Source: an optimization exercise on an open RTL-to-GDS flow (aim: small area, a short achievable clock period and few clock cycles). Production flows keep margins and buffers that such runs may drop.
Where RTL was checked, it was by simulation tests only, not by an equivalence proof against the original.
The series may have gaps, and a smaller design here may also do less where the tests do not look.
No functional check of the RTL was part of runs 2 to 7.
The clock cells of runs 9 to 12 come from the design's own scripts or RTL, not from TritonCTS.
No driver is modelled on the clock port, so clock power and skew are understated where the tree is cut down; a real chip needs a root buffer or a tree.

`flow/design.v`:
```
module multiplicacao (
    input wire clock,
    input wire rst,
    input wire start,
    input [199:0] matrix_a,           
    input signed [199:0] matrix_b,    
    output reg signed [399:0] result_out,   
    output reg done
);
    reg [4:0] index;
    reg [1:0] state;
    reg [7:0] a_elem;
    reg signed [7:0] b_elem;
    reg signed [15:0] products [0:24];
    localparam S_IDLE = 2'd0;
    localparam S_CALC = 2'd1;
    localparam S_DONE = 2'd2;
    integer j;
    always @(posedge clock) begin
        if (rst) begin
            state <= S_IDLE;
            done <= 0;
            result_out <= 0;
            index <= 0;
        end else begin
        case (state)
            S_IDLE: begin
                done <= 0;
                index <= 0;
                if (start) begin
                    state <= S_CALC;
                end else begin
                    state <= S_IDLE;
                end
            end
            S_CALC: begin
                a_elem = matrix_a[(index * 8) +: 8];
                b_elem = matrix_b[(index * 8) +: 8];
                products[index] <= $signed({1'b0, a_elem}) * b_elem;
                if (index == 5'd24) begin
                    state <= S_DONE;
                end
                index <= index + 1;
            end
            S_DONE: begin
                for (j = 0; j < 25; j = j + 1) begin
                    result_out[(j * 16) +: 16] <= products[j];
                end
                done <= 1;
                state <= S_IDLE;
            end
            default: state <= S_IDLE;
        endcase
        end
    end
endmodule
module convolucao(
    input clk,
    input rst,
    input start,
    input [199:0] matriz,
    input signed [199:0] kernel,
    output [199:0] valor,
    output reg done
);
reg start_mul;
wire done_mul;
wire signed [399:0] matriz_mult;
multiplicacao inst_multiplicacao (
    .clock(clk),
    .rst(rst),
    .start(start_mul),
    .matrix_a(matriz),
    .matrix_b(kernel),
    .result_out(matriz_mult),
    .done(done_mul)
);
localparam S_IDLE       = 0;
localparam S_START_MUL  = 1;
localparam S_WAIT_MUL   = 2;
localparam S_STAGE_1    = 3;
localparam S_STAGE_2    = 4;
localparam S_STAGE_3    = 5;
localparam S_STAGE_4    = 6;
localparam S_STAGE_5    = 7;
localparam S_SATURATE   = 8;
localparam S_DONE       = 9;
reg [3:0] state;
reg signed [17:0] sum_stage1 [0:11];
reg signed [18:0] sum_stage2 [0:5];
reg signed [19:0] sum_stage3 [0:2];
reg signed [20:0] sum_stage4 [0:1];
reg signed [21:0] sum_stage5;
reg signed [22:0] final_soma;
reg signed [15:0] products [0:24];
reg [7:0] saturado;
reg [7:0] valor_c;    
assign valor = {96'd0, valor_c, 96'd0};
integer i;
always @(*) begin
    for (i = 0; i < 25; i = i + 1) begin
        products[i] = matriz_mult[(i*16) +: 16];
    end
end
always @(posedge clk) begin
    if (rst) begin
        state <= S_IDLE;
        start_mul <= 0;
        done <= 0;
        valor_c <= 8'd0;
    end else begin
    case (state)
        S_IDLE: begin
            done <= 0;
            if (start) begin
                start_mul <= 1;
                state <= S_START_MUL;
            end
        end
        S_START_MUL: begin
            start_mul <= 0;
            state <= S_WAIT_MUL;
        end
        S_WAIT_MUL: begin
            if (done_mul) begin
                for (i = 0; i < 12; i = i + 1) begin
                    sum_stage1[i] <= products[2*i] + products[2*i + 1];
                end
                state <= S_STAGE_1;
            end
        end
        S_STAGE_1: begin
            for (i = 0; i < 6; i = i + 1) begin
                sum_stage2[i] <= sum_stage1[2*i] + sum_stage1[2*i + 1];
            end
            state <= S_STAGE_2;
        end
        S_STAGE_2: begin
            for (i = 0; i < 3; i = i + 1) begin
                sum_stage3[i] <= sum_stage2[2*i] + sum_stage2[2*i + 1];
            end
            state <= S_STAGE_3;
        end
        S_STAGE_3: begin
            sum_stage4[0] <= sum_stage3[0] + sum_stage3[1];
            sum_stage4[1] <= sum_stage3[2] + products[24];  
            state <= S_STAGE_4;
        end
        S_STAGE_4: begin
            sum_stage5 <= sum_stage4[0] + sum_stage4[1];
            state <= S_STAGE_5;
        end
        S_STAGE_5: begin
            final_soma <= sum_stage5;
            state <= S_SATURATE;
        end
        S_SATURATE: begin
            if (final_soma < 0)
                saturado <= 8'd0;
            else if (final_soma > 255)
                saturado <= 8'd255;
            else
                saturado <= final_soma[7:0];
            state <= S_DONE;
        end
        S_DONE: begin
            valor_c <= saturado;
            done <= 1;
            state <= S_IDLE;
        end
        default: state <= S_IDLE;
    endcase
    end
end
endmodule
module coprocessador(
    input clk,
    input rst,                         
    input start,                       
    input [2:0] tamanho,               
    input [2:0] op,                    
    input [199:0] matriz1,             
    input [199:0] matriz2,             
    output [199:0] matrizresult,       
    output reg overflow,               
    output reg done                    
);
    localparam ESPERA = 2'b00;
    localparam EXECUTA = 2'b01;
    localparam FINALIZA = 2'b10;
    reg [1:0] estado_atual, proximo_estado;
    wire [199:0] matriz_conv;
    reg [7:0] resultado;               
    assign matrizresult = {96'd0, resultado, 96'd0};
    wire conv_done;
    always @(posedge clk) begin
        if (rst)
            estado_atual <= ESPERA;
        else
            estado_atual <= proximo_estado;
    end
    always @(*) begin
        case (estado_atual)
            ESPERA:   proximo_estado = start ? EXECUTA : ESPERA;
            EXECUTA:  proximo_estado = conv_done ? FINALIZA : EXECUTA;
            FINALIZA: proximo_estado = ESPERA;
            default:  proximo_estado = ESPERA;
        endcase
    end
    always @(posedge clk) begin
        if (rst) begin
            resultado <= 0;
            overflow <= 0;
            done <= 0;
        end else begin
            case (estado_atual)
                ESPERA: begin
                    overflow <= 0;
                    done <= 0;
                end
                EXECUTA: begin
                    if (conv_done) begin
                        case (op)
                            3'b101: begin  
                                resultado <= matriz_conv[8*12 +: 8];
                                overflow <= 0;
                            end
                            default: begin
                                resultado <= 0;
                                overflow <= 0;
                            end
                        endcase
                    end
                end
                FINALIZA: begin
                    done <= 1;
                end
                default: ;
            endcase
        end
    end
    convolucao conv_inst (
        .clk(clk),
        .rst(rst),
        .start(start && estado_atual == ESPERA),
        .matriz(matriz1),
        .kernel(matriz2),
        .valor(matriz_conv),
        .done(conv_done)
    );
endmodule
module gerenciador(
    input clk,
    input botao_rst,                
    input [31:0] entrada,           
    output reg [31:0] saida         
    );
    wire flag_HPS = entrada[31];               
    wire reset = botao_rst | entrada[29];      
    reg [199:0] matriz1;
    reg [199:0] matriz2;
    wire [199:0] matriz_C;
    wire overflow;
    wire done;
    reg start;
    coprocessador cop_inst (
        .clk(clk),
        .rst(reset),
        .start(start),
        .tamanho(3'b000),              
        .op(3'b101),                   
        .matriz1(matriz1),             
        .matriz2(matriz2),             
        .matrizresult(matriz_C),       
        .overflow(overflow),
        .done(done)
    );
    localparam ESPERA  = 2'b00;
    localparam LEITURA = 2'b01;
    localparam CALCULO = 2'b10;
    localparam ENVIO   = 2'b11;
    reg [7:0] matrizA [0:24];
    reg [7:0] matrizB [0:24];
    reg [7:0] matrizC12;    
    function [7:0] matrizC;
        input [4:0] j;
        matrizC = (j == 5'd12) ? matrizC12 : 8'd0;
    endfunction
    reg [1:0] estado_atual, proximo_estado;
    reg [4:0] indice;
    reg [4:0] indice_envio;
    reg [3:0] i_envio;
    reg flag;
    reg leu;
    reg carregouC;
    reg disparou;
    wire [7:0] valA = entrada[7:0];
    wire [7:0] valB = entrada[15:8];
    always @(posedge clk) begin
        if (reset)
            estado_atual <= ESPERA;
        else
            estado_atual <= proximo_estado;
    end
    always @(*) begin
        case (estado_atual)
            ESPERA:
                proximo_estado = flag_HPS ? LEITURA : ESPERA;
            LEITURA:
                proximo_estado = flag ? CALCULO : LEITURA;
            CALCULO:
                proximo_estado = carregouC ? ENVIO : CALCULO;
            ENVIO:
                proximo_estado = (i_envio == 8 && entrada[30] && saida[30]) ? ESPERA : ENVIO;
            default:
                proximo_estado = ESPERA;
        endcase
    end
    integer k;
    always @(posedge clk) begin
        if (reset) begin
            flag <= 0;
            saida <= 0;
            indice <= 0;
            leu <= 0;
            i_envio <= 0;
            indice_envio <= 0;
            carregouC <= 0;
            disparou <= 0;
            start <= 0;
        end else begin
            case (estado_atual)
                ESPERA: begin
                    saida <= 0;
                    leu <= 0;
                    indice <= 0;
                    i_envio <= 0;
                    indice_envio <= 0;
                    carregouC <= 0;
                    disparou <= 0;
                    flag <= 0;
                    start <= 0;
                end
                LEITURA: begin
                    if (!leu && flag_HPS) begin
                        matrizA[indice] <= valA;
                        matrizB[indice] <= valB;
                        saida[31] <= 1;
                        leu <= 1;
                    end
                    if (!flag_HPS && leu && !flag) begin
                        if (indice < 24) begin
                            indice <= indice + 1;
                            saida[31] <= 0;
                            leu <= 0;
                        end
                        else begin
                            for (k = 0; k < 25; k = k + 1) begin
                                matriz1[k*8 +: 8] <= matrizA[k];
                                matriz2[k*8 +: 8] <= matrizB[k];
                            end
                            saida[31] <= 0;
                            flag <= 1;
                        end
                    end
                end
                CALCULO: begin
                    start <= !disparou;
                    disparou <= 1;
                    if (done && !carregouC) begin
                        matrizC12 <= matriz_C[12*8 +: 8];
                        saida[29] <= overflow;
                        carregouC <= 1;
                    end
                end
                ENVIO: begin
                    start <= 0;
                    if (i_envio < 8) begin
                        if (!saida[30] & !entrada[30]) begin
                            saida[7:0]   <= matrizC(indice_envio);
                            saida[15:8]  <= matrizC(indice_envio + 5'd1);
                            saida[23:16] <= matrizC(indice_envio + 5'd2);
                            saida[30]    <= 1;
                        end
                        if (entrada[30] & saida[30]) begin
                            saida[30] <= 0;
                            indice_envio <= indice_envio + 3;
                            i_envio <= i_envio + 1;
                        end
                    end else begin
                        if (!saida[30] & !entrada[30]) begin
                            saida[7:0] <= matrizC(5'd24);
                            saida[30]  <= 1;
                        end
                    end
                end
            endcase
        end
    end
endmodule
```
`flow/run.sh`:
```
#!/bin/bash
# synth_recipe.tcl (not shown) runs the flow's synth.tcl, then flattens the netlist and writes it again
# the make line also repeats each setting of config.mk as NAME=value (left out here)
make -C /OpenROAD-flow-scripts/flow DESIGN_CONFIG=/design/flow/config.mk WORK_HOME=/design/flow/orfs CLKGATE_MAP_FILE= SYNTH_SCRIPT=/design/flow/synth_recipe.tcl finish
```
`flow/config.mk`:
```
export PLATFORM = sky130hd
export DESIGN_NAME = gerenciador
export DESIGN_NICKNAME = gerenciador
export VERILOG_FILES = /design/flow/design.v
export SDC_FILE = /design/flow/constraint.sdc
export NUM_CORES = 4
export LEC_CHECK = 0
export CAP_MARGIN = 20
export CORE_MARGIN = 2
export CORE_UTILIZATION = 40
export SLEW_MARGIN = 20
```
`flow/constraint.sdc`:
```
create_clock -name core_clock -period 10.0 [get_ports {clk}]
set_input_delay 2.0000 -clock core_clock [delete_from_list [all_inputs] [get_ports {clk}]]
set_output_delay 2.0000 -clock core_clock [all_outputs]
set_load 0.01 [all_outputs]
```
Figure 1. Routing view (run 1).
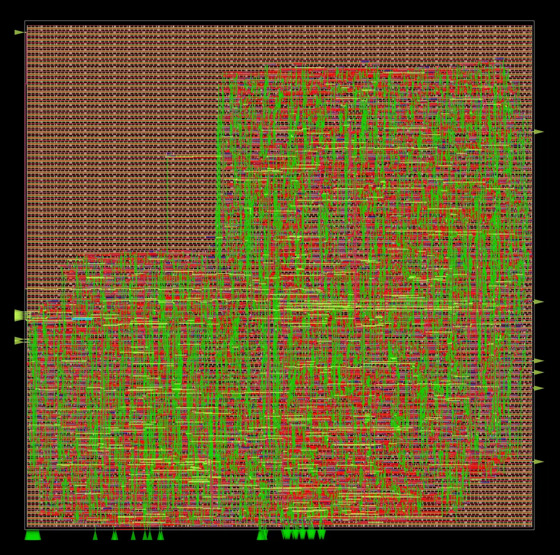
WL/cell: 19.1 um
gr usage total: 0.167
metal3 WL: 8850 um
DR vias: 52.5k
wl on met1: 86,400 um

Figure 2. Signal wires on met4 (run 1).
Scale bar: 100 um.
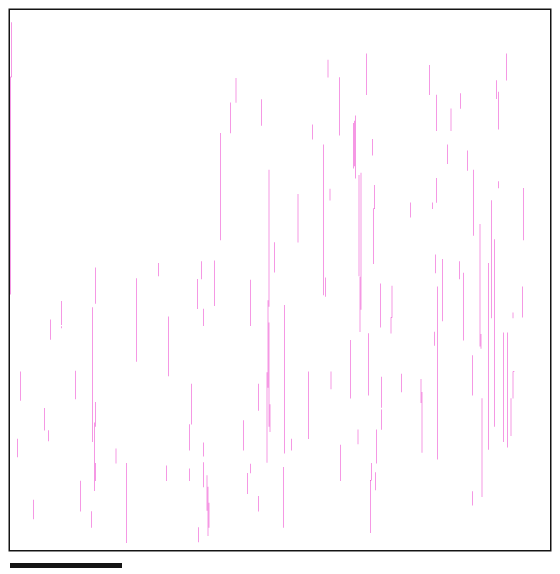
The longest straight run is 193 um. The layer holds 2.6% of the routed length. 51 nets have wire on it. The layer carries 5,150 um of wire. The wires run mostly vertical.

Figure 3. Cell classes on the final placement (run 1).
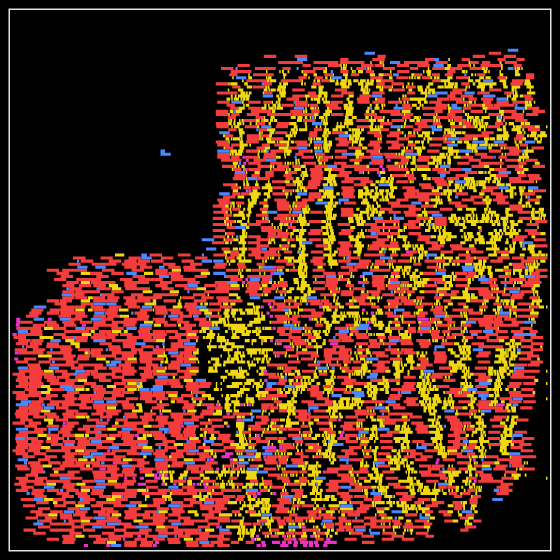
flip-flops: marked red, cells 2,160, share of their area 61%. all other logic: marked yellow, cells 4,499, share of their area 31%. other buffers and delay cells: marked magenta, cells 144, share of their area 1.3%. clock drivers and dummy loads: marked blue, cells 404, share of their area 7.4%.

[run 1: kinds of logic (layout without fill, tap and decap cells)]
group / count (synthesis) / after routing / synth area share
adders and majority gates: 535 / 535 / 0.0787
xor gates and xnor gates: 317 / 317 / 0.0306
and+or+nand+nor: 1881 / 1881 / 0.0880
muxes: 130 / 130 / 0.0282
DFF: 2160 / 2160 / 0.661
other: 1 / 10 / 0.0000413
AOI/OAI and AO/OA: 1385 / 1385 / 0.0940
buffers and inverters: 448 / 793 / 0.0194
[run 1: per-stage QoR]
step                      setup WS (ns)  cells  area [um^2]
final                              2.26  10200       103000
after global routing               1.84  10200       103000
after CTS                          1.93  10200       103000
after detailed placement           1.96   9793        95300
after global placement             1.89   9793        95300
after floorplan                   0.453   6862        90900
[run 1: final cells by class]
cell class,instances,area (um^2)
inverters,245,920
fillers,19800,123000
multi-input cells,4254,29300
diodes,4,10.0
clock buffers,278,5780
flip-flops and latches,2160,60100
well taps,2992,3740
repair buffers,144,1300
clock inverters,126,1560
==> impl_metrics.csv, run 1 <==
group,metric,value,unit
worst_setup_path,start_kind,"flip-flop",
finish,drive_above_1_share,0.0910,
timing,post-route-min-period,7.74,ns
worst_setup_path,crit_buf_inv,5,
clock_tree,clock-sinks,2160,
synth,synthTopCellsByArea,"edfxtp_1 (56%), dfxtp_1 (11%), ha_1 (6.5%)",
clock_tree,cts_hold_buf,0,
synth,seq_area_frac_synth,0.661,
floorplanning,placementRows,174,
floorplanning,ios,66,
synth,syn_area,90800,um^2
global_route,antenna_found_initial,12,
worst_setup_path,end_kind,"flip-flop",
synth,synth_ff_type,"edfxtp_1",
synth,ys_seq_elements,2160,
synth,ys_warn_count,9,
synth,postSynthCellCount,6857,
timing,finClkSkew,0.0664,ns
clock_tree,clk_latency,0.86,ns
detailed_routing,ant_nets,0,
clock_tree,cts_buffers,212,
floorplanning,fp.dieW,481,um
detailed_routing,viasPerCell,5.14,
floorplanning,initial_core_util,0.403,
synth,async_reset_ff_frac,0,
floorplanning,fp.dieH,481,um
min_path,worstHoldStart,"matrizA[13][4]",
global_route,grt_pass1_vias,51400,
place,port_buffers,46,
worst_setup_path,max_stage_delay,0.86,ns
status,status,"complete, no violations",
floorplanning,fp.coreArea,225000,um^2
timing,holdWs,0.369,ns
finish,nets,7586,
detailed_routing,drtIter0Drc,3987,
clock_tree,htreeDepth,4,
synth,synth_common_cells,"edfxtp_1 (1,680), nand2_1 (1,003), a21oi_1 (672), dfxtp_1 (480), ha_1 (474)",
finish,layout.cells.most_common,"edfxtp_1",
Testbench counts for the RTL of run 1, summed over its fixed seeds: cycles 21,696.
Figure 4. Port wiring (run 1).
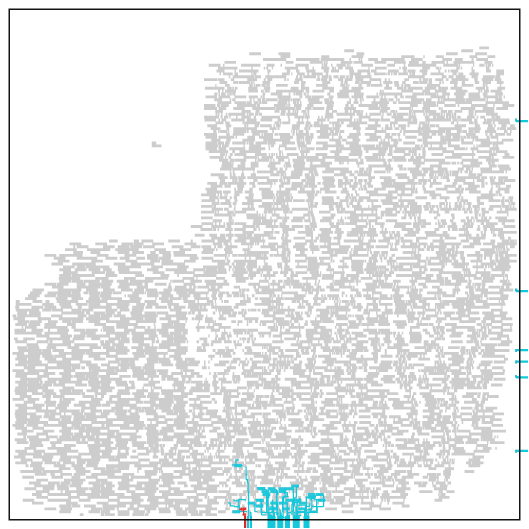

## Run 2: what changed since run 1
==> flow/design.v (replaced) <==
module gerenciador(
    input clk,
    input botao_rst,
    input [31:0] entrada,
    output [31:0] saida
    );
    wire reset = botao_rst | entrada[29];
    reg        rd;         
    reg        wack;       
    reg        rv;         
    reg [4:0]  wcnt;
    reg [3:0]  rcnt;
    reg [7:0]  dout;       
    reg  [7:0] p;
    reg  [7:0] k;
    reg        v1, v2, f1, f2;
    reg signed [15:0] prod;
    reg signed [20:0] acc;
    wire cap = !rd && !wack && entrada[31];
    always @(posedge clk) begin
        if (reset) begin
            rd <= 1'b0; wack <= 1'b0; rv <= 1'b0;
            wcnt <= 5'd0; rcnt <= 4'd0; dout <= 8'd0;
            v1 <= 1'b0; v2 <= 1'b0;
        end else begin
            v1 <= cap;
            v2 <= v1;
            if (!rd) begin
                if (cap) wack <= 1'b1;
                if (wack && !entrada[31]) begin
                    wack <= 1'b0;
                    if (wcnt == 5'd24) begin
                        wcnt <= 5'd0;
                        rd <= 1'b1;
                        rv <= 1'b1;
                        dout <= 8'd0;
                    end else
                        wcnt <= wcnt + 5'd1;
                end
            end else begin
                if (rv && entrada[30]) begin
                    rv <= 1'b0;
                    if (rcnt == 4'd8) begin
                        rcnt <= 4'd0;
                        rd <= 1'b0;
                    end else
                        rcnt <= rcnt + 4'd1;
                end
                if (!rv && !entrada[30]) begin
                    rv <= 1'b1;
                    if (rcnt == 4'd4)
                        dout <= acc[20] ? 8'd0 : (|acc[19:8]) ? 8'd255 : acc[7:0];
                    else
                        dout <= 8'd0;
                end
            end
        end
    end
    always @(posedge clk) begin
        if (cap) begin
            p <= entrada[7:0];
            k <= entrada[15:8];
        end
        f1 <= (wcnt == 5'd0);
        f2 <= f1;
        prod <= $signed({1'b0, p}) * $signed(k);
        if (v2)
            acc <= (f2 ? 21'sd0 : acc) + prod;
    end
    assign saida = {wack, rv, 22'd0, dout};
endmodule
Figure 5. Port wiring (run 2).
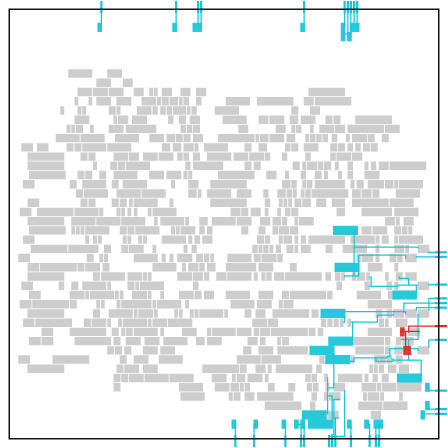
botao_rst: marked red, bits 1, direction input, end cells 2, wire 22.0 um. saida: marked cyan, bits 32, direction output, end cells 32, wire 396 um.

Figure 6. Routing view (run 2).
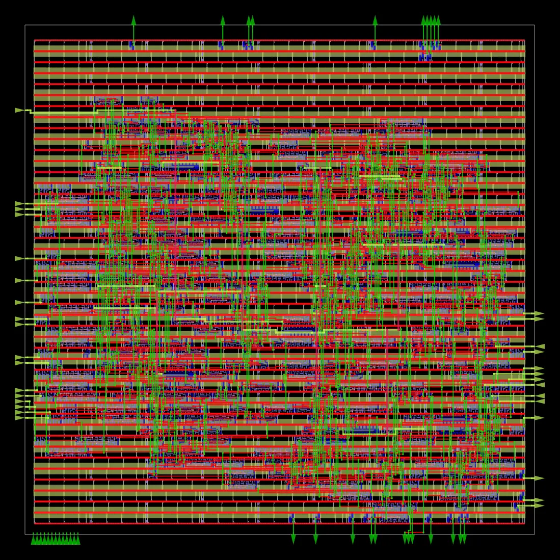
top layer in use: met4
DR vias: 4,159
WL/cell: 13.2 um
met2 routed WL: 5270 um

==> run 2 against run 1 <==
Still clean on timing, DRC and antenna; maximum frequency grew 73%; clock-buffer cell count decreased by 267; sequential cell count fell by 2083; register-to-register slack gained 3.3 ns; sequential share of layout area shrank 30 points; via count is 92% lower; synthesized cell count fell by 91%; final area fell by 94%; core utilization up 0.14 points; highest routed layer is now met4.
==> impl_metrics.csv, run 2 <==
group,metric,value,unit
synth,ys_warn_count,1,
place,dp_slack,5.52,ns
synth,syn_area,5970,um^2
global_route,grt_pass1_vias,4265,
place,port_buffers,30,
synth,synth_top_family_by_area,"adder cells",
status,status,"complete, no violations",
finish,regArea,1910,um^2
floorplanning,initial_core_util,0.411,
synth,synth_ff_type,"dfxtp_1",
synth,synthMuxAreaShare,0.00335,
detailed_routing,drtIter0Drc,169,
synth,async_reset_ff_frac,0,
clock_tree,htreeDepth,3,
place,dp.cells,819,
synth,ys_seq_elements,77,
synth,synthAdderAreaFrac,0.262,
clock_tree,cts_hold_buf,0,
synth,seq_area_frac_synth,0.320,
global_route,track_usage,0.151,
synth,synth_compound_area_frac,0.114,
synth,synth_xor_area_frac,0.0513,
place,placed_cell_area,6370,um^2
worst_setup_path,crit_buf_inv,3,
clock_tree,cts_buffers,9,
finish,drive_above_1_share,0.0445,
synth,postSynthCellCount,616,
timing,post-route-min-period,4.47,ns
timing,holdWs,0.331,ns
floorplanning,fp.dieH,126,um
timing,finClkSkew,0.00983,ns
finish,stdcell_area,6650,um^2
floorplanning,fp.dieW,126,um
detailed_routing,ant_nets,0,
global_route,antenna_found_initial,0,
Figure 7. Logic cells by family (run 2).
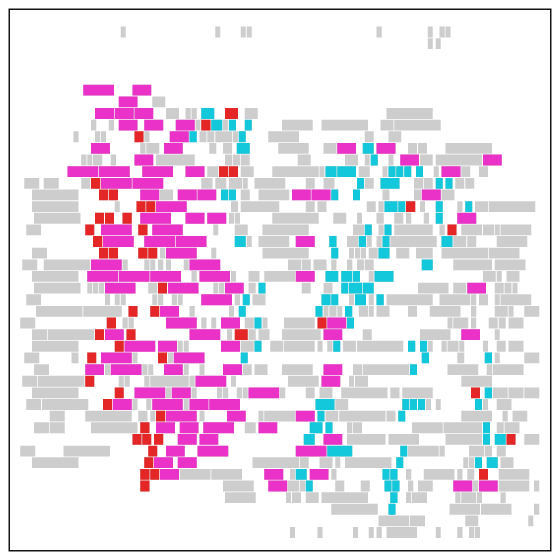
AND and OR gates: marked red, cells 49, most used and2_1. adder and majority cells: marked magenta, cells 102, most used ha_1. inverting AOI/OAI gates: marked cyan, cells 91, most used a21oi_1.

Figure 8. Signal wires on met4 (run 2).
Scale bar: 50 um.
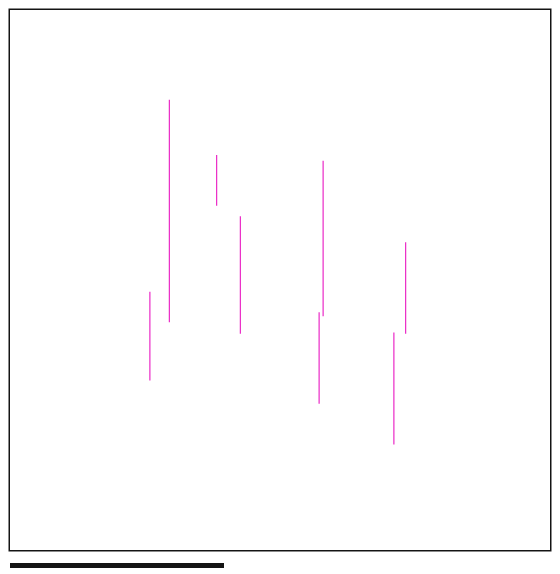
4 nets have wire on it. The wires run mostly vertical. The layer holds 2.0% of the routed length. The layer carries 215 um of wire. The longest straight run is 51.7 um.

[run 2: cell types whose count changed in the layout (fill, tap and decap cells not counted), moves of 99 or more]
cell,delta
a21oi_1,-629
clkbuf_16,-205
dfxtp_1,-437
edfxtp_1,-1643
ha_1,-408
inv_1,-184
mux4_2,-99
nand2_1,-947
nor2_1,-388
nor3_1,-99
o21a_1,-100
o21ai_0,-161
xnor2_1,-221
[run 2: metal layers]
metal / vias to the layer above / track usage / share of wire
met5: - / 0 / 0
met4: 0 / 0.0595 / 0.019
met3: 18 / 0.0378 / 0.034
met2: 59 / 0.252 / 0.48
met1: 1977 / 0.187 / 0.47
li1: 2105 / - / -
[run 2: layout make-up]
cell class / instances / area share
multi-input cells: 466 / 0.555
flip-flops and latches: 77 / 0.288
repair buffers: 32 / 0.0474
clock buffers: 11 / 0.0365
well taps: 184 / 0.0346
inverters: 60 / 0.0339
clock inverters: 5 / 0.00489
[run 2: worst min path at each step]
stage	from	end	cells past startpoint
after global placement	f1	f2	0
after floorplan	f1	f2	0
after global routing	f1	f2	0
final	f1	f2	0
after CTS	f1	f2	0
after detailed placement	f1	f2	0
Figure 9. Cell classes on the final placement (run 2).
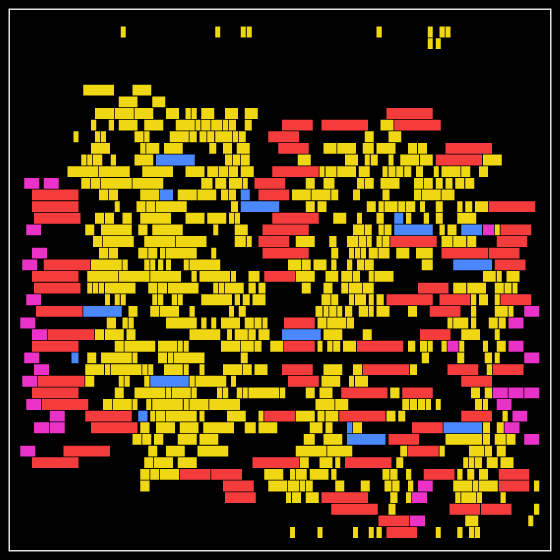

## Run 3: what changed since run 2
==> flow/design.v (replaced) <==
module gerenciador(
    input clk,
    input botao_rst,
    input [31:0] entrada,
    output [31:0] saida
    );
    wire reset = botao_rst | entrada[29];
    reg        rd;         
    reg        wack;       
    reg        rv;         
    reg [4:0]  cnt;        
    reg [7:0]  dout;       
    reg        clr;        
    reg        phA, phB;   
    wire cap = !rd && !wack && entrada[31];
    reg  [15:0] S;         
    reg  [15:1] C;         
    reg  [4:0]  U;         
    reg  [1:0]  q;         
    localparam [20:0] INIT = 21'h138C80;
    wire [7:0] res = U[4] ? 8'd0 : (|{U[3:0], S[15:8]}) ? 8'd255 : S[7:0];
    always @(posedge clk) begin
        if (reset) begin
            rd <= 1'b0; wack <= 1'b0; rv <= 1'b0;
            cnt <= 5'd0;
            phA <= 1'b0; phB <= 1'b0;
            clr <= 1'b1;
        end else begin
            phA <= cap;
            phB <= phA;
            if (cap) clr <= 1'b0;
            if (!rd) begin
                if (cap) wack <= 1'b1;
                if (wack && !entrada[31]) begin
                    wack <= 1'b0;
                    if (cnt == 5'd24) begin
                        cnt <= 5'd0;
                        rd <= 1'b1;
                        rv <= 1'b1;
                        dout <= 8'd0;
                    end else
                        cnt <= cnt + 5'd1;
                end
            end else begin
                if (rv && entrada[30]) begin
                    rv <= 1'b0;
                    if (cnt == 5'd8) begin
                        cnt <= 5'd0;
                        rd <= 1'b0;
                    end else
                        cnt <= cnt + 5'd1;
                end
                if (!rv && !entrada[30]) begin
                    rv <= 1'b1;
                    if (cnt == 5'd4) begin
                        dout <= res;
                        clr <= 1'b1;
                    end else
                        dout <= 8'd0;
                end
            end
        end
    end
    reg [7:0] p, k;
    always @(posedge clk)
        if (cap) begin
            p <= entrada[7:0];
            k <= entrada[15:8];
        end
    wire [3:0] kA = k[3:0] & {4{phA}};
    wire [2:0] kB = k[6:4] & {3{phB}};
    reg  [15:0] row [0:3];
    integer j, b;
    always @(*) begin
        for (j = 0; j < 4; j = j + 1) begin
            row[j] = 16'd0;
            for (b = 0; b < 16; b = b + 1) begin
                if (b - j >= 0 && b - j <= 7)
                    row[j][b] = row[j][b] | (p[b-j] & kA[j]);
                if (b - j - 4 >= 0 && b - j - 4 <= 7) begin
                    if (j < 3)
                        row[j][b] = row[j][b] | (p[b-j-4] & kB[j]);
                    else
                        row[j][b] = row[j][b] | (phB & ~(k[7] & p[b-7]));
                end
            end
        end
    end
    reg [15:0] s [0:4];
    reg [16:0] c [0:4];
    reg [3:0]  co;
    integer l;
    always @(*) begin
        s[0] = clr ? INIT[15:0] : S;
        c[0] = clr ? 17'd0 : {1'b0, C, 1'b0};
        for (l = 1; l <= 4; l = l + 1) begin
            s[l] = s[l-1] ^ c[l-1][15:0] ^ row[l-1];
            c[l] = {(s[l-1] & c[l-1][15:0]) | (s[l-1] & row[l-1]) | (c[l-1][15:0] & row[l-1]), 1'b0};
            co[l-1] = c[l][16];
        end
    end
    always @(posedge clk) begin
        S <= s[4];
        C <= c[4][15:1];
        q <= clr ? 2'd0 : {(co[0] & co[1]) | (co[0] & co[2]) | (co[0] & co[3]) |
                           (co[1] & co[2]) | (co[1] & co[3]) | (co[2] & co[3]),
                           co[0] ^ co[1] ^ co[2] ^ co[3]};
        U <= clr ? INIT[20:16] : U + {3'd0, q};
    end
    assign saida = {wack, rv, 22'd0, dout};
endmodule
Figure 10. Cell classes on the final placement (run 3).
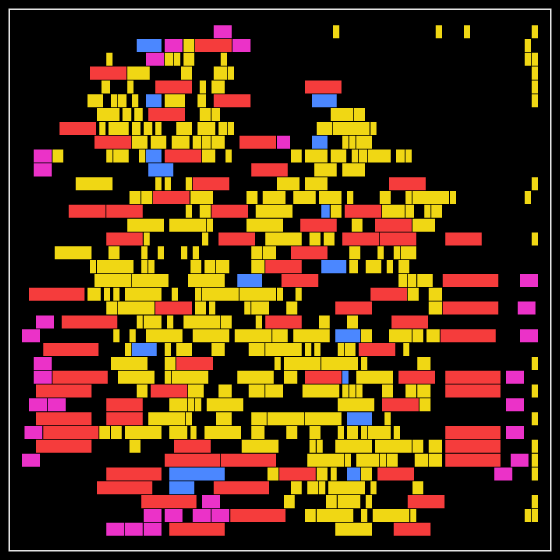
flip-flops: marked red, cells 70, share of their area 36%. clock drivers and dummy loads: marked blue, cells 16, share of their area 4.3%. other buffers and delay cells: marked magenta, cells 31, share of their area 6.8%. all other logic: marked yellow, cells 290, share of their area 53%.

Figure 11. Routing view (run 3).
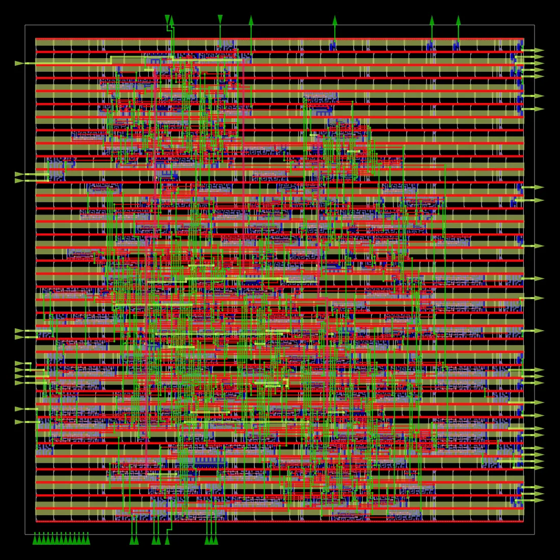
WL/cell: 14.0 um
met2 routed WL: 3520 um
metal3 WL: 315 um
wl on met1: 3570 um
gr usage total: 0.154

Figure 12. Logic cells by family (run 3).
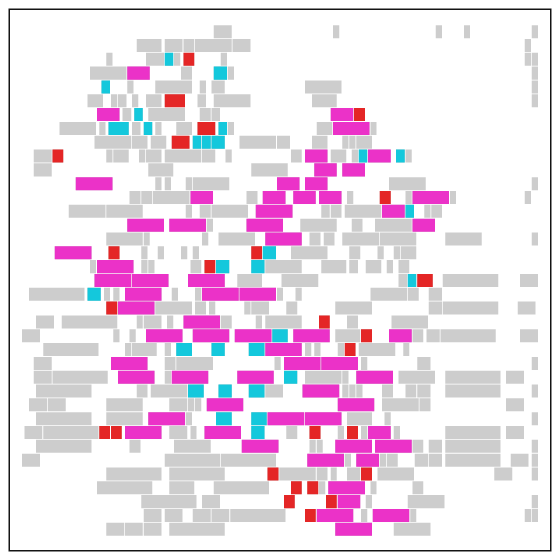
adder and majority cells: marked magenta, cells 65, most used fa_1. AND and OR gates: marked red, cells 26, most used and3_1. inverting AOI/OAI gates: marked cyan, cells 29, most used a21oi_1.

Figure 13. Port wiring (run 3).
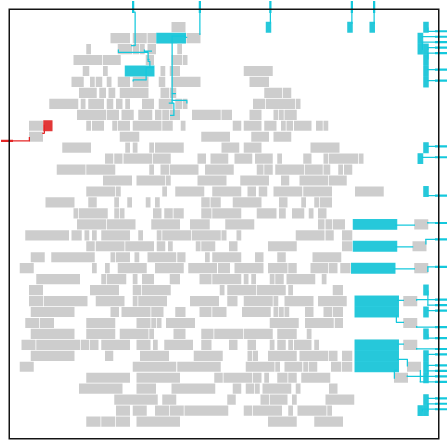
saida: marked cyan, bits 32, direction output, end cells 32, wire 208 um. botao_rst: marked red, bits 1, direction input, end cells 1, wire 7.70 um.

==> run 3 against run 2 <==
Core utilization grew 0.24 points; wire length shrank 31%; clock skew shrank 0.00063 ns; sequential share of layout area grew 6.1 points; die area shrank 29%; register-to-register slack gained 1.0 ns; setup slack gained 1.0 ns; critical path type is now in2reg; final area shrank 29%; sequential cell count shrank 7; synthesized cell count shrank 39%.
==> impl_metrics.csv, run 3 <==
group,metric,value,unit
worst_setup_path,start_kind,"input pin",
finish,stdcell_area,4700,um^2
global_route,grt_pass1_vias,2717,
worst_setup_path,crit_buf_inv,1,
synth,synth_xor_area_frac,0.0168,
synth,synth_top_family_by_area,"adder cells",
synth,async_reset_ff_frac,0,
clock_tree,cts_hold_buf,0,
worst_setup_path,end_kind,"flip-flop",
floorplanning,fp.coreArea,10200,um^2
synth,syn_area,4180,um^2
finish,fill_cells,974,
finish,drive_above_1_share,0.0614,
global_route,busiest_layer,"met2",
timing,finalWorstSetupSlack,6.55,ns
clock_tree,cts_buffers,9,
place,dp_slack,6.10,ns
detailed_routing,viasPerCell,4.72,
synth,synth_common_cells,"dfxtp_1 (46), fa_1 (46), inv_1 (44), buf_4 (24), edfxtp_1 (24)",
synth,postSynthCellCount,375,
synth,ys_seq_elements,70,
clock_tree,clock-sinks,70,
synth,seq_area_frac_synth,0.392,
detailed_routing,vias,2565,
timing,post-route-min-period,3.45,ns
global_route,use_met1,0.206,
clock_tree,htreeDepth,3,
floorplanning,initial_core_util,0.409,
synth,synthAdderAreaFrac,0.277,
finish,nets,501,
synth,synth_compound_area_frac,0.0787,
synth,ys_warn_count,4,
status,status,"complete, no violations",
global_route,antenna_found_initial,0,
worst_setup_path,max_stage_delay,0.55,ns
clock_tree,clk_latency,0.36,ns
floorplanning,ios,66,
==> run 3: changes by cell type after synthesis, sizes merged, moves of 10 or more <==
| cell | change |
|---|---|
| nor2 | -11 |
| inv | -16 |
| and3 | +13 |
| xnor2 | -10 |
| nand2 | -33 |
| a21oi | -35 |
| xor2 | -17 |
| and2 | -37 |
| nand4 | -10 |
| edfxtp | -13 |
| o21ai | -21 |
| ha | -45 |
==> run 3: final timing paths <==
check | from | endpoint | slack, ns
hold / removal | wack | wack | 0.50
setup / recovery | entrada[31] | dout[4] | 6.55
setup reg to reg | phB | S[7] | 6.56
hold reg to reg | wack | wack | 0.50
==> run 3: cell type report <==
type                    instances  area, um^2  share of cell area
inverters                      44         165              0.0351
well taps                     136         170              0.0362
clock buffers                   9         124              0.0263
multi-input cells             246        2220               0.472
clock inverters                 7        72.6              0.0154
flip-flops and latches         70        1640               0.349
repair buffers                 31         308              0.0654
==> run 3: logic make-up after synthesis <==
kind of cell,count (synthesis)
other,1
AND/OR/NAND/NOR,107
buffers and inverters,80
flip-flops,70
XOR/XNOR,8
AO/OA/AOI/OAI,44
adder cells (fa/ha/maj),65
## Run 4: what changed since run 3
==> flow/flow/run.sh (new file) <==
#!/bin/bash
# Standard synthesis and layout, with timing repair aimed below the clock period and fast
# port buffers. Each step's output goes to its own log in the work folder.
set -euo pipefail
bash standard.sh synth > synth.log 2>&1
export BUFFER_PORTS_ARGS="-buffer_cell sky130_fd_sc_hd__buf_2"
export SETUP_SLACK_MARGIN=7
bash standard.sh finish > layout.log 2>&1
==> flow/standard.sh (new file) <==
#!/bin/bash
# synth_recipe.tcl (not shown) runs the flow's synth.tcl, then flattens the netlist and writes it again
# the make line also repeats each setting of config.mk as NAME=value (left out here)
make -C /OpenROAD-flow-scripts/flow DESIGN_CONFIG=/design/flow/config.mk WORK_HOME=/design/flow/orfs CLKGATE_MAP_FILE= SYNTH_SCRIPT=/design/flow/synth_recipe.tcl "${@:-finish}"
removed: flow/run.sh
Figure 14. Port wiring (run 4).
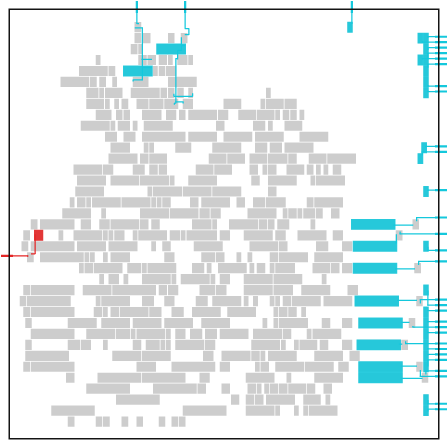
botao_rst: marked red, bits 1, direction input, end cells 1, wire 9.80 um. saida: marked cyan, bits 32, direction output, end cells 32, wire 204 um.

Figure 15. Routing view (run 4).
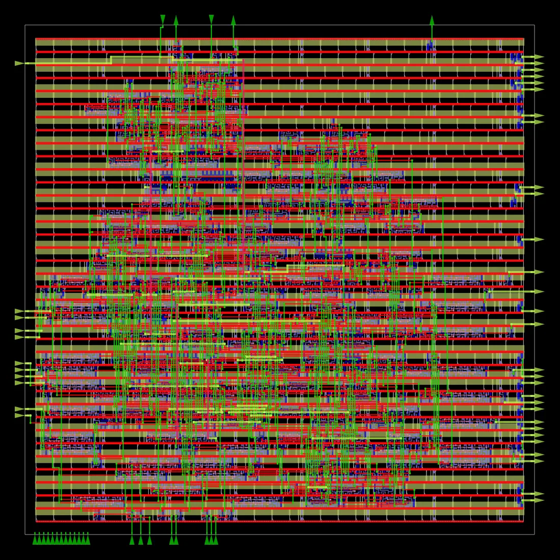
gr usage total: 0.152
DR vias: 2,633
WL/cell: 13.7 um
met2 routed WL: 3640 um
wl on met1: 3390 um

Figure 16. Logic cells by family (run 4).
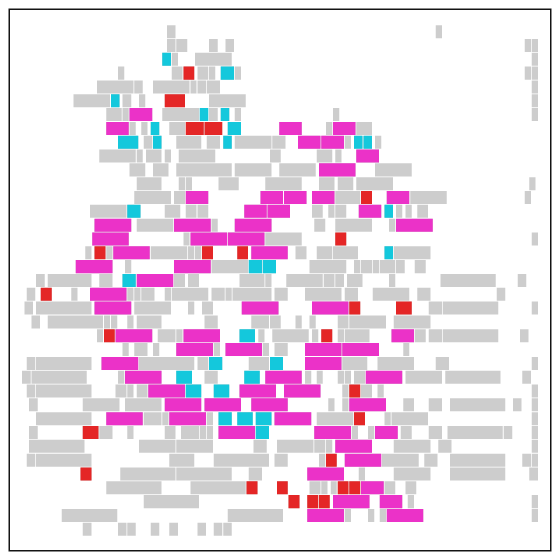
adder and majority cells: marked magenta, cells 65, most used fa_1. AND and OR gates: marked red, cells 26, most used and3_1. inverting AOI/OAI gates: marked cyan, cells 29, most used a21oi_1.

Figure 17. Cell classes on the final placement (run 4).
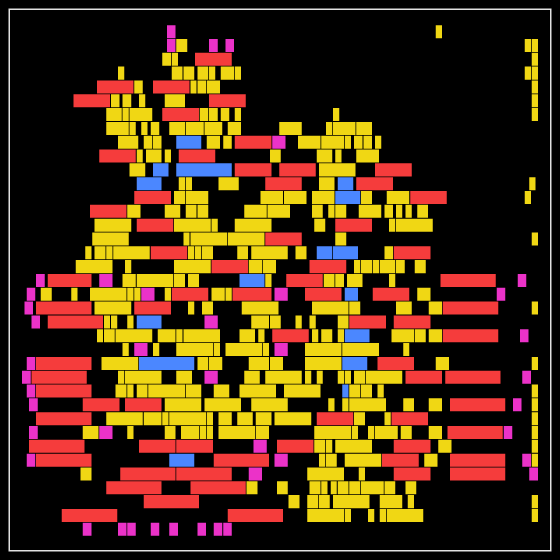
flip-flops: marked red, cells 70, share of their area 37%. other buffers and delay cells: marked magenta, cells 42, share of their area 5.3%. clock drivers and dummy loads: marked blue, cells 16, share of their area 4.9%. all other logic: marked yellow, cells 290, share of their area 53%.

==> run 4 against run 3 <==
Still clean; wire length is 0.20% higher; maximum frequency grew 17%; clock-buffer cell count rose by 1; die area stayed put; sequential cell count unchanged; via count increased by 2.7%.
==> impl_metrics.csv, run 4 <==
group,metric,value,unit
status,status,"complete, no violations",
worst_setup_path,worstReg2RegEnd,"S[4]",
timing,finClkSkew,0.0126,ns
global_route,use_met2,0.237,
global_route,use_met1,0.210,
finish,drive_above_1_share,0.172,
worst_setup_path,rr_startpoint,"p[4]",
synth,synth_compound_area_frac,0.0787,
min_path,holdPathStages,2,
clock_tree,htreeDepth,3,
synth,syn_area,4180,um^2
clock_tree,clock-sinks,70,
timing,finalWorstSetupSlack,7.04,ns
worst_setup_path,r2r_setup_slack,7.04,ns
clock_tree,clk_latency,0.35,ns
worst_setup_path,crit_end,"S[4]",
worst_setup_path,startpoint,"p[4]",
synth,synthTopCellsByArea,"dfxtp_1 (22%), fa_1 (22%), edfxtp_1 (17%)",
floorplanning,fp.coreArea,10200,um^2
floorplanning,placementRows,37,
min_path,worstHoldStart,"wack",
finish,n_antenna_cell,0,
synth,seq_area_frac_synth,0.392,
global_route,antenna_found_initial,0,
clock_tree,cts_hold_buf,0,
place,placed_cell_area,4370,um^2
worst_setup_path,start_kind,"flip-flop",
place,dp_slack,6.56,ns
finish,stdcell_count,554,
floorplanning,ios,66,
place,dp.cells,527,
finish,stdcell_area,4680,um^2
synth,synth_ff_type,"dfxtp_1",
global_route,busiest_layer,"met2",
floorplanning,fp.dieH,106,um
synth,synthAdderAreaFrac,0.277,
worst_setup_path,end_kind,"flip-flop",
-- run 4: cell count changes in the layout (fill, tap and decap cells not counted), moves of 2 or more --
cell,before,now
clkdlybuf4s50_1,30,0
dfxtp_1,46,44
buf_2,0,30
buf_4,1,12
-- run 4: routing by layer --
| metal | vias to the layer above | share of wire |
|---|---|---|
| met4 | 0 | 0.017 |
| met5 | - | 0 |
| met3 | 10 | 0.060 |
| met2 | 94 | 0.48 |
| met1 | 1271 | 0.45 |
| li1 | 1258 | - |
-- run 4: layout make-up --
cell class / instances / area, um^2
fill: 971 / 5550
inverter: 44 / 169
clock buffer: 10 / 128
multi-input combinational: 246 / 2230
timing repair buffer: 42 / 240
clock inverter: 6 / 93.8
tap: 136 / 170
sequential: 70 / 1650
Figure 18. Sequential cells colored by netlist name (run 4).
Other sequential cells in the stronger gray, the rest of the logic in the fainter gray.
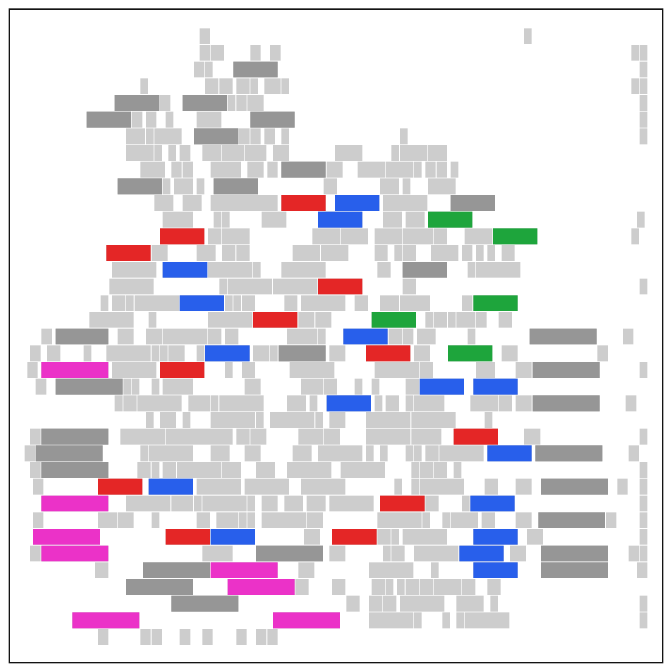

## Run 5: what changed since run 4
--- a/flow/design.v
+++ b/flow/design.v
@@ -38,5 +38,4 @@
                         rd <= 1'b1;
                         rv <= 1'b1;
-                        dout <= 8'd0;
                     end else
                         cnt <= cnt + 5'd1;
@@ -48,4 +47,5 @@
                         cnt <= 5'd0;
                         rd <= 1'b0;
+                        clr <= 1'b1;
                     end else
                         cnt <= cnt + 5'd1;
@@ -53,9 +53,4 @@
                 if (!rv && !entrada[30]) begin
                     rv <= 1'b1;
-                    if (cnt == 5'd4) begin
-                        dout <= res;
-                        clr <= 1'b1;
-                    end else
-                        dout <= 8'd0;
                 end
             end
@@ -68,6 +63,6 @@
             k <= entrada[15:8];
         end
-    wire [3:0] kA = k[3:0] & {4{phA}};
-    wire [2:0] kB = k[6:4] & {3{phB}};
+    wire [3:0] kA = {k[6], k[4], k[2], k[0]} & {4{phA}};
+    wire [2:0] kB = {k[5], k[3], k[1]} & {3{phB}};
     reg  [15:0] row [0:3];
     integer j, b;
@@ -76,9 +71,9 @@
             row[j] = 16'd0;
             for (b = 0; b < 16; b = b + 1) begin
-                if (b - j >= 0 && b - j <= 7)
-                    row[j][b] = row[j][b] | (p[b-j] & kA[j]);
-                if (b - j - 4 >= 0 && b - j - 4 <= 7) begin
+                if (b - 2*j >= 0 && b - 2*j <= 7)
+                    row[j][b] = row[j][b] | (p[b-2*j] & kA[j]);
+                if (b - 2*j - 1 >= 0 && b - 2*j - 1 <= 7) begin
                     if (j < 3)
-                        row[j][b] = row[j][b] | (p[b-j-4] & kB[j]);
+                        row[j][b] = row[j][b] | (p[b-2*j-1] & kB[j]);
                     else
                         row[j][b] = row[j][b] | (phB & ~(k[7] & p[b-7]));
@@ -100,4 +95,6 @@
         end
     end
+    always @(posedge clk)
+        dout <= (rd && cnt == 5'd4) ? res : 8'd0;
     always @(posedge clk) begin
         S <= s[4];
==> flow/flow/run.sh (replaced) <==
#!/bin/bash
# Standard synthesis and layout, with timing repair aimed below the clock period, fast
# port buffers and no dummy clock loads. Each step's output goes to its own log in the
# work folder.
set -euo pipefail
bash standard.sh synth > synth.log 2>&1
export BUFFER_PORTS_ARGS="-buffer_cell sky130_fd_sc_hd__buf_2"
export SETUP_SLACK_MARGIN=7
export CTS_ARGS="-sink_clustering_enable -repair_clock_nets -dont_use_dummy_load"
bash standard.sh finish > layout.log 2>&1
Figure 19. Sequential cells colored by netlist name (run 5).
Other sequential cells in the stronger gray, the rest of the logic in the fainter gray.
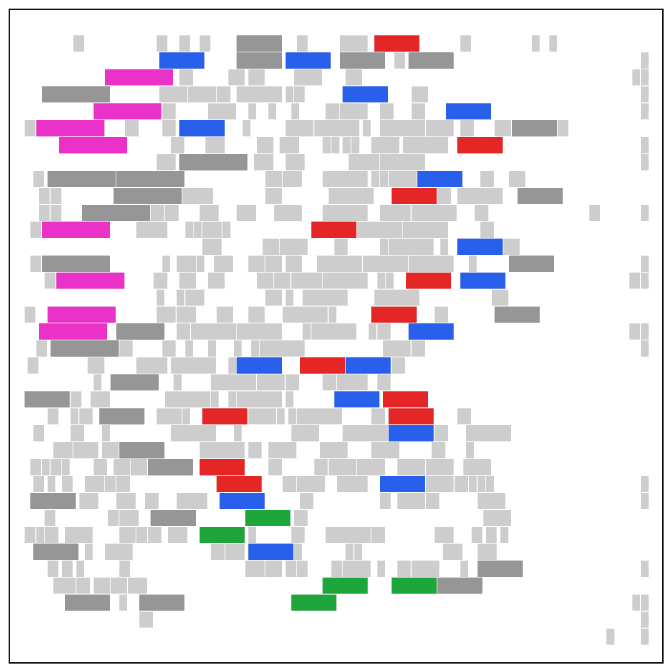
U: marked green, flops 5, where bottom middle. k: marked magenta, flops 8. C: marked red, flops 12. S: marked blue, flops 16.
Another 29 sequential cells are not colored.

Figure 20. Routing view (run 5).
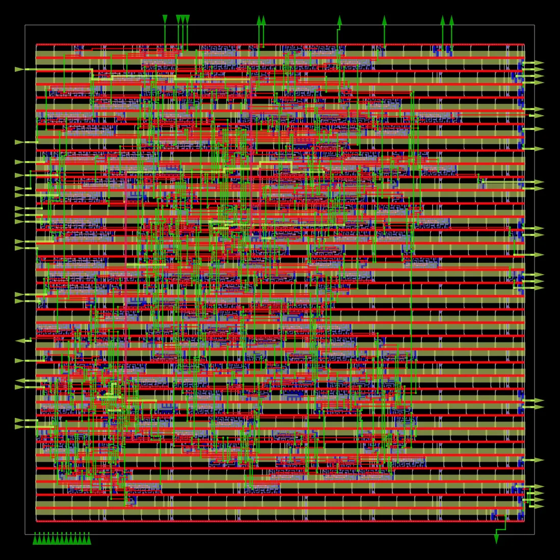
gr usage total: 0.132
WL/cell: 12.6 um
metal3 WL: 273 um

==> run 5 against run 4 <==
Highest routed layer unchanged; via count fell by 7.1%; register-to-register slack better by 0.09 ns; sequential share of layout area is 1.0 points higher; critical endpoint is now S[6]; final cell count fell by 5.8%; largest cell class unchanged; final area shrank 7.6%; setup slack improved by 0.086 ns.
==> impl_metrics.csv, run 5 <==
group,metric,value,unit
status,status,"complete, no violations",
global_route,use_met1,0.196,
place,placed_cell_area,4180,um^2
finish,regArea,1560,um^2
synth,ys_warn_count,4,
floorplanning,initial_core_util,0.413,
detailed_routing,top_layer_used,"met4",
min_path,worstHoldStart,"S[4]",
finish,n_antenna_cell,0,
worst_setup_path,start_kind,"flip-flop",
synth,synth_common_cells,"dfxtp_1 (54), inv_1 (43), fa_1 (34), ha_1 (31), buf_4 (24)",
clock_tree,htreeDepth,3,
detailed_routing,drtIter0Drc,53,
finish,drive_above_1_share,0.139,
synth,seq_area_frac_synth,0.385,
global_route,antenna_found_initial,0,
clock_tree,clk_latency,0.34,ns
synth,synthAdderAreaFrac,0.264,
detailed_routing,viasPerCell,4.69,
timing,finClkSkew,0.0217,ns
floorplanning,ios,66,
synth,synth_compound_area_frac,0.109,
synth,synth_xor_area_frac,0.0108,
worst_setup_path,rr_startpoint,"phB",
finish,multi_input_area,2140,um^2
detailed_routing,vias,2447,
global_route,busiest_layer,"met1",
min_path,holdPathStages,1,
detailed_routing,ant_nets,0,
synth,synthTopCellsByArea,"dfxtp_1 (27%), fa_1 (17%), edfxtp_1 (12%)",
finish,multi_input_cells,236,
worst_setup_path,worstReg2RegEnd,"S[6]",
floorplanning,fp.coreArea,9820,um^2
floorplanning,fp.dieW,105,um
global_route,grt_pass1_vias,2347,
worst_setup_path,crit_buf_inv,1,
clock_tree,clock-sinks,70,
timing,post-route-min-period,2.87,ns
finish,area_dominant_class,"multi-input gates",
finish,seq_share,0.362,
floorplanning,placementRows,36,
clock_tree,cts_buffers,9,
worst_setup_path,max_stage_delay,0.56,ns
global_route,grt_util_met3,0.0250,
detailed_routing,met1_length,3340,um
synth,syn_area,4050,um^2
synth,synth_ff_type,"dfxtp_1",
floorplanning,tap_cells,133,
floorplanning,fp.dieH,105,um
finish,layout.cells.most_common,"dfxtp_1",
finish,seq_cells,70,
synth,ys_seq_elements,70,
finish,buffers,31,
clock_tree,cts_hold_buf,0,
finish,stdcell_count,522,
Figure 21. Logic cells by family (run 5).
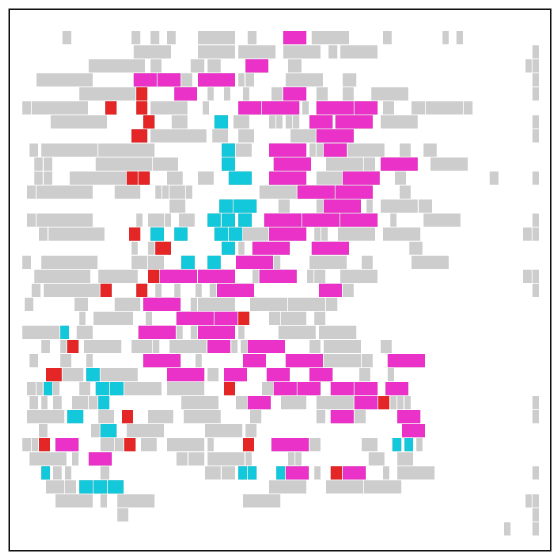
adder and majority cells: marked magenta, cells 65, most used fa_1. AND and OR gates: marked red, cells 22. inverting AOI/OAI gates: marked cyan, cells 33, most used a22oi_1.

Figure 22. Cell classes on the final placement (run 5).
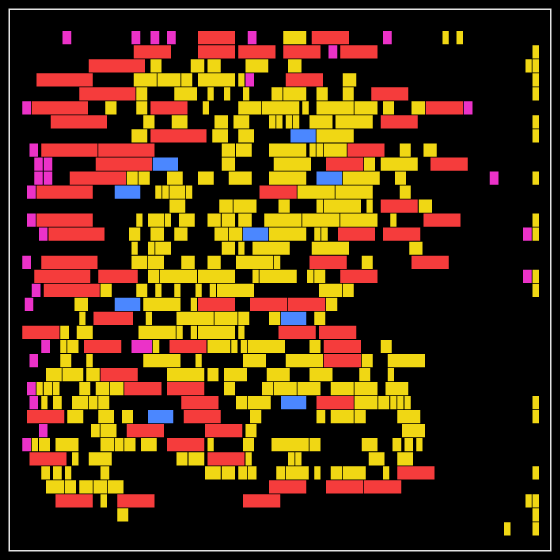
other buffers and delay cells: marked magenta, cells 31, share of their area 3.9%. all other logic: marked yellow, cells 279, share of their area 56%. flip-flops: marked red, cells 70, share of their area 38%. cells driving clock nets: marked blue, cells 9, share of their area 3.0%.

[run 5: changes by cell type after synthesis, moves of 5 or more]
| cell | before | now |
|---|---|---|
| a22o_1 | 0 | 13 |
| a22oi_1 | 4 | 15 |
| a32o_1 | 5 | 0 |
| a32oi_1 | 7 | 0 |
| and3_1 | 14 | 5 |
| buf_1 | 0 | 6 |
| dfxtp_1 | 46 | 54 |
| edfxtp_1 | 24 | 16 |
| fa_1 | 46 | 34 |
| ha_1 | 19 | 31 |
| nand2_1 | 23 | 14 |
| nor2_1 | 16 | 6 |
[run 5: per-stage QoR]
| stage | hold WS [ns] |
|---|---|
| 2_1_floorplan | 0.433 |
| 3_3_place_gp | 0.449 |
| 3_5_place_dp | 0.446 |
| 4_1_cts | 0.473 |
| 5_1_grt | 0.483 |
| 6_report | 0.465 |
Figure 23. Port wiring (run 5).
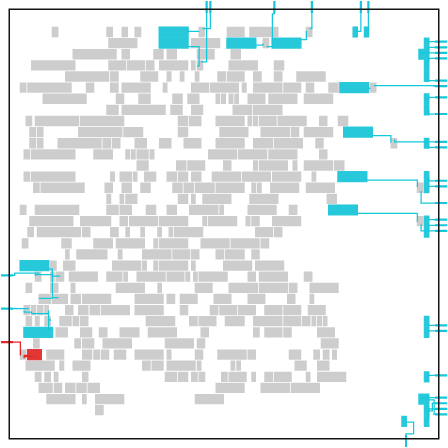

## Run 6: what changed since run 5
--- a/flow/design.v
+++ b/flow/design.v
@@ -82,22 +82,40 @@
         end
     end
-    reg [15:0] s [0:4];
-    reg [16:0] c [0:4];
-    reg [3:0]  co;
-    integer l;
-    always @(*) begin
-        s[0] = clr ? INIT[15:0] : S;
-        c[0] = clr ? 17'd0 : {1'b0, C, 1'b0};
-        for (l = 1; l <= 4; l = l + 1) begin
-            s[l] = s[l-1] ^ c[l-1][15:0] ^ row[l-1];
-            c[l] = {(s[l-1] & c[l-1][15:0]) | (s[l-1] & row[l-1]) | (c[l-1][15:0] & row[l-1]), 1'b0};
-            co[l-1] = c[l][16];
+    wire [15:0] s0 = clr ? INIT[15:0] : S;
+    wire [15:1] c0 = clr ? 15'd0 : C;
+    wire [15:0] sl [0:4];
+    wire [16:0] cl [0:4];
+    wire [3:0]  co;
+    assign sl[0] = s0;
+    assign cl[0] = {1'b0, c0, 1'b0};
+    genvar gl, gb;
+    generate
+        for (gl = 1; gl <= 4; gl = gl + 1) begin : lev
+            assign cl[gl][0] = 1'b0;
+            for (gb = 0; gb < 16; gb = gb + 1) begin : col
+                localparam HASROW = (gb >= 2*(gl-1) && gb <= 2*(gl-1) + 8);
+                localparam HASC = (gb >= 1) && (gb >= gl - 1);
+                if (HASROW && HASC) begin : f
+                    fadd u (.a(sl[gl-1][gb]), .b(cl[gl-1][gb]), .c(row[gl-1][gb]),
+                            .s(sl[gl][gb]), .co(cl[gl][gb+1]));
+                end else if (HASC) begin : h
+                    hadd u (.a(sl[gl-1][gb]), .b(cl[gl-1][gb]),
+                            .s(sl[gl][gb]), .co(cl[gl][gb+1]));
+                end else if (HASROW) begin : hr
+                    hadd u (.a(sl[gl-1][gb]), .b(row[gl-1][gb]),
+                            .s(sl[gl][gb]), .co(cl[gl][gb+1]));
+                end else begin : w
+                    assign sl[gl][gb] = sl[gl-1][gb];
+                    assign cl[gl][gb+1] = 1'b0;
+                end
+            end
+            assign co[gl-1] = cl[gl][16];
         end
-    end
+    endgenerate
     always @(posedge clk)
         dout <= (rd && cnt == 5'd4) ? res : 8'd0;
     always @(posedge clk) begin
-        S <= s[4];
-        C <= c[4][15:1];
+        S <= sl[4];
+        C <= cl[4][15:1];
         q <= clr ? 2'd0 : {(co[0] & co[1]) | (co[0] & co[2]) | (co[0] & co[3]) |
                            (co[1] & co[2]) | (co[1] & co[3]) | (co[2] & co[3]),
@@ -107,2 +125,10 @@
     assign saida = {wack, rv, 22'd0, dout};
 endmodule
+module fadd(input a, input b, input c, output s, output co);
+    assign s = a ^ b ^ c;
+    assign co = (a & b) | (a & c) | (b & c);
+endmodule
+module hadd(input a, input b, output s, output co);
+    assign s = a ^ b;
+    assign co = a & b;
+endmodule
--- a/flow/config.mk
+++ b/flow/config.mk
@@ -10,2 +10,4 @@
 export CORE_UTILIZATION = 40
 export SLEW_MARGIN = 20
+export SYNTH_HIERARCHICAL = 1
+export SYNTH_MINIMUM_KEEP_SIZE = 0
Figure 24. Port wiring (run 6).
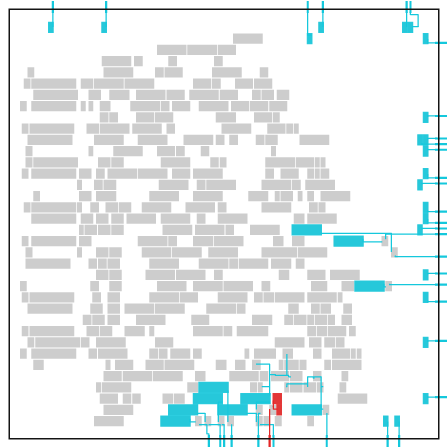
saida: marked cyan, bits 32, direction output, end cells 32, wire 243 um. botao_rst: marked red, bits 1, direction input, end cells 2, wire 9.60 um.

Figure 25. Sequential cells colored by netlist name (run 6).
Other sequential cells in the stronger gray, the rest of the logic in the fainter gray.
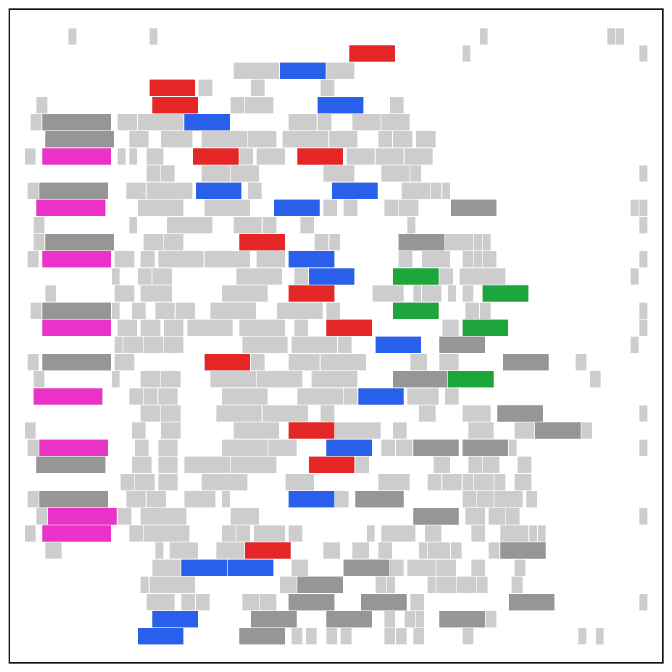
S: marked blue, flops 16. k: marked magenta, flops 8. U: marked green, flops 5. C: marked red, flops 12.
Another 29 sequential cells are not colored.

==> run 6 against run 5 <==
Sequential cell count stayed put; largest cell class unchanged; still clean on timing, DRC and antenna; setup slack worse by 0.050 ns; non-clock buffer count stayed put.
==> impl_metrics.csv, run 6 <==
group,metric,value,unit
finish,drive_above_1_share,0.148,
global_route,use_met1,0.185,
finish,n_antenna_cell,0,
global_route,track_usage,0.138,
finish,seq_share,0.368,
worst_setup_path,crit_end,"S[6]",
detailed_routing,vias,2345,
worst_setup_path,worstReg2RegEnd,"S[6]",
finish,clock_area_frac,0.0291,
worst_setup_path,crit_buf_inv,0,
finish,inverters,9,
floorplanning,initial_core_util,0.409,
timing,finalWorstSetupSlack,7.08,ns
floorplanning,tap_cells,133,
worst_setup_path,r2r_setup_slack,7.08,ns
finish,regArea,1570,um^2
global_route,antenna_found_initial,0,
timing,finClkSkew,0.0198,ns
detailed_routing,met2_length,2790,um
detailed_routing,met1_length,3090,um
place,placed_cell_area,4110,um^2
synth,ys_warn_count,9,
finish,nets,458,
detailed_routing,met3_length,284,um
finish,multi_input_cells,239,
status,status,"complete, no violations",
timing,post-route-min-period,2.92,ns
global_route,busiest_layer,"met2",
worst_setup_path,max_stage_delay,0.52,ns
worst_setup_path,start_kind,"flip-flop",
floorplanning,fp.dieW,103,um
synth,synthTopCellsByArea,"dfxtp_1 (27%), fa_1 (18%), edfxtp_1 (12%)",
synth,ys_seq_elements,70,
clock_tree,clock-sinks,70,
detailed_routing,wire_per_inst,12.8,um
synth,async_reset_ff_frac,0,
synth,synth_ff_type,"dfxtp_1",
finish,stdcell_area,4260,um^2
finish,layout.cells.most_common,"dfxtp_1",
global_route,grt_util_met3,0.0323,
finish,clockBufferCount,9,
floorplanning,fp.dieH,103,um
finish,buffers,31,
place,dp_slack,6.72,ns
clock_tree,cts_buffers,9,
detailed_routing,viasPerCell,4.78,
clock_tree,cts_hold_buf,0,
min_path,holdPathStages,1,
global_route,grt_pass1_vias,2410,
finish,multi_input_area,2200,um^2
min_path,worstHoldStart,"S[4]",
worst_setup_path,end_kind,"flip-flop",
synth,seq_area_frac_synth,0.394,
min_path,holdPathEnd,"dout[4]",
detailed_routing,drtIter0Drc,63,
detailed_routing,ant_nets,0,
Figure 26. Cell classes on the final placement (run 6).
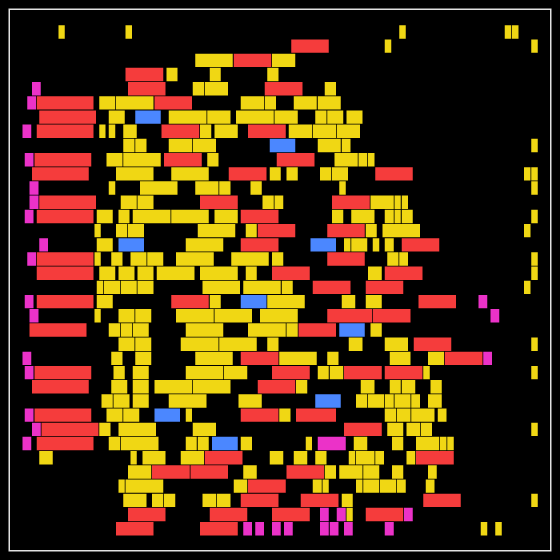
all other logic: marked yellow, cells 248, share of their area 55%. cells driving clock nets: marked blue, cells 9, share of their area 3.0%. other buffers and delay cells: marked magenta, cells 31, share of their area 4.0%. flip-flops: marked red, cells 70, share of their area 38%.

Figure 27. Logic cells by family (run 6).
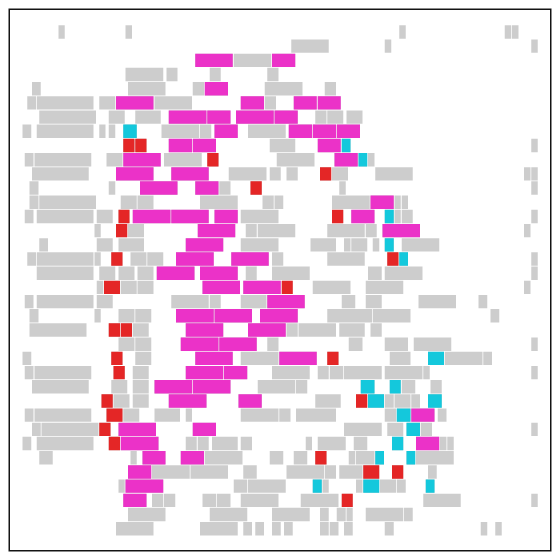
AND and OR gates: marked red, cells 26, most used and3_1. inverting AOI/OAI gates: marked cyan, cells 19, most used a21oi_1. adder and majority cells: marked magenta, cells 64, most used fa_1.

[run 6: stage by stage]
stage,hold WS (ns),utilization,std cells
final,0.452,0.440,491
after global routing,0.454,0.440,491
after CTS,0.462,0.438,491
after detailed placement,0.455,0.425,482
after global placement,0.456,0.425,482
after floorplan,0.433,-,363
[run 6: cells by family (layout without fill, tap and decap cells)]
logic type | after synthesis | in the layout | synth area share
AND/OR/NAND/NOR | 86 | 86 | 0.132
flip-flops | 70 | 70 | 0.394
adder cells (fa/ha/maj) | 64 | 64 | 0.271
AO/OA/AOI/OAI | 59 | 59 | 0.117
buffers and inverters | 54 | 49 | 0.0746
XOR/XNOR | 5 | 5 | 0.0111
other | 1 | 25 | 0.000947
[run 6: timing repair]
| item | in CTS | in global routing |
|---|---|---|
| gates resized for setup | 5 | 5 |
| setup endpoints to repair | 10 | 21 |
| pin swaps | 0 | 4 |
## Run 7: what changed since run 6
--- a/flow/flow/run.sh
+++ b/flow/flow/run.sh
@@ -7,4 +7,4 @@
 export BUFFER_PORTS_ARGS="-buffer_cell sky130_fd_sc_hd__buf_2"
 export SETUP_SLACK_MARGIN=7
-export CTS_ARGS="-sink_clustering_enable -repair_clock_nets -dont_use_dummy_load"
+export CTS_ARGS="-sink_clustering_enable -repair_clock_nets -dont_use_dummy_load -sink_clustering_size 40 -sink_clustering_max_diameter 200"
 bash standard.sh finish > layout.log 2>&1
Figure 28. Routing view (run 7).
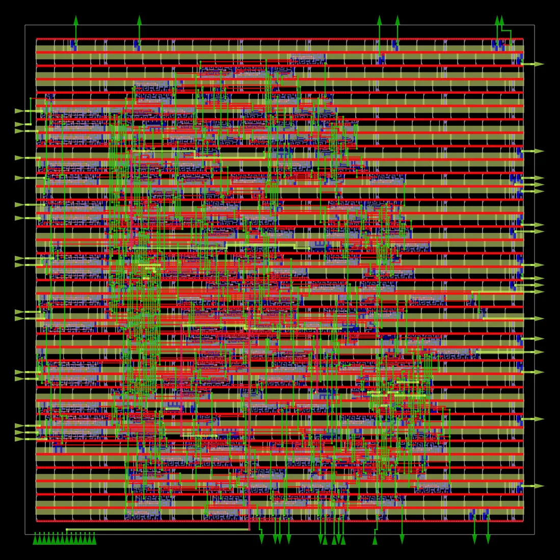
wl on met1: 3090 um
WL/cell: 12.8 um
met2 routed WL: 2790 um

==> run 7 against run 6 <==
Still clean on timing, DRC and antenna; core utilization is the same; maximum frequency stayed put; hold slack unchanged; synthesized area unchanged; die area unchanged; clock skew stayed put; final area unchanged; synthesized cell count stayed put.
==> impl_metrics.csv, run 7 <==
group,metric,value,unit
status,status,"complete, no violations",
synth,syn_area,3960,um^2
finish,n_antenna_cell,0,
worst_setup_path,end_kind,"flip-flop",
synth,synth_xor_area_frac,0.0111,
worst_setup_path,r2r_setup_slack,7.08,ns
finish,nets,458,
synth,synthAdderAreaFrac,0.271,
global_route,use_met2,0.213,
synth,postSynthCellCount,339,
worst_setup_path,crit_buf_inv,0,
worst_setup_path,startpoint,"phA",
clock_tree,cts_hold_buf,0,
finish,fill_cells,946,
global_route,track_usage,0.138,
detailed_routing,drtIter0Drc,63,
synth,synth_ff_type,"dfxtp_1",
place,port_buffers,30,
synth,synthTopCellsByArea,"dfxtp_1 (27%), fa_1 (18%), edfxtp_1 (12%)",
floorplanning,fp.dieW,103,um
global_route,use_met1,0.185,
synth,async_reset_ff_frac,0,
finish,regArea,1570,um^2
clock_tree,clock-sinks,70,
floorplanning,placementRows,36,
worst_setup_path,worstReg2RegEnd,"S[6]",
finish,multi_input_area,2200,um^2
detailed_routing,top_layer_used,"met4",
global_route,busiest_layer,"met2",
synth,ys_warn_count,9,
synth,synth_compound_area_frac,0.117,
detailed_routing,ant_nets,0,
synth,seq_area_frac_synth,0.394,
finish,layout.cells.most_common,"dfxtp_1",
floorplanning,ios,66,
detailed_routing,vias,2345,
worst_setup_path,crit_end,"S[6]",
global_route,grt_pass1_vias,2410,
floorplanning,fp.coreArea,9680,um^2
place,placed_cell_area,4110,um^2
worst_setup_path,start_kind,"flip-flop",
clock_tree,clk_latency,0.35,ns
min_path,worstHoldStart,"S[4]",
global_route,antenna_found_initial,0,
clock_tree,htreeDepth,3,
synth,synth_common_cells,"dfxtp_1 (54), fa_1 (36), a22o_1 (28), ha_1 (28)",
min_path,holdPathStages,1,
worst_setup_path,rr_startpoint,"phA",
worst_setup_path,max_stage_delay,0.52,ns
synth,synthMuxAreaShare,0,
synth,synth-simple-area-share,0.132,
run 7: cell counts after synthesis:
No cell type changed its count.
run 7: per-module statistics from Yosys, one instance, submodules excluded:
module       cells  area [um^2]  flops+latches  copies in the design
fadd             1         20.0              0                    35
hadd             1         12.5              0                    23
gerenciador    281         2970             70                     1
run 7: metrics by stage:
stage | setup slack, ns | hold WS [ns] | cells
floorplan | 7.02 | 0.433 | 363
global placement | 6.73 | 0.456 | 482
detailed placement | 6.72 | 0.455 | 482
CTS | 6.96 | 0.462 | 491
global route | 6.97 | 0.454 | 491
finish | 7.08 | 0.452 | 491
run 7: what timing repair did:
action | in CTS | in global routing
hold endpoints to repair | 0 | 0
gates resized for setup | 5 | 5
pin swaps | 0 | 4
setup endpoints to repair | 10 | 21
run 7: cell type report:
type,instances,share of cell area
timing repair buffer,31,0.0388
clock buffer,9,0.0291
multi-input combinational,239,0.516
inverter,9,0.00882
tap,133,0.0391
sequential,70,0.368
--- run 8 (changed files replaced; the others as in run 7) ---
==> flow/design.v <==
module gerenciador(
    input clk,
    input botao_rst,
    input [31:0] entrada,
    output [31:0] saida
    );
    wire reset = botao_rst | entrada[29];
    reg        rd;         
    reg        wack;       
    reg        rv;         
    reg [4:0]  cnt;        
    reg [7:0]  dout;       
    reg        clr;        
    reg        phA, phB;   
    wire cap = !rd && !wack && entrada[31];
    reg  [14:0] S;         
    reg  [14:3] C;         
    reg  [5:0]  U;         
    reg  [1:0]  q;         
    localparam [20:0] INIT = 21'h138C80;
    wire [7:0] res = U[5] ? 8'd0 : (|{U[4:0], S[14:8]}) ? 8'd255 : S[7:0];
    always @(posedge clk) begin
        if (reset) begin
            rd <= 1'b0; wack <= 1'b0; rv <= 1'b0;
            cnt <= 5'd0;
            phA <= 1'b0; phB <= 1'b0;
            clr <= 1'b1;
        end else begin
            phA <= cap;
            phB <= phA;
            if (cap) clr <= 1'b0;
            if (!rd) begin
                if (cap) wack <= 1'b1;
                if (wack && !entrada[31]) begin
                    wack <= 1'b0;
                    if (cnt == 5'd24) begin
                        cnt <= 5'd0;
                        rd <= 1'b1;
                        rv <= 1'b1;
                    end else
                        cnt <= cnt + 5'd1;
                end
            end else begin
                if (rv && entrada[30]) begin
                    rv <= 1'b0;
                    if (cnt == 5'd8) begin
                        cnt <= 5'd0;
                        rd <= 1'b0;
                        clr <= 1'b1;
                    end else
                        cnt <= cnt + 5'd1;
                end
                if (!rv && !entrada[30])
                    rv <= 1'b1;
            end
        end
    end
    always @(posedge clk)
        dout <= (rd && cnt == 5'd4) ? res : 8'd0;
    reg [7:0] p;           
    reg [3:0] kA;          
    reg [3:0] kodd;        
    always @(posedge clk) begin
        if (cap) begin
            p <= entrada[7:0];
            kodd <= {entrada[15], entrada[13], entrada[11], entrada[9]};
        end
        kA <= {entrada[14], entrada[12], entrada[10], entrada[8]} & {4{cap}};
    end
    wire [2:0] kB = kodd[2:0] & {3{phB}};
    wire k7 = kodd[3];
    wire [15:0] row0, row1, row2, row3;
    assign row0[0] = (p[0] & kA[0]);
    assign row0[1] = (p[1] & kA[0]) | (p[0] & kB[0]);
    assign row0[2] = (p[2] & kA[0]) | (p[1] & kB[0]);
    assign row0[3] = (p[3] & kA[0]) | (p[2] & kB[0]);
    assign row0[4] = (p[4] & kA[0]) | (p[3] & kB[0]);
    assign row0[5] = (p[5] & kA[0]) | (p[4] & kB[0]);
    assign row0[6] = (p[6] & kA[0]) | (p[5] & kB[0]);
    assign row0[7] = (p[7] & kA[0]) | (p[6] & kB[0]);
    assign row0[8] = (p[7] & kB[0]);
    assign row0[9] = 1'b0;
    assign row0[10] = 1'b0;
    assign row0[11] = 1'b0;
    assign row0[12] = 1'b0;
    assign row0[13] = 1'b0;
    assign row0[14] = 1'b0;
    assign row0[15] = 1'b0;
    assign row1[0] = 1'b0;
    assign row1[1] = 1'b0;
    assign row1[2] = (p[0] & kA[1]);
    assign row1[3] = (p[1] & kA[1]) | (p[0] & kB[1]);
    assign row1[4] = (p[2] & kA[1]) | (p[1] & kB[1]);
    assign row1[5] = (p[3] & kA[1]) | (p[2] & kB[1]);
    assign row1[6] = (p[4] & kA[1]) | (p[3] & kB[1]);
    assign row1[7] = (p[5] & kA[1]) | (p[4] & kB[1]);
    assign row1[8] = (p[6] & kA[1]) | (p[5] & kB[1]);
    assign row1[9] = (p[7] & kA[1]) | (p[6] & kB[1]);
    assign row1[10] = (p[7] & kB[1]);
    assign row1[11] = 1'b0;
    assign row1[12] = 1'b0;
    assign row1[13] = 1'b0;
    assign row1[14] = 1'b0;
    assign row1[15] = 1'b0;
    assign row2[0] = 1'b0;
    assign row2[1] = 1'b0;
    assign row2[2] = 1'b0;
    assign row2[3] = 1'b0;
    assign row2[4] = (p[0] & kA[2]);
    assign row2[5] = (p[1] & kA[2]) | (p[0] & kB[2]);
    assign row2[6] = (p[2] & kA[2]) | (p[1] & kB[2]);
    assign row2[7] = (p[3] & kA[2]) | (p[2] & kB[2]);
    assign row2[8] = (p[4] & kA[2]) | (p[3] & kB[2]);
    assign row2[9] = (p[5] & kA[2]) | (p[4] & kB[2]);
    assign row2[10] = (p[6] & kA[2]) | (p[5] & kB[2]);
    assign row2[11] = (p[7] & kA[2]) | (p[6] & kB[2]);
    assign row2[12] = (p[7] & kB[2]);
    assign row2[13] = 1'b0;
    assign row2[14] = 1'b0;
    assign row2[15] = 1'b0;
    assign row3[0] = 1'b0;
    assign row3[1] = 1'b0;
    assign row3[2] = 1'b0;
    assign row3[3] = 1'b0;
    assign row3[4] = 1'b0;
    assign row3[5] = 1'b0;
    assign row3[6] = (p[0] & kA[3]);
    assign row3[7] = (p[1] & kA[3]) | (phB & ~(k7 & p[0]));
    assign row3[8] = (p[2] & kA[3]) | (phB & ~(k7 & p[1]));
    assign row3[9] = (p[3] & kA[3]) | (phB & ~(k7 & p[2]));
    assign row3[10] = (p[4] & kA[3]) | (phB & ~(k7 & p[3]));
    assign row3[11] = (p[5] & kA[3]) | (phB & ~(k7 & p[4]));
    assign row3[12] = (p[6] & kA[3]) | (phB & ~(k7 & p[5]));
    assign row3[13] = (p[7] & kA[3]) | (phB & ~(k7 & p[6]));
    assign row3[14] = (phB & ~(k7 & p[7]));
    assign row3[15] = 1'b0;
    wire [14:0] s0 = clr ? INIT[14:0] : S;
    wire [14:0] c0 = clr ? 15'd0 : {C, 3'd0};
    wire [15:0] xs, xc;
    wire [15:0] ys, yc;
    wire [15:0] zs, zc;
    wire [15:0] ws, wc;
    hadd a1 (.a(s0[0]), .b(row0[0]), .s(xs[0]), .co(xc[1]));
    hadd a2 (.a(s0[1]), .b(row0[1]), .s(xs[1]), .co(xc[2]));
    hadd a3 (.a(s0[2]), .b(row0[2]), .s(xs[2]), .co(xc[3]));
    fadd a4 (.a(s0[3]), .b(c0[3]), .c(row0[3]), .s(xs[3]), .co(xc[4]));
    fadd a5 (.a(s0[4]), .b(c0[4]), .c(row0[4]), .s(xs[4]), .co(xc[5]));
    fadd a6 (.a(s0[5]), .b(c0[5]), .c(row0[5]), .s(xs[5]), .co(xc[6]));
    fadd a7 (.a(s0[6]), .b(c0[6]), .c(row0[6]), .s(xs[6]), .co(xc[7]));
    fadd a8 (.a(s0[7]), .b(c0[7]), .c(row0[7]), .s(xs[7]), .co(xc[8]));
    fadd a9 (.a(s0[8]), .b(c0[8]), .c(row0[8]), .s(xs[8]), .co(xc[9]));
    hadd a10 (.a(s0[9]), .b(c0[9]), .s(xs[9]), .co(xc[10]));
    hadd a11 (.a(s0[10]), .b(c0[10]), .s(xs[10]), .co(xc[11]));
    hadd a12 (.a(s0[11]), .b(c0[11]), .s(xs[11]), .co(xc[12]));
    hadd a13 (.a(s0[12]), .b(c0[12]), .s(xs[12]), .co(xc[13]));
    hadd a14 (.a(s0[13]), .b(c0[13]), .s(xs[13]), .co(xc[14]));
    hadd a15 (.a(s0[14]), .b(c0[14]), .s(xs[14]), .co(xc[15]));
    hadd a16 (.a(row1[4]), .b(row2[4]), .s(ys[4]), .co(yc[5]));
    hadd a17 (.a(row1[5]), .b(row2[5]), .s(ys[5]), .co(yc[6]));
    fadd a18 (.a(row1[6]), .b(row2[6]), .c(row3[6]), .s(ys[6]), .co(yc[7]));
    fadd a19 (.a(row1[7]), .b(row2[7]), .c(row3[7]), .s(ys[7]), .co(yc[8]));
    fadd a20 (.a(row1[8]), .b(row2[8]), .c(row3[8]), .s(ys[8]), .co(yc[9]));
    fadd a21 (.a(row1[9]), .b(row2[9]), .c(row3[9]), .s(ys[9]), .co(yc[10]));
    fadd a22 (.a(row1[10]), .b(row2[10]), .c(row3[10]), .s(ys[10]), .co(yc[11]));
    hadd a23 (.a(row2[11]), .b(row3[11]), .s(ys[11]), .co(yc[12]));
    hadd a24 (.a(row2[12]), .b(row3[12]), .s(ys[12]), .co(yc[13]));
    hadd a25 (.a(xs[1]), .b(xc[1]), .s(zs[1]), .co(zc[2]));
    fadd a26 (.a(xs[2]), .b(xc[2]), .c(row1[2]), .s(zs[2]), .co(zc[3]));
    fadd a27 (.a(xs[3]), .b(xc[3]), .c(row1[3]), .s(zs[3]), .co(zc[4]));
    fadd a28 (.a(xs[4]), .b(xc[4]), .c(ys[4]), .s(zs[4]), .co(zc[5]));
    fadd a29 (.a(xs[5]), .b(xc[5]), .c(ys[5]), .s(zs[5]), .co(zc[6]));
    fadd a30 (.a(xs[6]), .b(xc[6]), .c(ys[6]), .s(zs[6]), .co(zc[7]));
    fadd a31 (.a(xs[7]), .b(xc[7]), .c(ys[7]), .s(zs[7]), .co(zc[8]));
    fadd a32 (.a(xs[8]), .b(xc[8]), .c(ys[8]), .s(zs[8]), .co(zc[9]));
    fadd a33 (.a(xs[9]), .b(xc[9]), .c(ys[9]), .s(zs[9]), .co(zc[10]));
    fadd a34 (.a(xs[10]), .b(xc[10]), .c(ys[10]), .s(zs[10]), .co(zc[11]));
    fadd a35 (.a(xs[11]), .b(xc[11]), .c(ys[11]), .s(zs[11]), .co(zc[12]));
    fadd a36 (.a(xs[12]), .b(xc[12]), .c(ys[12]), .s(zs[12]), .co(zc[13]));
    fadd a37 (.a(xs[13]), .b(xc[13]), .c(row3[13]), .s(zs[13]), .co(zc[14]));
    fadd a38 (.a(xs[14]), .b(xc[14]), .c(row3[14]), .s(zs[14]), .co(zc[15]));
    hadd a39 (.a(zs[2]), .b(zc[2]), .s(ws[2]), .co(wc[3]));
    hadd a40 (.a(zs[3]), .b(zc[3]), .s(ws[3]), .co(wc[4]));
    hadd a41 (.a(zs[4]), .b(zc[4]), .s(ws[4]), .co(wc[5]));
    fadd a42 (.a(zs[5]), .b(zc[5]), .c(yc[5]), .s(ws[5]), .co(wc[6]));
    fadd a43 (.a(zs[6]), .b(zc[6]), .c(yc[6]), .s(ws[6]), .co(wc[7]));
    fadd a44 (.a(zs[7]), .b(zc[7]), .c(yc[7]), .s(ws[7]), .co(wc[8]));
    fadd a45 (.a(zs[8]), .b(zc[8]), .c(yc[8]), .s(ws[8]), .co(wc[9]));
    fadd a46 (.a(zs[9]), .b(zc[9]), .c(yc[9]), .s(ws[9]), .co(wc[10]));
    fadd a47 (.a(zs[10]), .b(zc[10]), .c(yc[10]), .s(ws[10]), .co(wc[11]));
    fadd a48 (.a(zs[11]), .b(zc[11]), .c(yc[11]), .s(ws[11]), .co(wc[12]));
    fadd a49 (.a(zs[12]), .b(zc[12]), .c(yc[12]), .s(ws[12]), .co(wc[13]));
    fadd a50 (.a(zs[13]), .b(zc[13]), .c(yc[13]), .s(ws[13]), .co(wc[14]));
    hadd a51 (.a(zs[14]), .b(zc[14]), .s(ws[14]), .co(wc[15]));
    wire [3-1:0] co = {xc[15], zc[15], wc[15]};
    wire q1, q0;
    fadd aq (.a(co[0]), .b(co[1]), .c(co[2]), .s(q0), .co(q1));
    always @(posedge clk) begin
        S <= {ws[14], ws[13], ws[12], ws[11], ws[10], ws[9], ws[8], ws[7], ws[6], ws[5], ws[4], ws[3], ws[2], zs[1], xs[0]};
        C <= {wc[14], wc[13], wc[12], wc[11], wc[10], wc[9], wc[8], wc[7], wc[6], wc[5], wc[4], wc[3]};
        q <= clr ? 2'd0 : {q1, q0};
        U <= clr ? INIT[20:15] : U + {4'd0, q};
    end
    assign saida = {wack, rv, 22'd0, dout};
endmodule
module fadd(input a, input b, input c, output s, output co);
    assign s = a ^ b ^ c;
    assign co = (a & b) | (a & c) | (b & c);
endmodule
module hadd(input a, input b, output s, output co);
    assign s = a ^ b;
    assign co = a & b;
endmodule
==> flow/flow/run.sh <==
#!/bin/bash
# Standard synthesis and layout, with timing repair aimed below the clock period, fast
# port buffers and no dummy clock loads. Each step's output goes to its own log in the
# work folder.
set -euo pipefail
bash standard.sh synth > synth.log 2>&1
export BUFFER_PORTS_ARGS="-buffer_cell sky130_fd_sc_hd__buf_2"
export SETUP_SLACK_MARGIN=7
export CTS_ARGS="-sink_clustering_enable -repair_clock_nets -dont_use_dummy_load"
bash standard.sh finish > layout.log 2>&1
Figure 29. Logic cells by family (run 8).
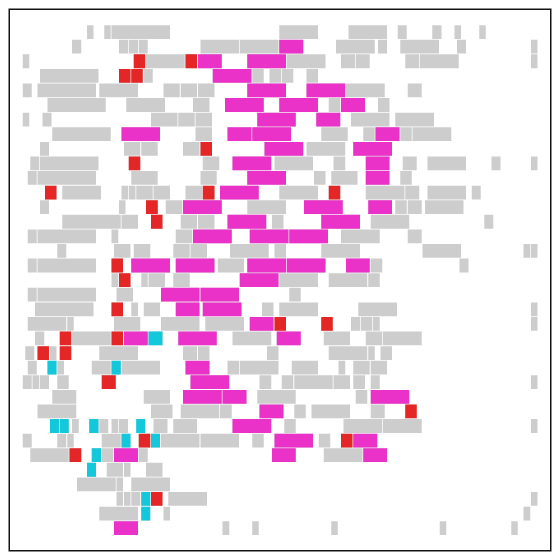
AND and OR gates: marked red, cells 26, most used and2_1. inverting AOI/OAI gates: marked cyan, cells 13, most used a21oi_1, where bottom left. adder and majority cells: marked magenta, cells 57, most used fa_1.

Figure 30. Port wiring (run 8).
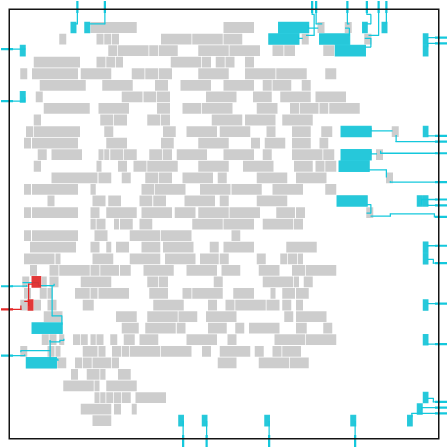
botao_rst: marked red, bits 1, direction input, end cells 2, wire 9.90 um. saida: marked cyan, bits 32, direction output, end cells 32, wire 226 um.

==> run 8 against run 7 <==
Sequential share of layout area up 1.4 points; highest routed layer unchanged; synthesized cell count down 5.3%; non-clock buffer count unchanged; sequential cell count unchanged.
==> impl_metrics.csv, run 8 <==
group,metric,value,unit
worst_setup_path,rr_startpoint,"phB",
finish,bufAreaShareNonClock,0.0395,
finish,inverters,4,
worst_setup_path,max_stage_delay,0.36,ns
floorplanning,ios,66,
finish,layout.cells.most_common,"dfxtp_1",
synth,synth_common_cells,"dfxtp_1 (58), fa_1 (35), a22o_1 (28), nor2b_1 (26), buf_4 (24)",
synth,seq_area_frac_synth,0.407,
synth,postSynthCellCount,321,
floorplanning,initial_core_util,0.408,
finish,nets,432,
clock_tree,cts_buffers,9,
clock_tree,htreeDepth,3,
global_route,grt_pass1_vias,2220,
place,port_buffers,30,
finish,n_antenna_cell,0,
worst_setup_path,end_kind,"primary output",
clock_tree,cts.repair.resized,0,
global_route,use_met1,0.198,
floorplanning,fp.coreArea,9150,um^2
detailed_routing,drtIter0Drc,58,
synth,ys_seq_elements,70,
synth,async_reset_ff_frac,0,
status,status,"complete, no violations",
worst_setup_path,crit_end,"saida[30]",
finish,multi_input_cells,225,
finish,regArea,1520,um^2
Testbench counts for the RTL of run 8, summed over its fixed seeds: cycles 13,056.
Figure 31. Sequential cells colored by netlist name (run 8).
Other sequential cells in the stronger gray, the rest of the logic in the fainter gray.
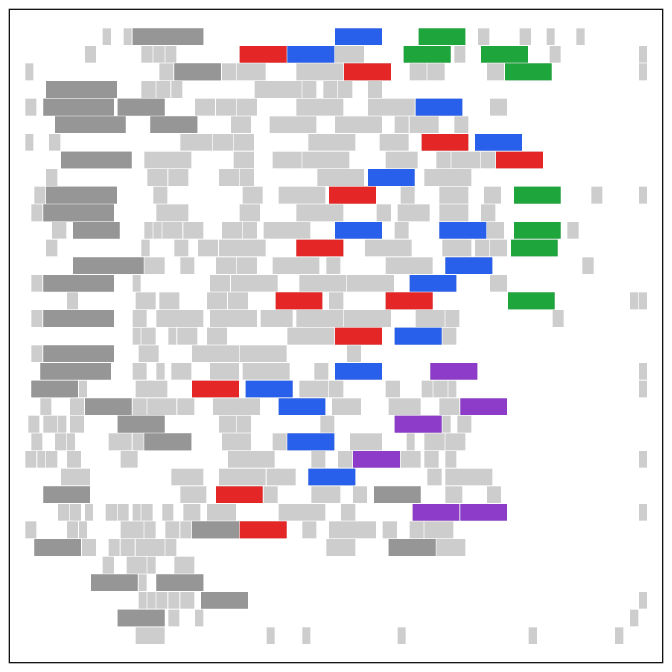
C: marked red, flops 12. U: marked purple, flops 6. S: marked blue, flops 15. dout: marked green, flops 8, where top right.

Figure 32. Cell classes on the final placement (run 8).
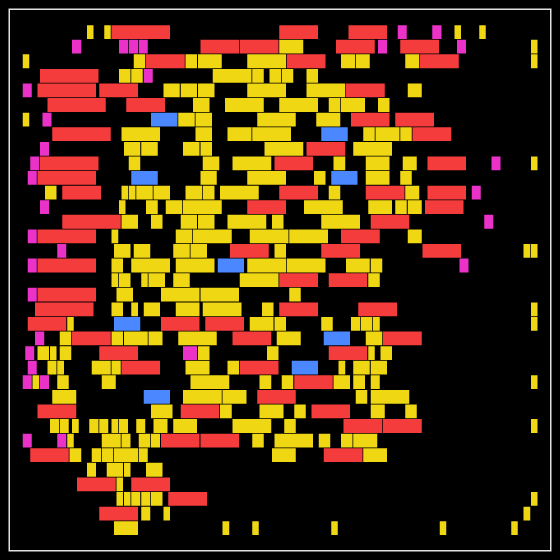
other buffers and delay cells: marked magenta, cells 31, share of their area 4.1%. all other logic: marked yellow, cells 229, share of their area 53%. cells driving clock nets: marked blue, cells 9, share of their area 3.2%. flip-flops: marked red, cells 70, share of their area 40%.

-- run 8: layer usage --
metal	share of wire	wire length (um)	vias up
met4	0.017	104	0
met1	0.51	3110	1034
met2	0.42	2560	46
met5	0	0	-
li1	-	-	1073
met3	0.044	268	9
-- run 8: metrics by stage --
| step | hold WS (ns) | util |
|---|---|---|
| after floorplan | 0.406 | - |
| after global placement | 0.411 | 0.422 |
| after detailed placement | 0.414 | 0.422 |
| after CTS | 0.429 | 0.436 |
| after global routing | 0.442 | 0.436 |
| final | 0.426 | 0.436 |
-- run 8: logic make-up (layout without fill, tap and decap cells) --
group	Yosys count	in the layout
muxes	1	1
adders and majority gates	57	57
DFF	70	70
buffers and inverters	47	44
AOI/OAI and AO/OA	51	51
other	1	22
xor gates and xnor gates	6	6
and+or+nand+nor	88	88
-- run 8: worst min path at each step --
| stage | start | endpoint |
|---|---|---|
| CTS | phA | phB |
| finish | phA | phB |
| global placement | phA | phB |
| global route | phA | phB |
| floorplan | phA | phB |
| detailed placement | phA | phB |
Figure 33. Routing view (run 8).
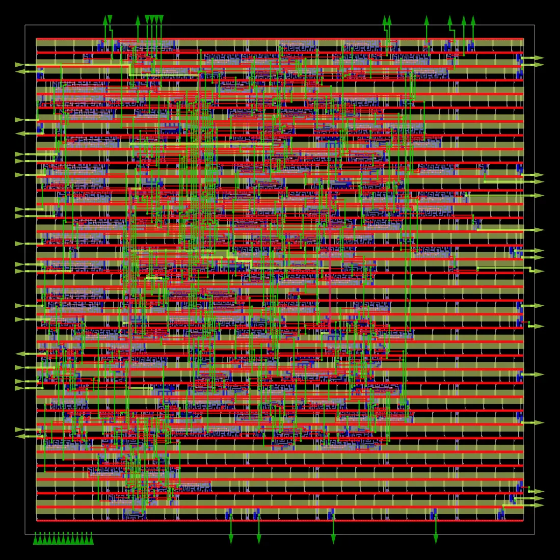

## Run 9: what changed since run 8
--- a/flow/design.v
+++ b/flow/design.v
@@ -11,7 +11,13 @@
     reg [4:0]  cnt;        
     reg [7:0]  dout;       
-    reg        clr;        
     reg        phA, phB;   
-    wire cap = !rd && !wack && entrada[31];
+    wire cap  = entrada[31] && !wack && !rd;           
+    wire wend = wack && !entrada[31];                  
+    wire rend = rv && entrada[30];                     
+    wire last = rd ? (cnt == 5'd8) : (cnt == 5'd24);   
+    wire [4:0] cnt_up = last ? 5'd0 : cnt + 5'd1;
+    reg clr;
+    always @(posedge clk)
+        clr <= !rd && !wack && cnt == 5'd0;
     reg  [14:0] S;         
     reg  [14:3] C;         
@@ -25,32 +31,12 @@
             cnt <= 5'd0;
             phA <= 1'b0; phB <= 1'b0;
-            clr <= 1'b1;
         end else begin
             phA <= cap;
             phB <= phA;
-            if (cap) clr <= 1'b0;
-            if (!rd) begin
-                if (cap) wack <= 1'b1;
-                if (wack && !entrada[31]) begin
-                    wack <= 1'b0;
-                    if (cnt == 5'd24) begin
-                        cnt <= 5'd0;
-                        rd <= 1'b1;
-                        rv <= 1'b1;
-                    end else
-                        cnt <= cnt + 5'd1;
-                end
-            end else begin
-                if (rv && entrada[30]) begin
-                    rv <= 1'b0;
-                    if (cnt == 5'd8) begin
-                        cnt <= 5'd0;
-                        rd <= 1'b0;
-                        clr <= 1'b1;
-                    end else
-                        cnt <= cnt + 5'd1;
-                end
-                if (!rv && !entrada[30])
-                    rv <= 1'b1;
+            wack <= entrada[31] && (wack || !rd);
+            rv <= rd ? !entrada[30] : (wend && last);
+            if (wend || rend) begin
+                cnt <= cnt_up;
+                if (last) rd <= !rd;
             end
         end
@@ -198,5 +184,5 @@
         S <= {ws[14], ws[13], ws[12], ws[11], ws[10], ws[9], ws[8], ws[7], ws[6], ws[5], ws[4], ws[3], ws[2], zs[1], xs[0]};
         C <= {wc[14], wc[13], wc[12], wc[11], wc[10], wc[9], wc[8], wc[7], wc[6], wc[5], wc[4], wc[3]};
-        q <= clr ? 2'd0 : {q1, q0};
+        q <= {q1, q0};
         U <= clr ? INIT[20:15] : U + {4'd0, q};
     end
==> flow/flow/run.sh (replaced) <==
#!/bin/bash
# Standard synthesis and layout, with: timing repair aimed below the clock period, fast port
# buffers, one tie cell for the constant outputs, and a one-level clock tree (flow/clocktree.tcl)
# in place of clock_tree_synthesis. Each step's output goes to its own log in the work folder.
set -euo pipefail
bash standard.sh synth > synth.log 2>&1
export BUFFER_PORTS_ARGS="-buffer_cell sky130_fd_sc_hd__buf_2"
export SETUP_SLACK_MARGIN=7
export SKIP_REPAIR_TIE_FANOUT=1
export PRE_CTS_TCL="$PWD/flow/clocktree.tcl"
export CLK_NBUF=3
bash standard.sh finish > layout.log 2>&1
==> flow/flow/clocktree.tcl (new file) <==
# Clock tree of NBUF clock buffers, each driving the flip-flops of one vertical strip of the
# placement, all driven from the clock port. Replaces clock_tree_synthesis.
set nbuf [expr {[info exists ::env(CLK_NBUF)] ? $::env(CLK_NBUF) : 3}]
set bufcell [expr {[info exists ::env(CLK_BUF)] ? $::env(CLK_BUF) : "sky130_fd_sc_hd__clkbuf_16"}]
set block [ord::get_db_block]
set clknet [$block findNet clk]
set sinks {}
foreach it [$clknet getITerms] {
  set inst [$it getInst]
  set bb [$inst getBBox]
  lappend sinks [list [expr {([$bb xMin] + [$bb xMax]) / 2}] [expr {([$bb yMin] + [$bb yMax]) / 2}] $it]
}
set sinks [lsort -integer -index 0 $sinks]
set n [llength $sinks]
set master [[ord::get_db] findMaster $bufcell]
for {set b 0} {$b < $nbuf} {incr b} {
  set lo [expr {$b * $n / $nbuf}]
  set hi [expr {($b + 1) * $n / $nbuf - 1}]
  set grp [lrange $sinks $lo $hi]
  set sx 0; set sy 0
  foreach s $grp { incr sx [lindex $s 0]; incr sy [lindex $s 1] }
  set cx [expr {$sx / [llength $grp]}]
  set cy [expr {$sy / [llength $grp]}]
  set inst [odb::dbInst_create $block $master "clkbuf_leaf_$b"]
  set net [odb::dbNet_create $block "clknet_leaf_$b"]
  $net setSigType CLOCK
  foreach s $grp {
    set it [lindex $s 2]
    $it disconnect
    $it connect $net
  }
  [$inst findITerm A] connect $clknet
  [$inst findITerm X] connect $net
  $inst setLocation $cx $cy
  $inst setPlacementStatus PLACED
  puts "clock buffer $b: [llength $grp] sinks at $cx $cy"
}
proc clock_tree_synthesis {args} { puts "clock_tree_synthesis replaced by clocktree.tcl" }
Figure 34. Routing view (run 9).
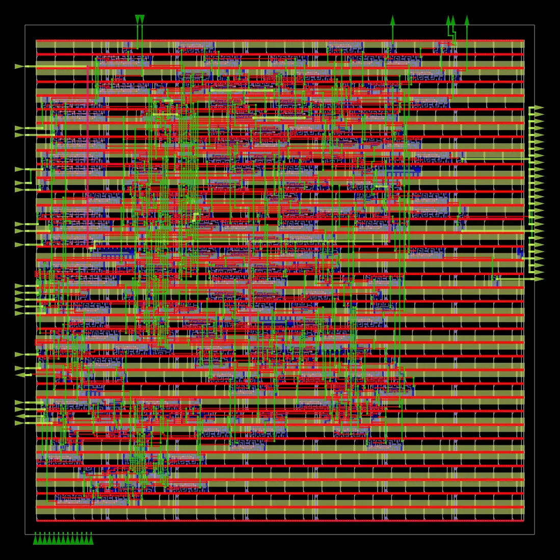
wl on met1: 3160 um
drt total wl: 5920 um

Figure 35. Cell classes on the final placement (run 9).
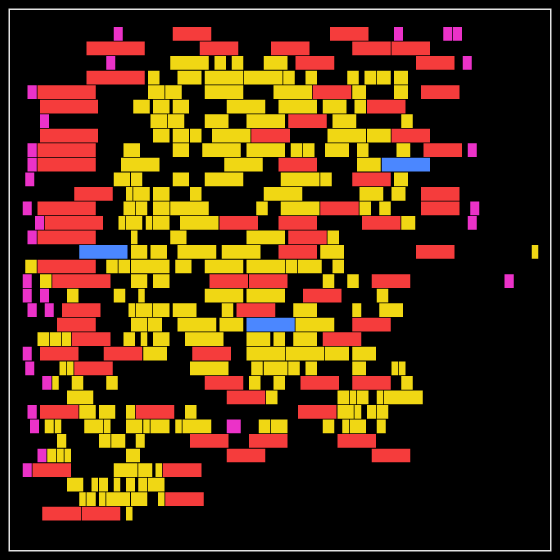
other buffers and delay cells: marked magenta, cells 31, share of their area 4.2%. flip-flops: marked red, cells 70, share of their area 41%. all other logic: marked yellow, cells 209, share of their area 53%. cells driving clock nets: marked blue, cells 3, share of their area 2.0%.

==> run 9 against run 8 <==
Sequential cell count is the same; synthesized cell count grew 0.62%; critical path type is now in2reg; core utilization shrank 1.5 points; setup slack gained 0.041 ns.
==> impl_metrics.csv, run 9 <==
group,metric,value,unit
clock_tree,cts_hold_buf,0,
worst_setup_path,start_kind,"input pin",
clock_tree,clk_latency,0.15,ns
floorplanning,tap_cells,111,
finish,fill_cells,896,
finish,multi_input_area,1940,um^2
global_route,antenna_found_initial,0,
finish,regArea,1520,um^2
place,port_buffers,30,
worst_setup_path,crit_buf_inv,1,
finish,drive_above_1_share,0.134,
detailed_routing,vias,2100,
clock_tree,cts.repair.resized,0,
global_route,grt_pass1_vias,2047,
floorplanning,initial_core_util,0.410,
finish,nets,406,
timing,finalWorstSetupSlack,7.21,ns
global_route,busiest_layer,"met1",
place,dp.cells,421,
global_route,use_met2,0.188,
synth,postSynthCellCount,323,
synth,synth_ff_type,"dfxtp_1",
synth,ys_seq_elements,70,
global_route,track_usage,0.122,
global_route,grt_util_met3,0.00832,
detailed_routing,drtIter0Drc,71,
finish,stdcell_count,424,
min_path,holdPathStages,1,
detailed_routing,met3_length,240,um
finish,utilization,0.421,
synth,synthTopCellsByArea,"dfxtp_1 (31%), fa_1 (19%), edfxtp_1 (9.6%)",
synth,async_reset_ff_frac,0,
finish,inverters,8,
synth,ys_warn_count,7,
synth,syn_area,3770,um^2
finish,multi_input_cells,201,
finish,seq_cells,70,
status,status,"complete, no violations",
finish,layout.cells.most_common,"dfxtp_1",
timing,holdWs,0.435,ns
Testbench counts for the RTL of run 9, summed over its fixed seeds: cycles 13,056.
Figure 36. Logic cells by family (run 9).
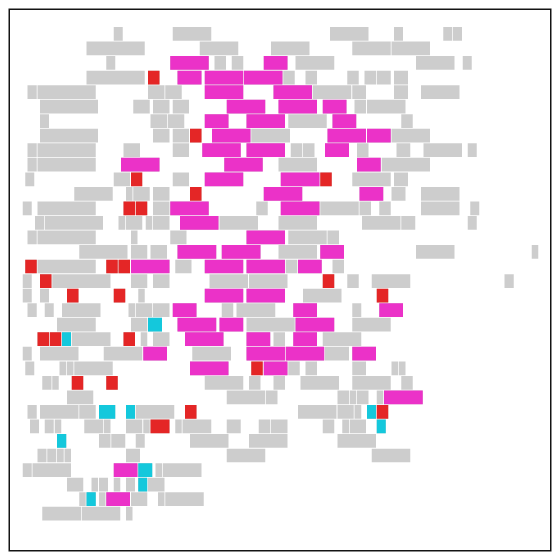
inverting AOI/OAI gates: marked cyan, cells 10, most used a21oi_1. AND and OR gates: marked red, cells 24. adder and majority cells: marked magenta, cells 57, most used fa_1.

Figure 37. Port wiring (run 9).
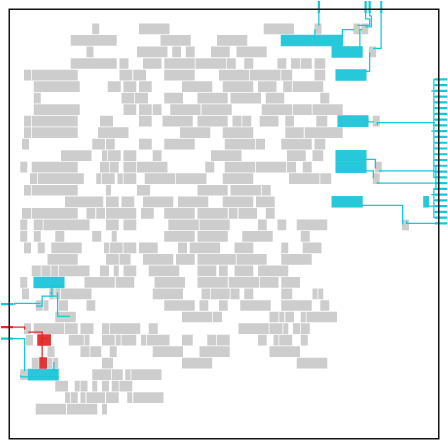
botao_rst: marked red, bits 1, direction input, end cells 3, wire 15.8 um. saida: marked cyan, bits 32, direction output, end cells 11, wire 224 um.

-- run 9: changes by cell type in the layout (fill, tap and decap cells not counted), moves of 3 or more --
cell       before  now
and3_1          4    9
conb_1         22    1
inv_1           4    8
and2_1         12    9
clkbuf_16       0    3
xnor2_1         2    5
clkbuf_8        9    0
o21ai_0         5    1
-- run 9: logic make-up after synthesis --
| kind of cell | after synthesis | share of synthesized area |
|---|---|---|
| adder cells (fa/ha/maj) | 57 | 0.259 |
| flip-flops | 70 | 0.404 |
| XOR/XNOR | 8 | 0.0186 |
| AO/OA/AOI/OAI | 48 | 0.101 |
| buffers and inverters | 52 | 0.0797 |
| other | 1 | 0.000996 |
| multiplexers | 1 | 0.00266 |
| AND/OR/NAND/NOR | 86 | 0.134 |
-- run 9: worst max-delay path by stage --
stage / start / to / slack, ns / depth (start not counted)
floorplan: entrada[31] / cnt[0] / 7.29 / 4
global placement: entrada[31] / cnt[0] / 7.05 / 5
detailed placement: entrada[31] / cnt[0] / 7.02 / 5
CTS: entrada[31] / cnt[0] / 7.02 / 5
global route: entrada[31] / cnt[0] / 7.14 / 5
finish: entrada[31] / cnt[0] / 7.21 / 5
Figure 38. Sequential cells colored by netlist name (run 9).
Other sequential cells in the stronger gray, the rest of the logic in the fainter gray.
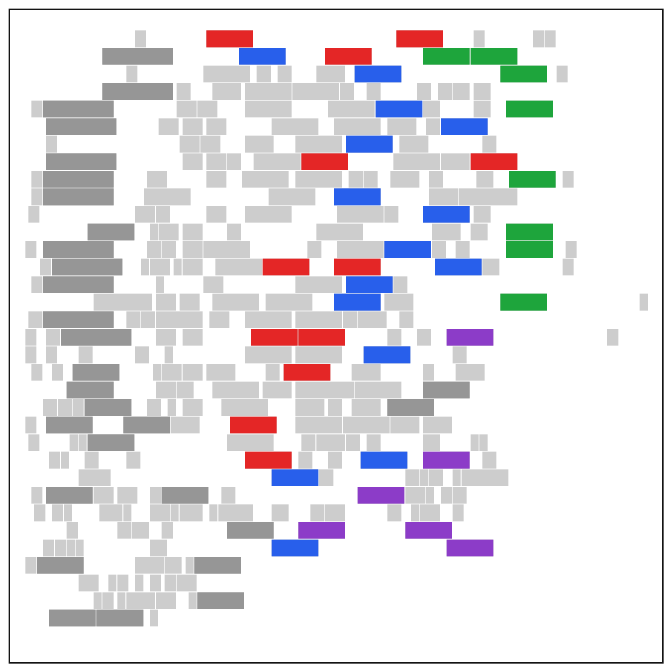

## Run 10: what changed since run 9
--- a/flow/design.v
+++ b/flow/design.v
@@ -47,6 +47,7 @@
     reg [3:0] kA;          
     reg [3:0] kodd;        
+    wire load = !wack && !rd;
     always @(posedge clk) begin
-        if (cap) begin
+        if (load) begin
             p <= entrada[7:0];
             kodd <= {entrada[15], entrada[13], entrada[11], entrada[9]};
--- a/flow/flow/run.sh
+++ b/flow/flow/run.sh
@@ -6,5 +6,5 @@
 bash standard.sh synth > synth.log 2>&1
 export BUFFER_PORTS_ARGS="-buffer_cell sky130_fd_sc_hd__buf_2"
-export SETUP_SLACK_MARGIN=7
+export SETUP_SLACK_MARGIN=7.27
 export SKIP_REPAIR_TIE_FANOUT=1
 export PRE_CTS_TCL="$PWD/flow/clocktree.tcl"
Figure 39. Sequential cells colored by netlist name (run 10).
Other sequential cells in the stronger gray, the rest of the logic in the fainter gray.
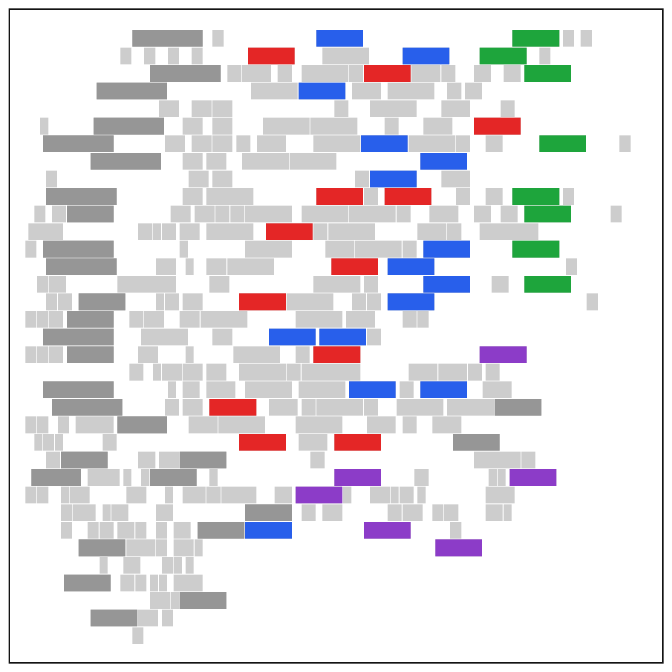
U: marked purple, flops 6. dout: marked green, flops 8. C: marked red, flops 12. S: marked blue, flops 15.
Another 29 sequential cells are not colored.

Figure 40. Routing view (run 10).
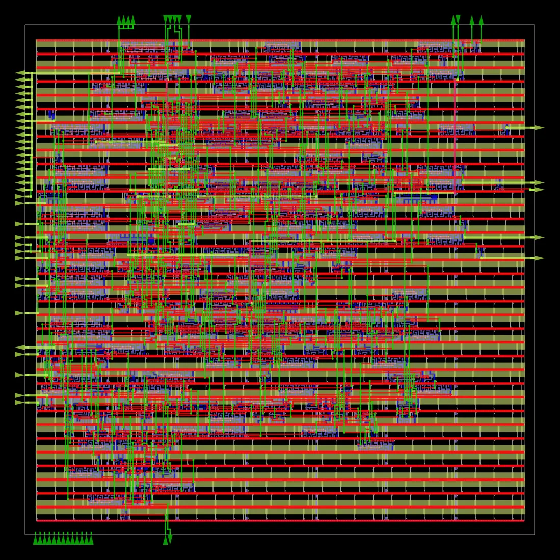
met2 routed WL: 2720 um
DR vias: 2,126
wl on met1: 3250 um

==> run 10 against run 9 <==
Via count is 1.2% higher; sequential share of layout area is 0.44 points lower; synthesized area is 0.17% lower; synthesized cell count is 0.31% lower; wire length is 6.7% higher; final area is 1.3% higher; largest cell class unchanged; highest routed layer unchanged.
==> impl_metrics.csv, run 10 <==
group,metric,value,unit
worst_setup_path,critical_path_depth,5,
worst_setup_path,crit_buf_inv,1,
status,status,"complete, no violations",
detailed_routing,ant_nets,0,
synth,async_reset_ff_frac,0,
worst_setup_path,crit_end,"cnt[2]",
worst_setup_path,start_kind,"input pin",
synth,ys_seq_elements,70,
detailed_routing,viasPerCell,4.98,
worst_setup_path,startpoint,"entrada[31]",
timing,finalWorstSetupSlack,7.32,ns
floorplanning,placementRows,35,
min_path,worstHoldStart,"phA",
detailed_routing,drt-total-wl,6320,um
global_route,use_met1,0.211,
detailed_routing,top_layer_used,"met4",
worst_setup_path,worstReg2RegEnd,"S[7]",
synth,synthMuxAreaShare,0.00266,
global_route,busiest_layer,"met1",
synth,synth_xor_area_frac,0.0186,
global_route,grt_util_met3,0.0146,
Testbench counts for the RTL of run 10, summed over its fixed seeds: cycles 13,056.
Figure 41. Logic cells by family (run 10).
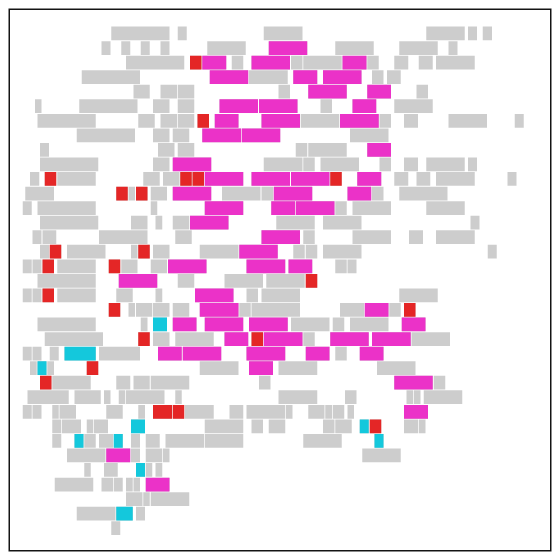
AND and OR gates: marked red, cells 23, most used and3_1. adder and majority cells: marked magenta, cells 57, most used fa_1. inverting AOI/OAI gates: marked cyan, cells 10, most used a21oi_1.

Figure 42. Port wiring (run 10).
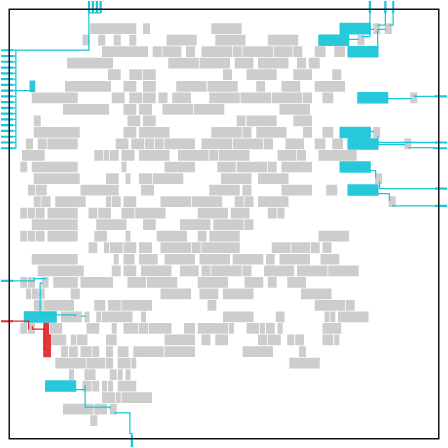
botao_rst: marked red, bits 1, direction input, end cells 3, wire 14.9 um. saida: marked cyan, bits 32, direction output, end cells 11, wire 229 um.

run 10: cell families after synthesis:
kind of cell	Yosys count
other	1
buffers and inverters	52
adders and majority gates	57
AOI/OAI and AO/OA	48
xor gates and xnor gates	8
and+or+nand+nor	85
DFF	70
muxes	1
run 10: modules after synthesis, one instance, submodules excluded:
module / times used / flops+latches / cells
gerenciador: 1 / 70 / 270
hadd: 18 / 0 / 1
fadd: 34 / 0 / 1
run 10: worst reg2reg max path: cells and delay by family (launching register included):
kind	cells	cell delay, ns
fa+ha+maj	3	1.57
buf+inv	1	0.22
flops	1	0.31
simple gates	1	0.35
run 10: final cells by class:
| class | count | area (um^2) |
|---|---|---|
| buffer | 3 | 75.1 |
| fill | 878 | 5280 |
| inverter | 8 | 30.0 |
| multi-input combinational | 200 | 1950 |
| sequential | 70 | 1520 |
| tap | 111 | 139 |
| timing repair buffer | 35 | 198 |
run 10: stage by stage:
step           cell area, um^2  hold slack, ns  std cells
3_5_place_dp              3790           0.418        421
6_report                  3920           0.434        427
3_3_place_gp              3790           0.413        421
2_1_floorplan             3760           0.406        322
4_1_cts                   3900           0.418        425
5_1_grt                   3920           0.462        427
Figure 43. Cell classes on the final placement (run 10).
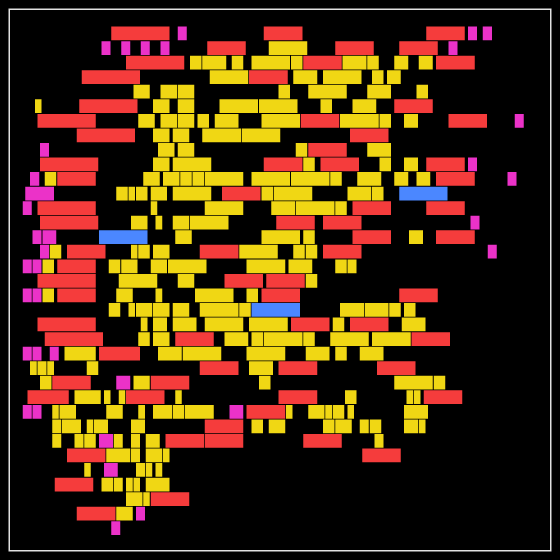

## Run 11: what changed since run 10
--- a/flow/design.v
+++ b/flow/design.v
@@ -15,9 +15,10 @@
     wire wend = wack && !entrada[31];                  
     wire rend = rv && entrada[30];                     
-    wire last = rd ? (cnt == 5'd8) : (cnt == 5'd24);   
-    wire [4:0] cnt_up = last ? 5'd0 : cnt + 5'd1;
+    localparam [4:0] N0 = 5'd1, N4 = 5'd18, N8 = 5'd12, N24 = 5'd29;
+    wire last = rd ? (cnt == N8) : (cnt == N24);       
+    wire [4:0] cnt_up = last ? N0 : {cnt[3:0], cnt[4] ^ cnt[2]};
     reg clr;
     always @(posedge clk)
-        clr <= !rd && !wack && cnt == 5'd0;
+        clr <= !rd && !wack && cnt == N0;
     reg  [14:0] S;         
     reg  [14:3] C;         
@@ -29,5 +30,5 @@
         if (reset) begin
             rd <= 1'b0; wack <= 1'b0; rv <= 1'b0;
-            cnt <= 5'd0;
+            cnt <= N0;
             phA <= 1'b0; phB <= 1'b0;
         end else begin
@@ -43,5 +44,5 @@
     end
     always @(posedge clk)
-        dout <= (rd && cnt == 5'd4) ? res : 8'd0;
+        dout <= (rd && cnt == N4) ? res : 8'd0;
     reg [7:0] p;           
     reg [3:0] kA;          
--- a/flow/flow/run.sh
+++ b/flow/flow/run.sh
@@ -5,5 +5,5 @@
 set -euo pipefail
 bash standard.sh synth > synth.log 2>&1
-export BUFFER_PORTS_ARGS="-buffer_cell sky130_fd_sc_hd__buf_2"
+export BUFFER_PORTS_ARGS="-buffer_cell sky130_fd_sc_hd__buf_1"
 export SETUP_SLACK_MARGIN=7.27
 export SKIP_REPAIR_TIE_FANOUT=1
Figure 44. Cell classes on the final placement (run 11).
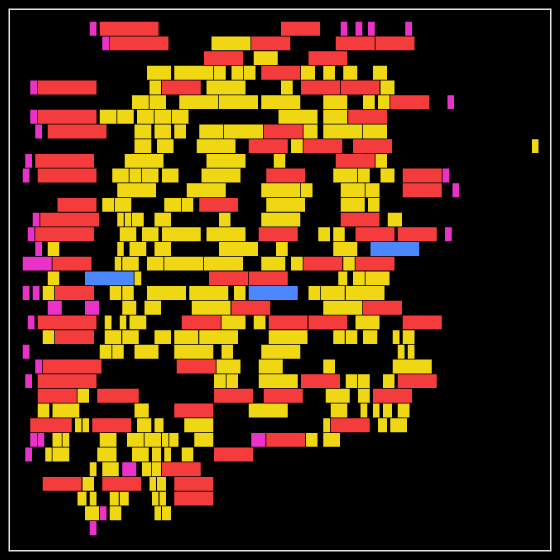
other buffers and delay cells: marked magenta, cells 34, share of their area 4.2%. flip-flops: marked red, cells 70, share of their area 41%. cells driving clock nets: marked blue, cells 3, share of their area 2.0%. all other logic: marked yellow, cells 204, share of their area 52%.

Figure 45. Routing view (run 11).
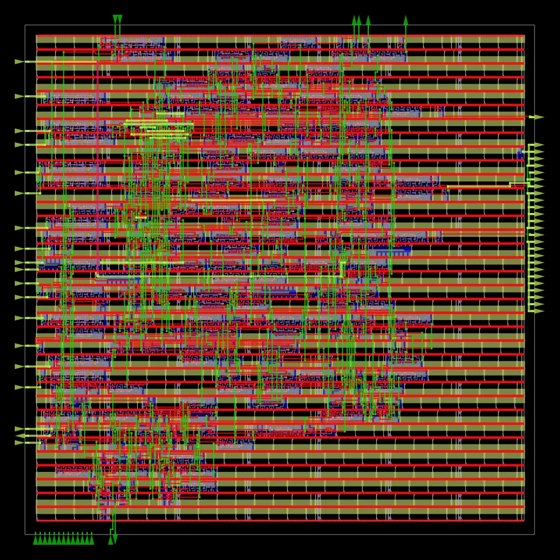
wl on met1: 3090 um
WL/cell: 14.0 um

Figure 46. Logic cells by family (run 11).
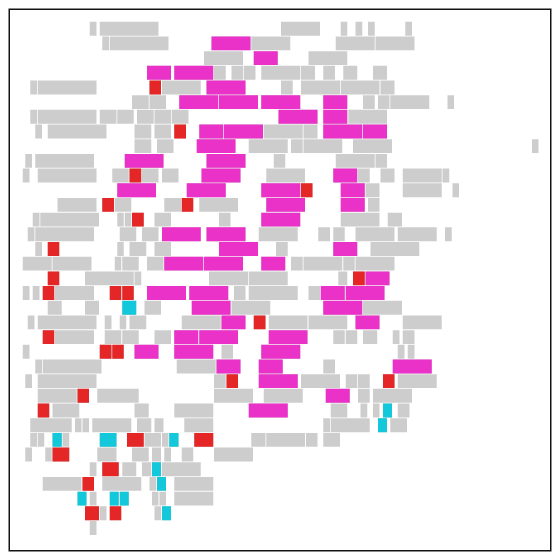
inverting AOI/OAI gates: marked cyan, cells 12, most used a21oi_1. adder and majority cells: marked magenta, cells 55, most used fa_1. AND and OR gates: marked red, cells 28.

Figure 47. Sequential cells colored by netlist name (run 11).
Other sequential cells in the stronger gray, the rest of the logic in the fainter gray.
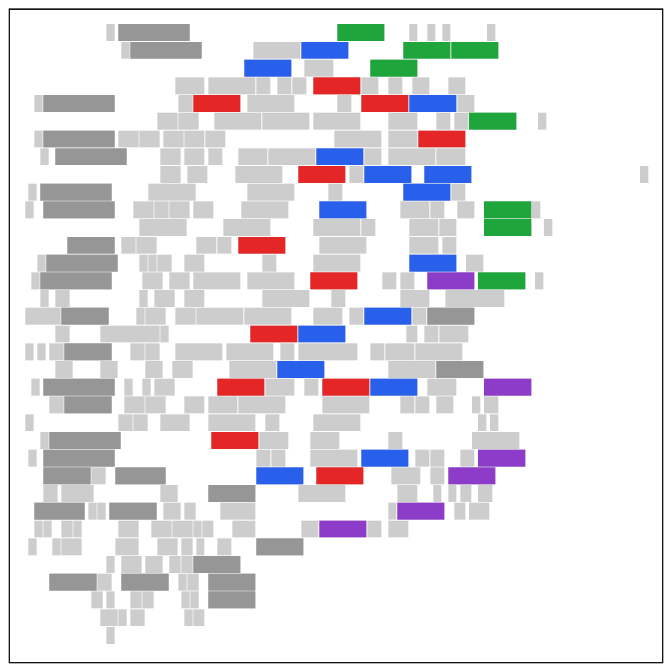
U: marked purple, flops 6. S: marked blue, flops 15. C: marked red, flops 12. dout: marked green, flops 8, where top right.
Another 29 sequential cells are not colored.

==> run 11 against run 10 <==
Hold slack got worse by 0.0019 ns; clock skew decreased by 0.0019 ns; critical endpoint is now saida[31]; highest routed layer unchanged; core utilization decreased by 0.61 points; final cell count decreased by 1.2%; sequential cell count unchanged; largest cell class unchanged.
==> impl_metrics.csv, run 11 <==
group,metric,value,unit
status,status,"complete, no violations",
min_path,hold_path.class,"reg2reg",
global_route,grt_util_met3,0.00696,
place,placed_cell_area,3720,um^2
synth,async_reset_ff_frac,0,
place,port_buffers,30,
detailed_routing,drtIter0Drc,93,
floorplanning,initial_core_util,0.405,
min_path,worstHoldStart,"phA",
finish,utilization,0.420,
timing,finClkSkew,0.00416,ns
floorplanning,placementRows,35,
timing,finalWorstSetupSlack,7.31,ns
detailed_routing,vias,2083,
worst_setup_path,end_kind,"primary output",
timing,holdWs,0.432,ns
finish,regArea,1520,um^2
worst_setup_path,r2r_setup_slack,7.47,ns
worst_setup_path,worstReg2RegEnd,"S[5]",
finish,multi_input_area,1920,um^2
floorplanning,ios,66,
synth,postSynthCellCount,317,
worst_setup_path,crit_buf_inv,1,
global_route,use_met1,0.212,
worst_setup_path,startpoint,"wack",
detailed_routing,drt-total-wl,5890,um
worst_setup_path,crit_end,"saida[31]",
detailed_routing,ant_nets,0,
worst_setup_path,rr_startpoint,"phB",
synth,yosysTopAreaCellShare,0.315,
global_route,busiest_layer,"met1",
place,dp.cells,417,
finish,final_cell_mix,"dfxtp_1 (56), fa_1 (35), buf_1 (29), a22o_1 (28), nor2b_1 (24)",
floorplanning,dieArea,10000,um^2
finish,n_antenna_cell,0,
worst_setup_path,critical_path_depth,1,
timing,fin_setup_tns,0,ns
synth,syn_area,3690,um^2
timing,post-route-min-period,2.69,ns
floorplanning,fp.coreArea,9110,um^2
global_route,grt_pass1_vias,2053,
detailed_routing,met3_length,279,um
global_route,track_usage,0.125,
synth,synth_ff_type,"dfxtp_1",
place,dp_slack,7.02,ns
min_path,holdPathEnd,"phB",
clock_tree,cts_hold_buf,0,
floorplanning,fp.dieH,100,um
finish,fill_cells,891,
clock_tree,cts.repair.resized,5,
finish,layout.cells.most_common,"dfxtp_1",
synth,synth_common_cells,"dfxtp_1 (58), fa_1 (35), a22o_1 (28), buf_4 (24), nor2b_1 (24)",
clock_tree,clk_latency,0.15,ns
synth,synthTopCellsByArea,"dfxtp_1 (31%), fa_1 (19%), edfxtp_1 (9.8%)",
min_path,holdPathStages,1,
finish,stdcell_area,3820,um^2
detailed_routing,met2_length,2480,um
Testbench counts for the RTL of run 11, summed over its fixed seeds: cycles 13,056.
## run 11: kinds of logic (layout without fill, tap and decap cells)
| family | after synthesis | count (layout) | synth area share |
|---|---|---|---|
| simple gates | 90 | 90 | 0.142 |
| flops | 70 | 70 | 0.412 |
| compound gates | 50 | 50 | 0.105 |
| xor+xnor | 4 | 4 | 0.00950 |
| buf+inv | 47 | 41 | 0.0723 |
| other cells | 1 | 1 | 0.00102 |
| fa+ha+maj | 55 | 55 | 0.258 |
## run 11: per-module statistics from Yosys, one instance, submodules excluded
module	area, um^2	copies in the design	flip-flops and latches	cells inside
fadd	20.0	34	0	1
gerenciador	2780	1	70	265
hadd	12.5	18	0	1
## run 11: cell type report
type                    count  area share
repair buffers             34      0.0402
well taps                 111      0.0363
multi-input cells         200       0.501
plain buffers               3      0.0196
flip-flops and latches     70       0.398
inverters                   4     0.00393
Figure 48. Port wiring (run 11).
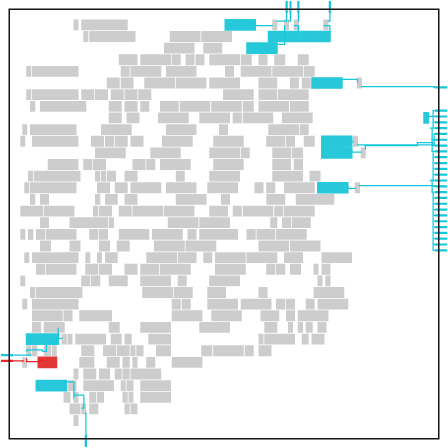

## Run 12: what changed since run 11
--- a/flow/flow/run.sh
+++ b/flow/flow/run.sh
@@ -5,5 +5,6 @@
 set -euo pipefail
 bash standard.sh synth > synth.log 2>&1
-export BUFFER_PORTS_ARGS="-buffer_cell sky130_fd_sc_hd__buf_1"
+export BUFFER_PORTS_ARGS="-inputs -buffer_cell sky130_fd_sc_hd__buf_2"
+export PRE_GLOBAL_PLACE_TCL="$PWD/flow/ports.tcl"
 export SETUP_SLACK_MARGIN=7.27
 export SKIP_REPAIR_TIE_FANOUT=1
==> flow/flow/ports.tcl (new file) <==
# Output ports get a stronger buffer than the input ports (run before global placement's
# buffer_ports, which then buffers only the inputs).
buffer_ports -outputs -buffer_cell sky130_fd_sc_hd__buf_4
Figure 49. Port wiring (run 12).
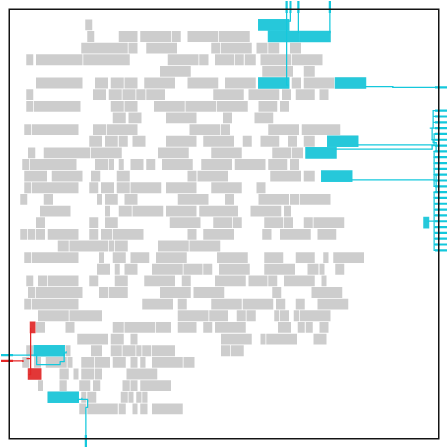
botao_rst: marked red, bits 1, direction input, end cells 2, wire 15.0 um. saida: marked cyan, bits 32, direction output, end cells 11, wire 199 um.

Figure 50. Cell classes on the final placement (run 12).
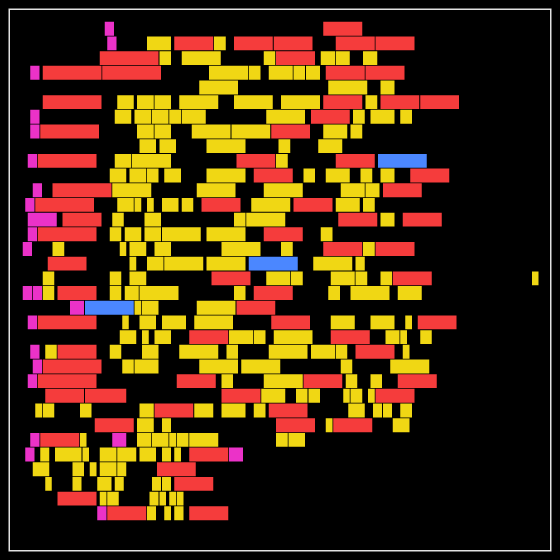
other buffers and delay cells: marked magenta, cells 23, share of their area 3.6%. flip-flops: marked red, cells 70, share of their area 42%. all other logic: marked yellow, cells 204, share of their area 53%. cells driving clock nets: marked blue, cells 3, share of their area 2.0%.

==> run 12 against run 11 <==
First-iteration DRC count shrank 28%; synthesized area did not move.
==> impl_metrics.csv, run 12 <==
group,metric,value,unit
detailed_routing,met3_length,201,um
global_route,track_usage,0.127,
synth,seq_area_frac_synth,0.412,
synth,synth_compound_area_frac,0.105,
timing,finalWorstSetupSlack,7.30,ns
finish,layout.cells.most_common,"dfxtp_1",
timing,fin_setup_tns,0,ns
detailed_routing,vias,2072,
synth,yosysTopAreaCellShare,0.315,
global_route,busiest_layer,"met2",
synth,synth_xor_area_frac,0.00950,
finish,final_cell_mix,"dfxtp_1 (57), fa_1 (35), a22o_1 (28), nor2b_1 (24), ha_1 (20)",
clock_tree,clk_latency,0.15,ns
detailed_routing,wire_per_inst,14.4,um
place,dp.cells,407,
timing,post-route-min-period,2.70,ns
synth,synthAdderAreaFrac,0.258,
global_route,use_met2,0.204,
synth,async_reset_ff_frac,0,
floorplanning,fp.dieH,100,um
finish,drive_above_1_share,0.120,
finish,multi_input_area,1920,um^2
synth,ys_seq_elements,70,
clock_tree,cts.repair.resized,4,
floorplanning,fp.dieW,100,um
worst_setup_path,end_kind,"flip-flop",
floorplanning,initial_core_util,0.405,
detailed_routing,viasPerCell,5.04,
status,status,"complete, no violations",
synth,synthMuxAreaShare,0,
synth,ys_warn_count,7,
floorplanning,placementRows,35,
timing,finClkSkew,0.00669,ns
Figure 51. Routing view (run 12).
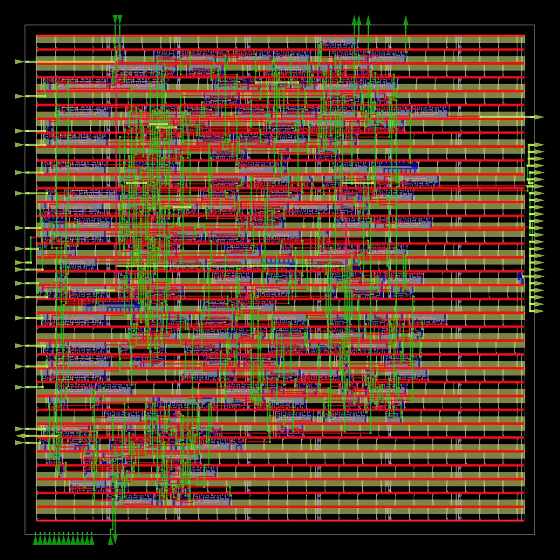
drt total wl: 5900 um
wl on met1: 2980 um
met2 routed WL: 2660 um

Figure 52. Sequential cells colored by netlist name (run 12).
Other sequential cells in the stronger gray, the rest of the logic in the fainter gray.
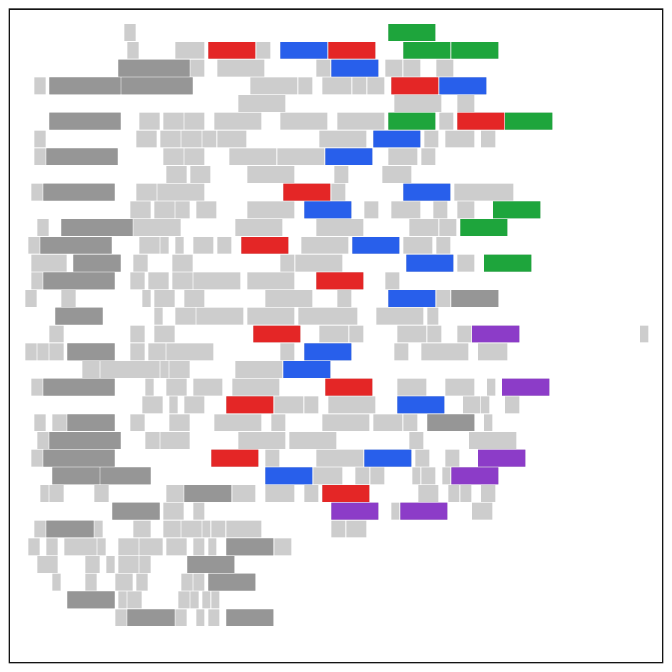
S: marked blue, flops 15. U: marked purple, flops 6. C: marked red, flops 12. dout: marked green, flops 8, where top right.

## run 12: cell counts after synthesis
No cell type changed its count.
## run 12: worst register-to-register path, stage by stage, from the launching register on
cell and delay [ns]:
dfxtp_2 0.44, and2_1 0.31, a22o_1 0.20, fa_1 0.45
fa_1 0.52, fa_1 0.48
## run 12: area by class of cell
type | instances | share of cell area
multi-input cells | 200 | 0.504
flip-flops and latches | 70 | 0.400
well taps | 111 | 0.0365
repair buffers | 23 | 0.0349
plain buffers | 3 | 0.0197
inverters | 4 | 0.00395
## run 12: final timing paths
kind                            cells after the start    to   startpoint
worst max-delay path                                5    rd  entrada[31]
worst min-delay path                                1   phB          phA
worst max register to register                      5  S[5]          phB
worst min register to register                      1   phB          phA
## run 12: through the flow
step | hold slack [ns] | cell area (um^2) | util
2_1_floorplan | 0.406 | 3710 | -
3_3_place_gp | 0.415 | 3700 | 0.406
3_5_place_dp | 0.416 | 3710 | 0.407
4_1_cts | 0.416 | 3800 | 0.417
5_1_grt | 0.478 | 3800 | 0.417
6_report | 0.433 | 3800 | 0.417

[port drivers added, routing unchanged]
The results above use ideal ports. As a check the final layouts listed here were re-extracted and re-timed, cells and wires unchanged.
Step 1, drivers: a clkbuf_16 drives clk and a buf_2 each remaining input, both assumed.
Step 2 moves the port delays by t, midway between the first and last clock arrival at a register: inputs arrive t later, outputs are due t later. That takes back most of the time a late clock gives input paths.
a / b / c = ideal / step 1 / step 2; a / b = the first two.
run | t (ns) | setup WS [ns] | worst setup path at the end
run 1 | 0.907 | 2.260 / 2.260 / 2.260 | register to register
run 2 | 0.383 | 5.532 / 5.532 / 5.532 | register to register
run 3 | 0.387 | 6.548 / 6.557 / 6.171 | input to register
run 4 | 0.372 | 7.041 / 7.041 / 6.754 | input to register
run 5 | 0.357 | 7.127 / 7.108 / 6.827 | input to register
run 6 | 0.372 | 7.077 / 7.076 / 6.868 | input to register
run 7 | 0.372 | 7.077 / 7.076 / 6.868 | input to register
run 8 | 0.366 | 7.173 / 7.140 / 6.835 | input to register
run 9 | 0.213 | 7.214 / 7.195 / 7.045 | input to register
run 10 | 0.216 | 7.321 / 7.265 / 7.125 | input to register
run 11 | 0.212 | 7.313 / 7.254 / 7.133 | input to register
run 12 | 0.214 | 7.297 / 7.320 / 7.106 | input to register
After both steps every run listed still meets setup and hold. The setup slack of run 3, which loses most, moves by +0.009 ns with the drivers and by -0.377 ns with both steps.
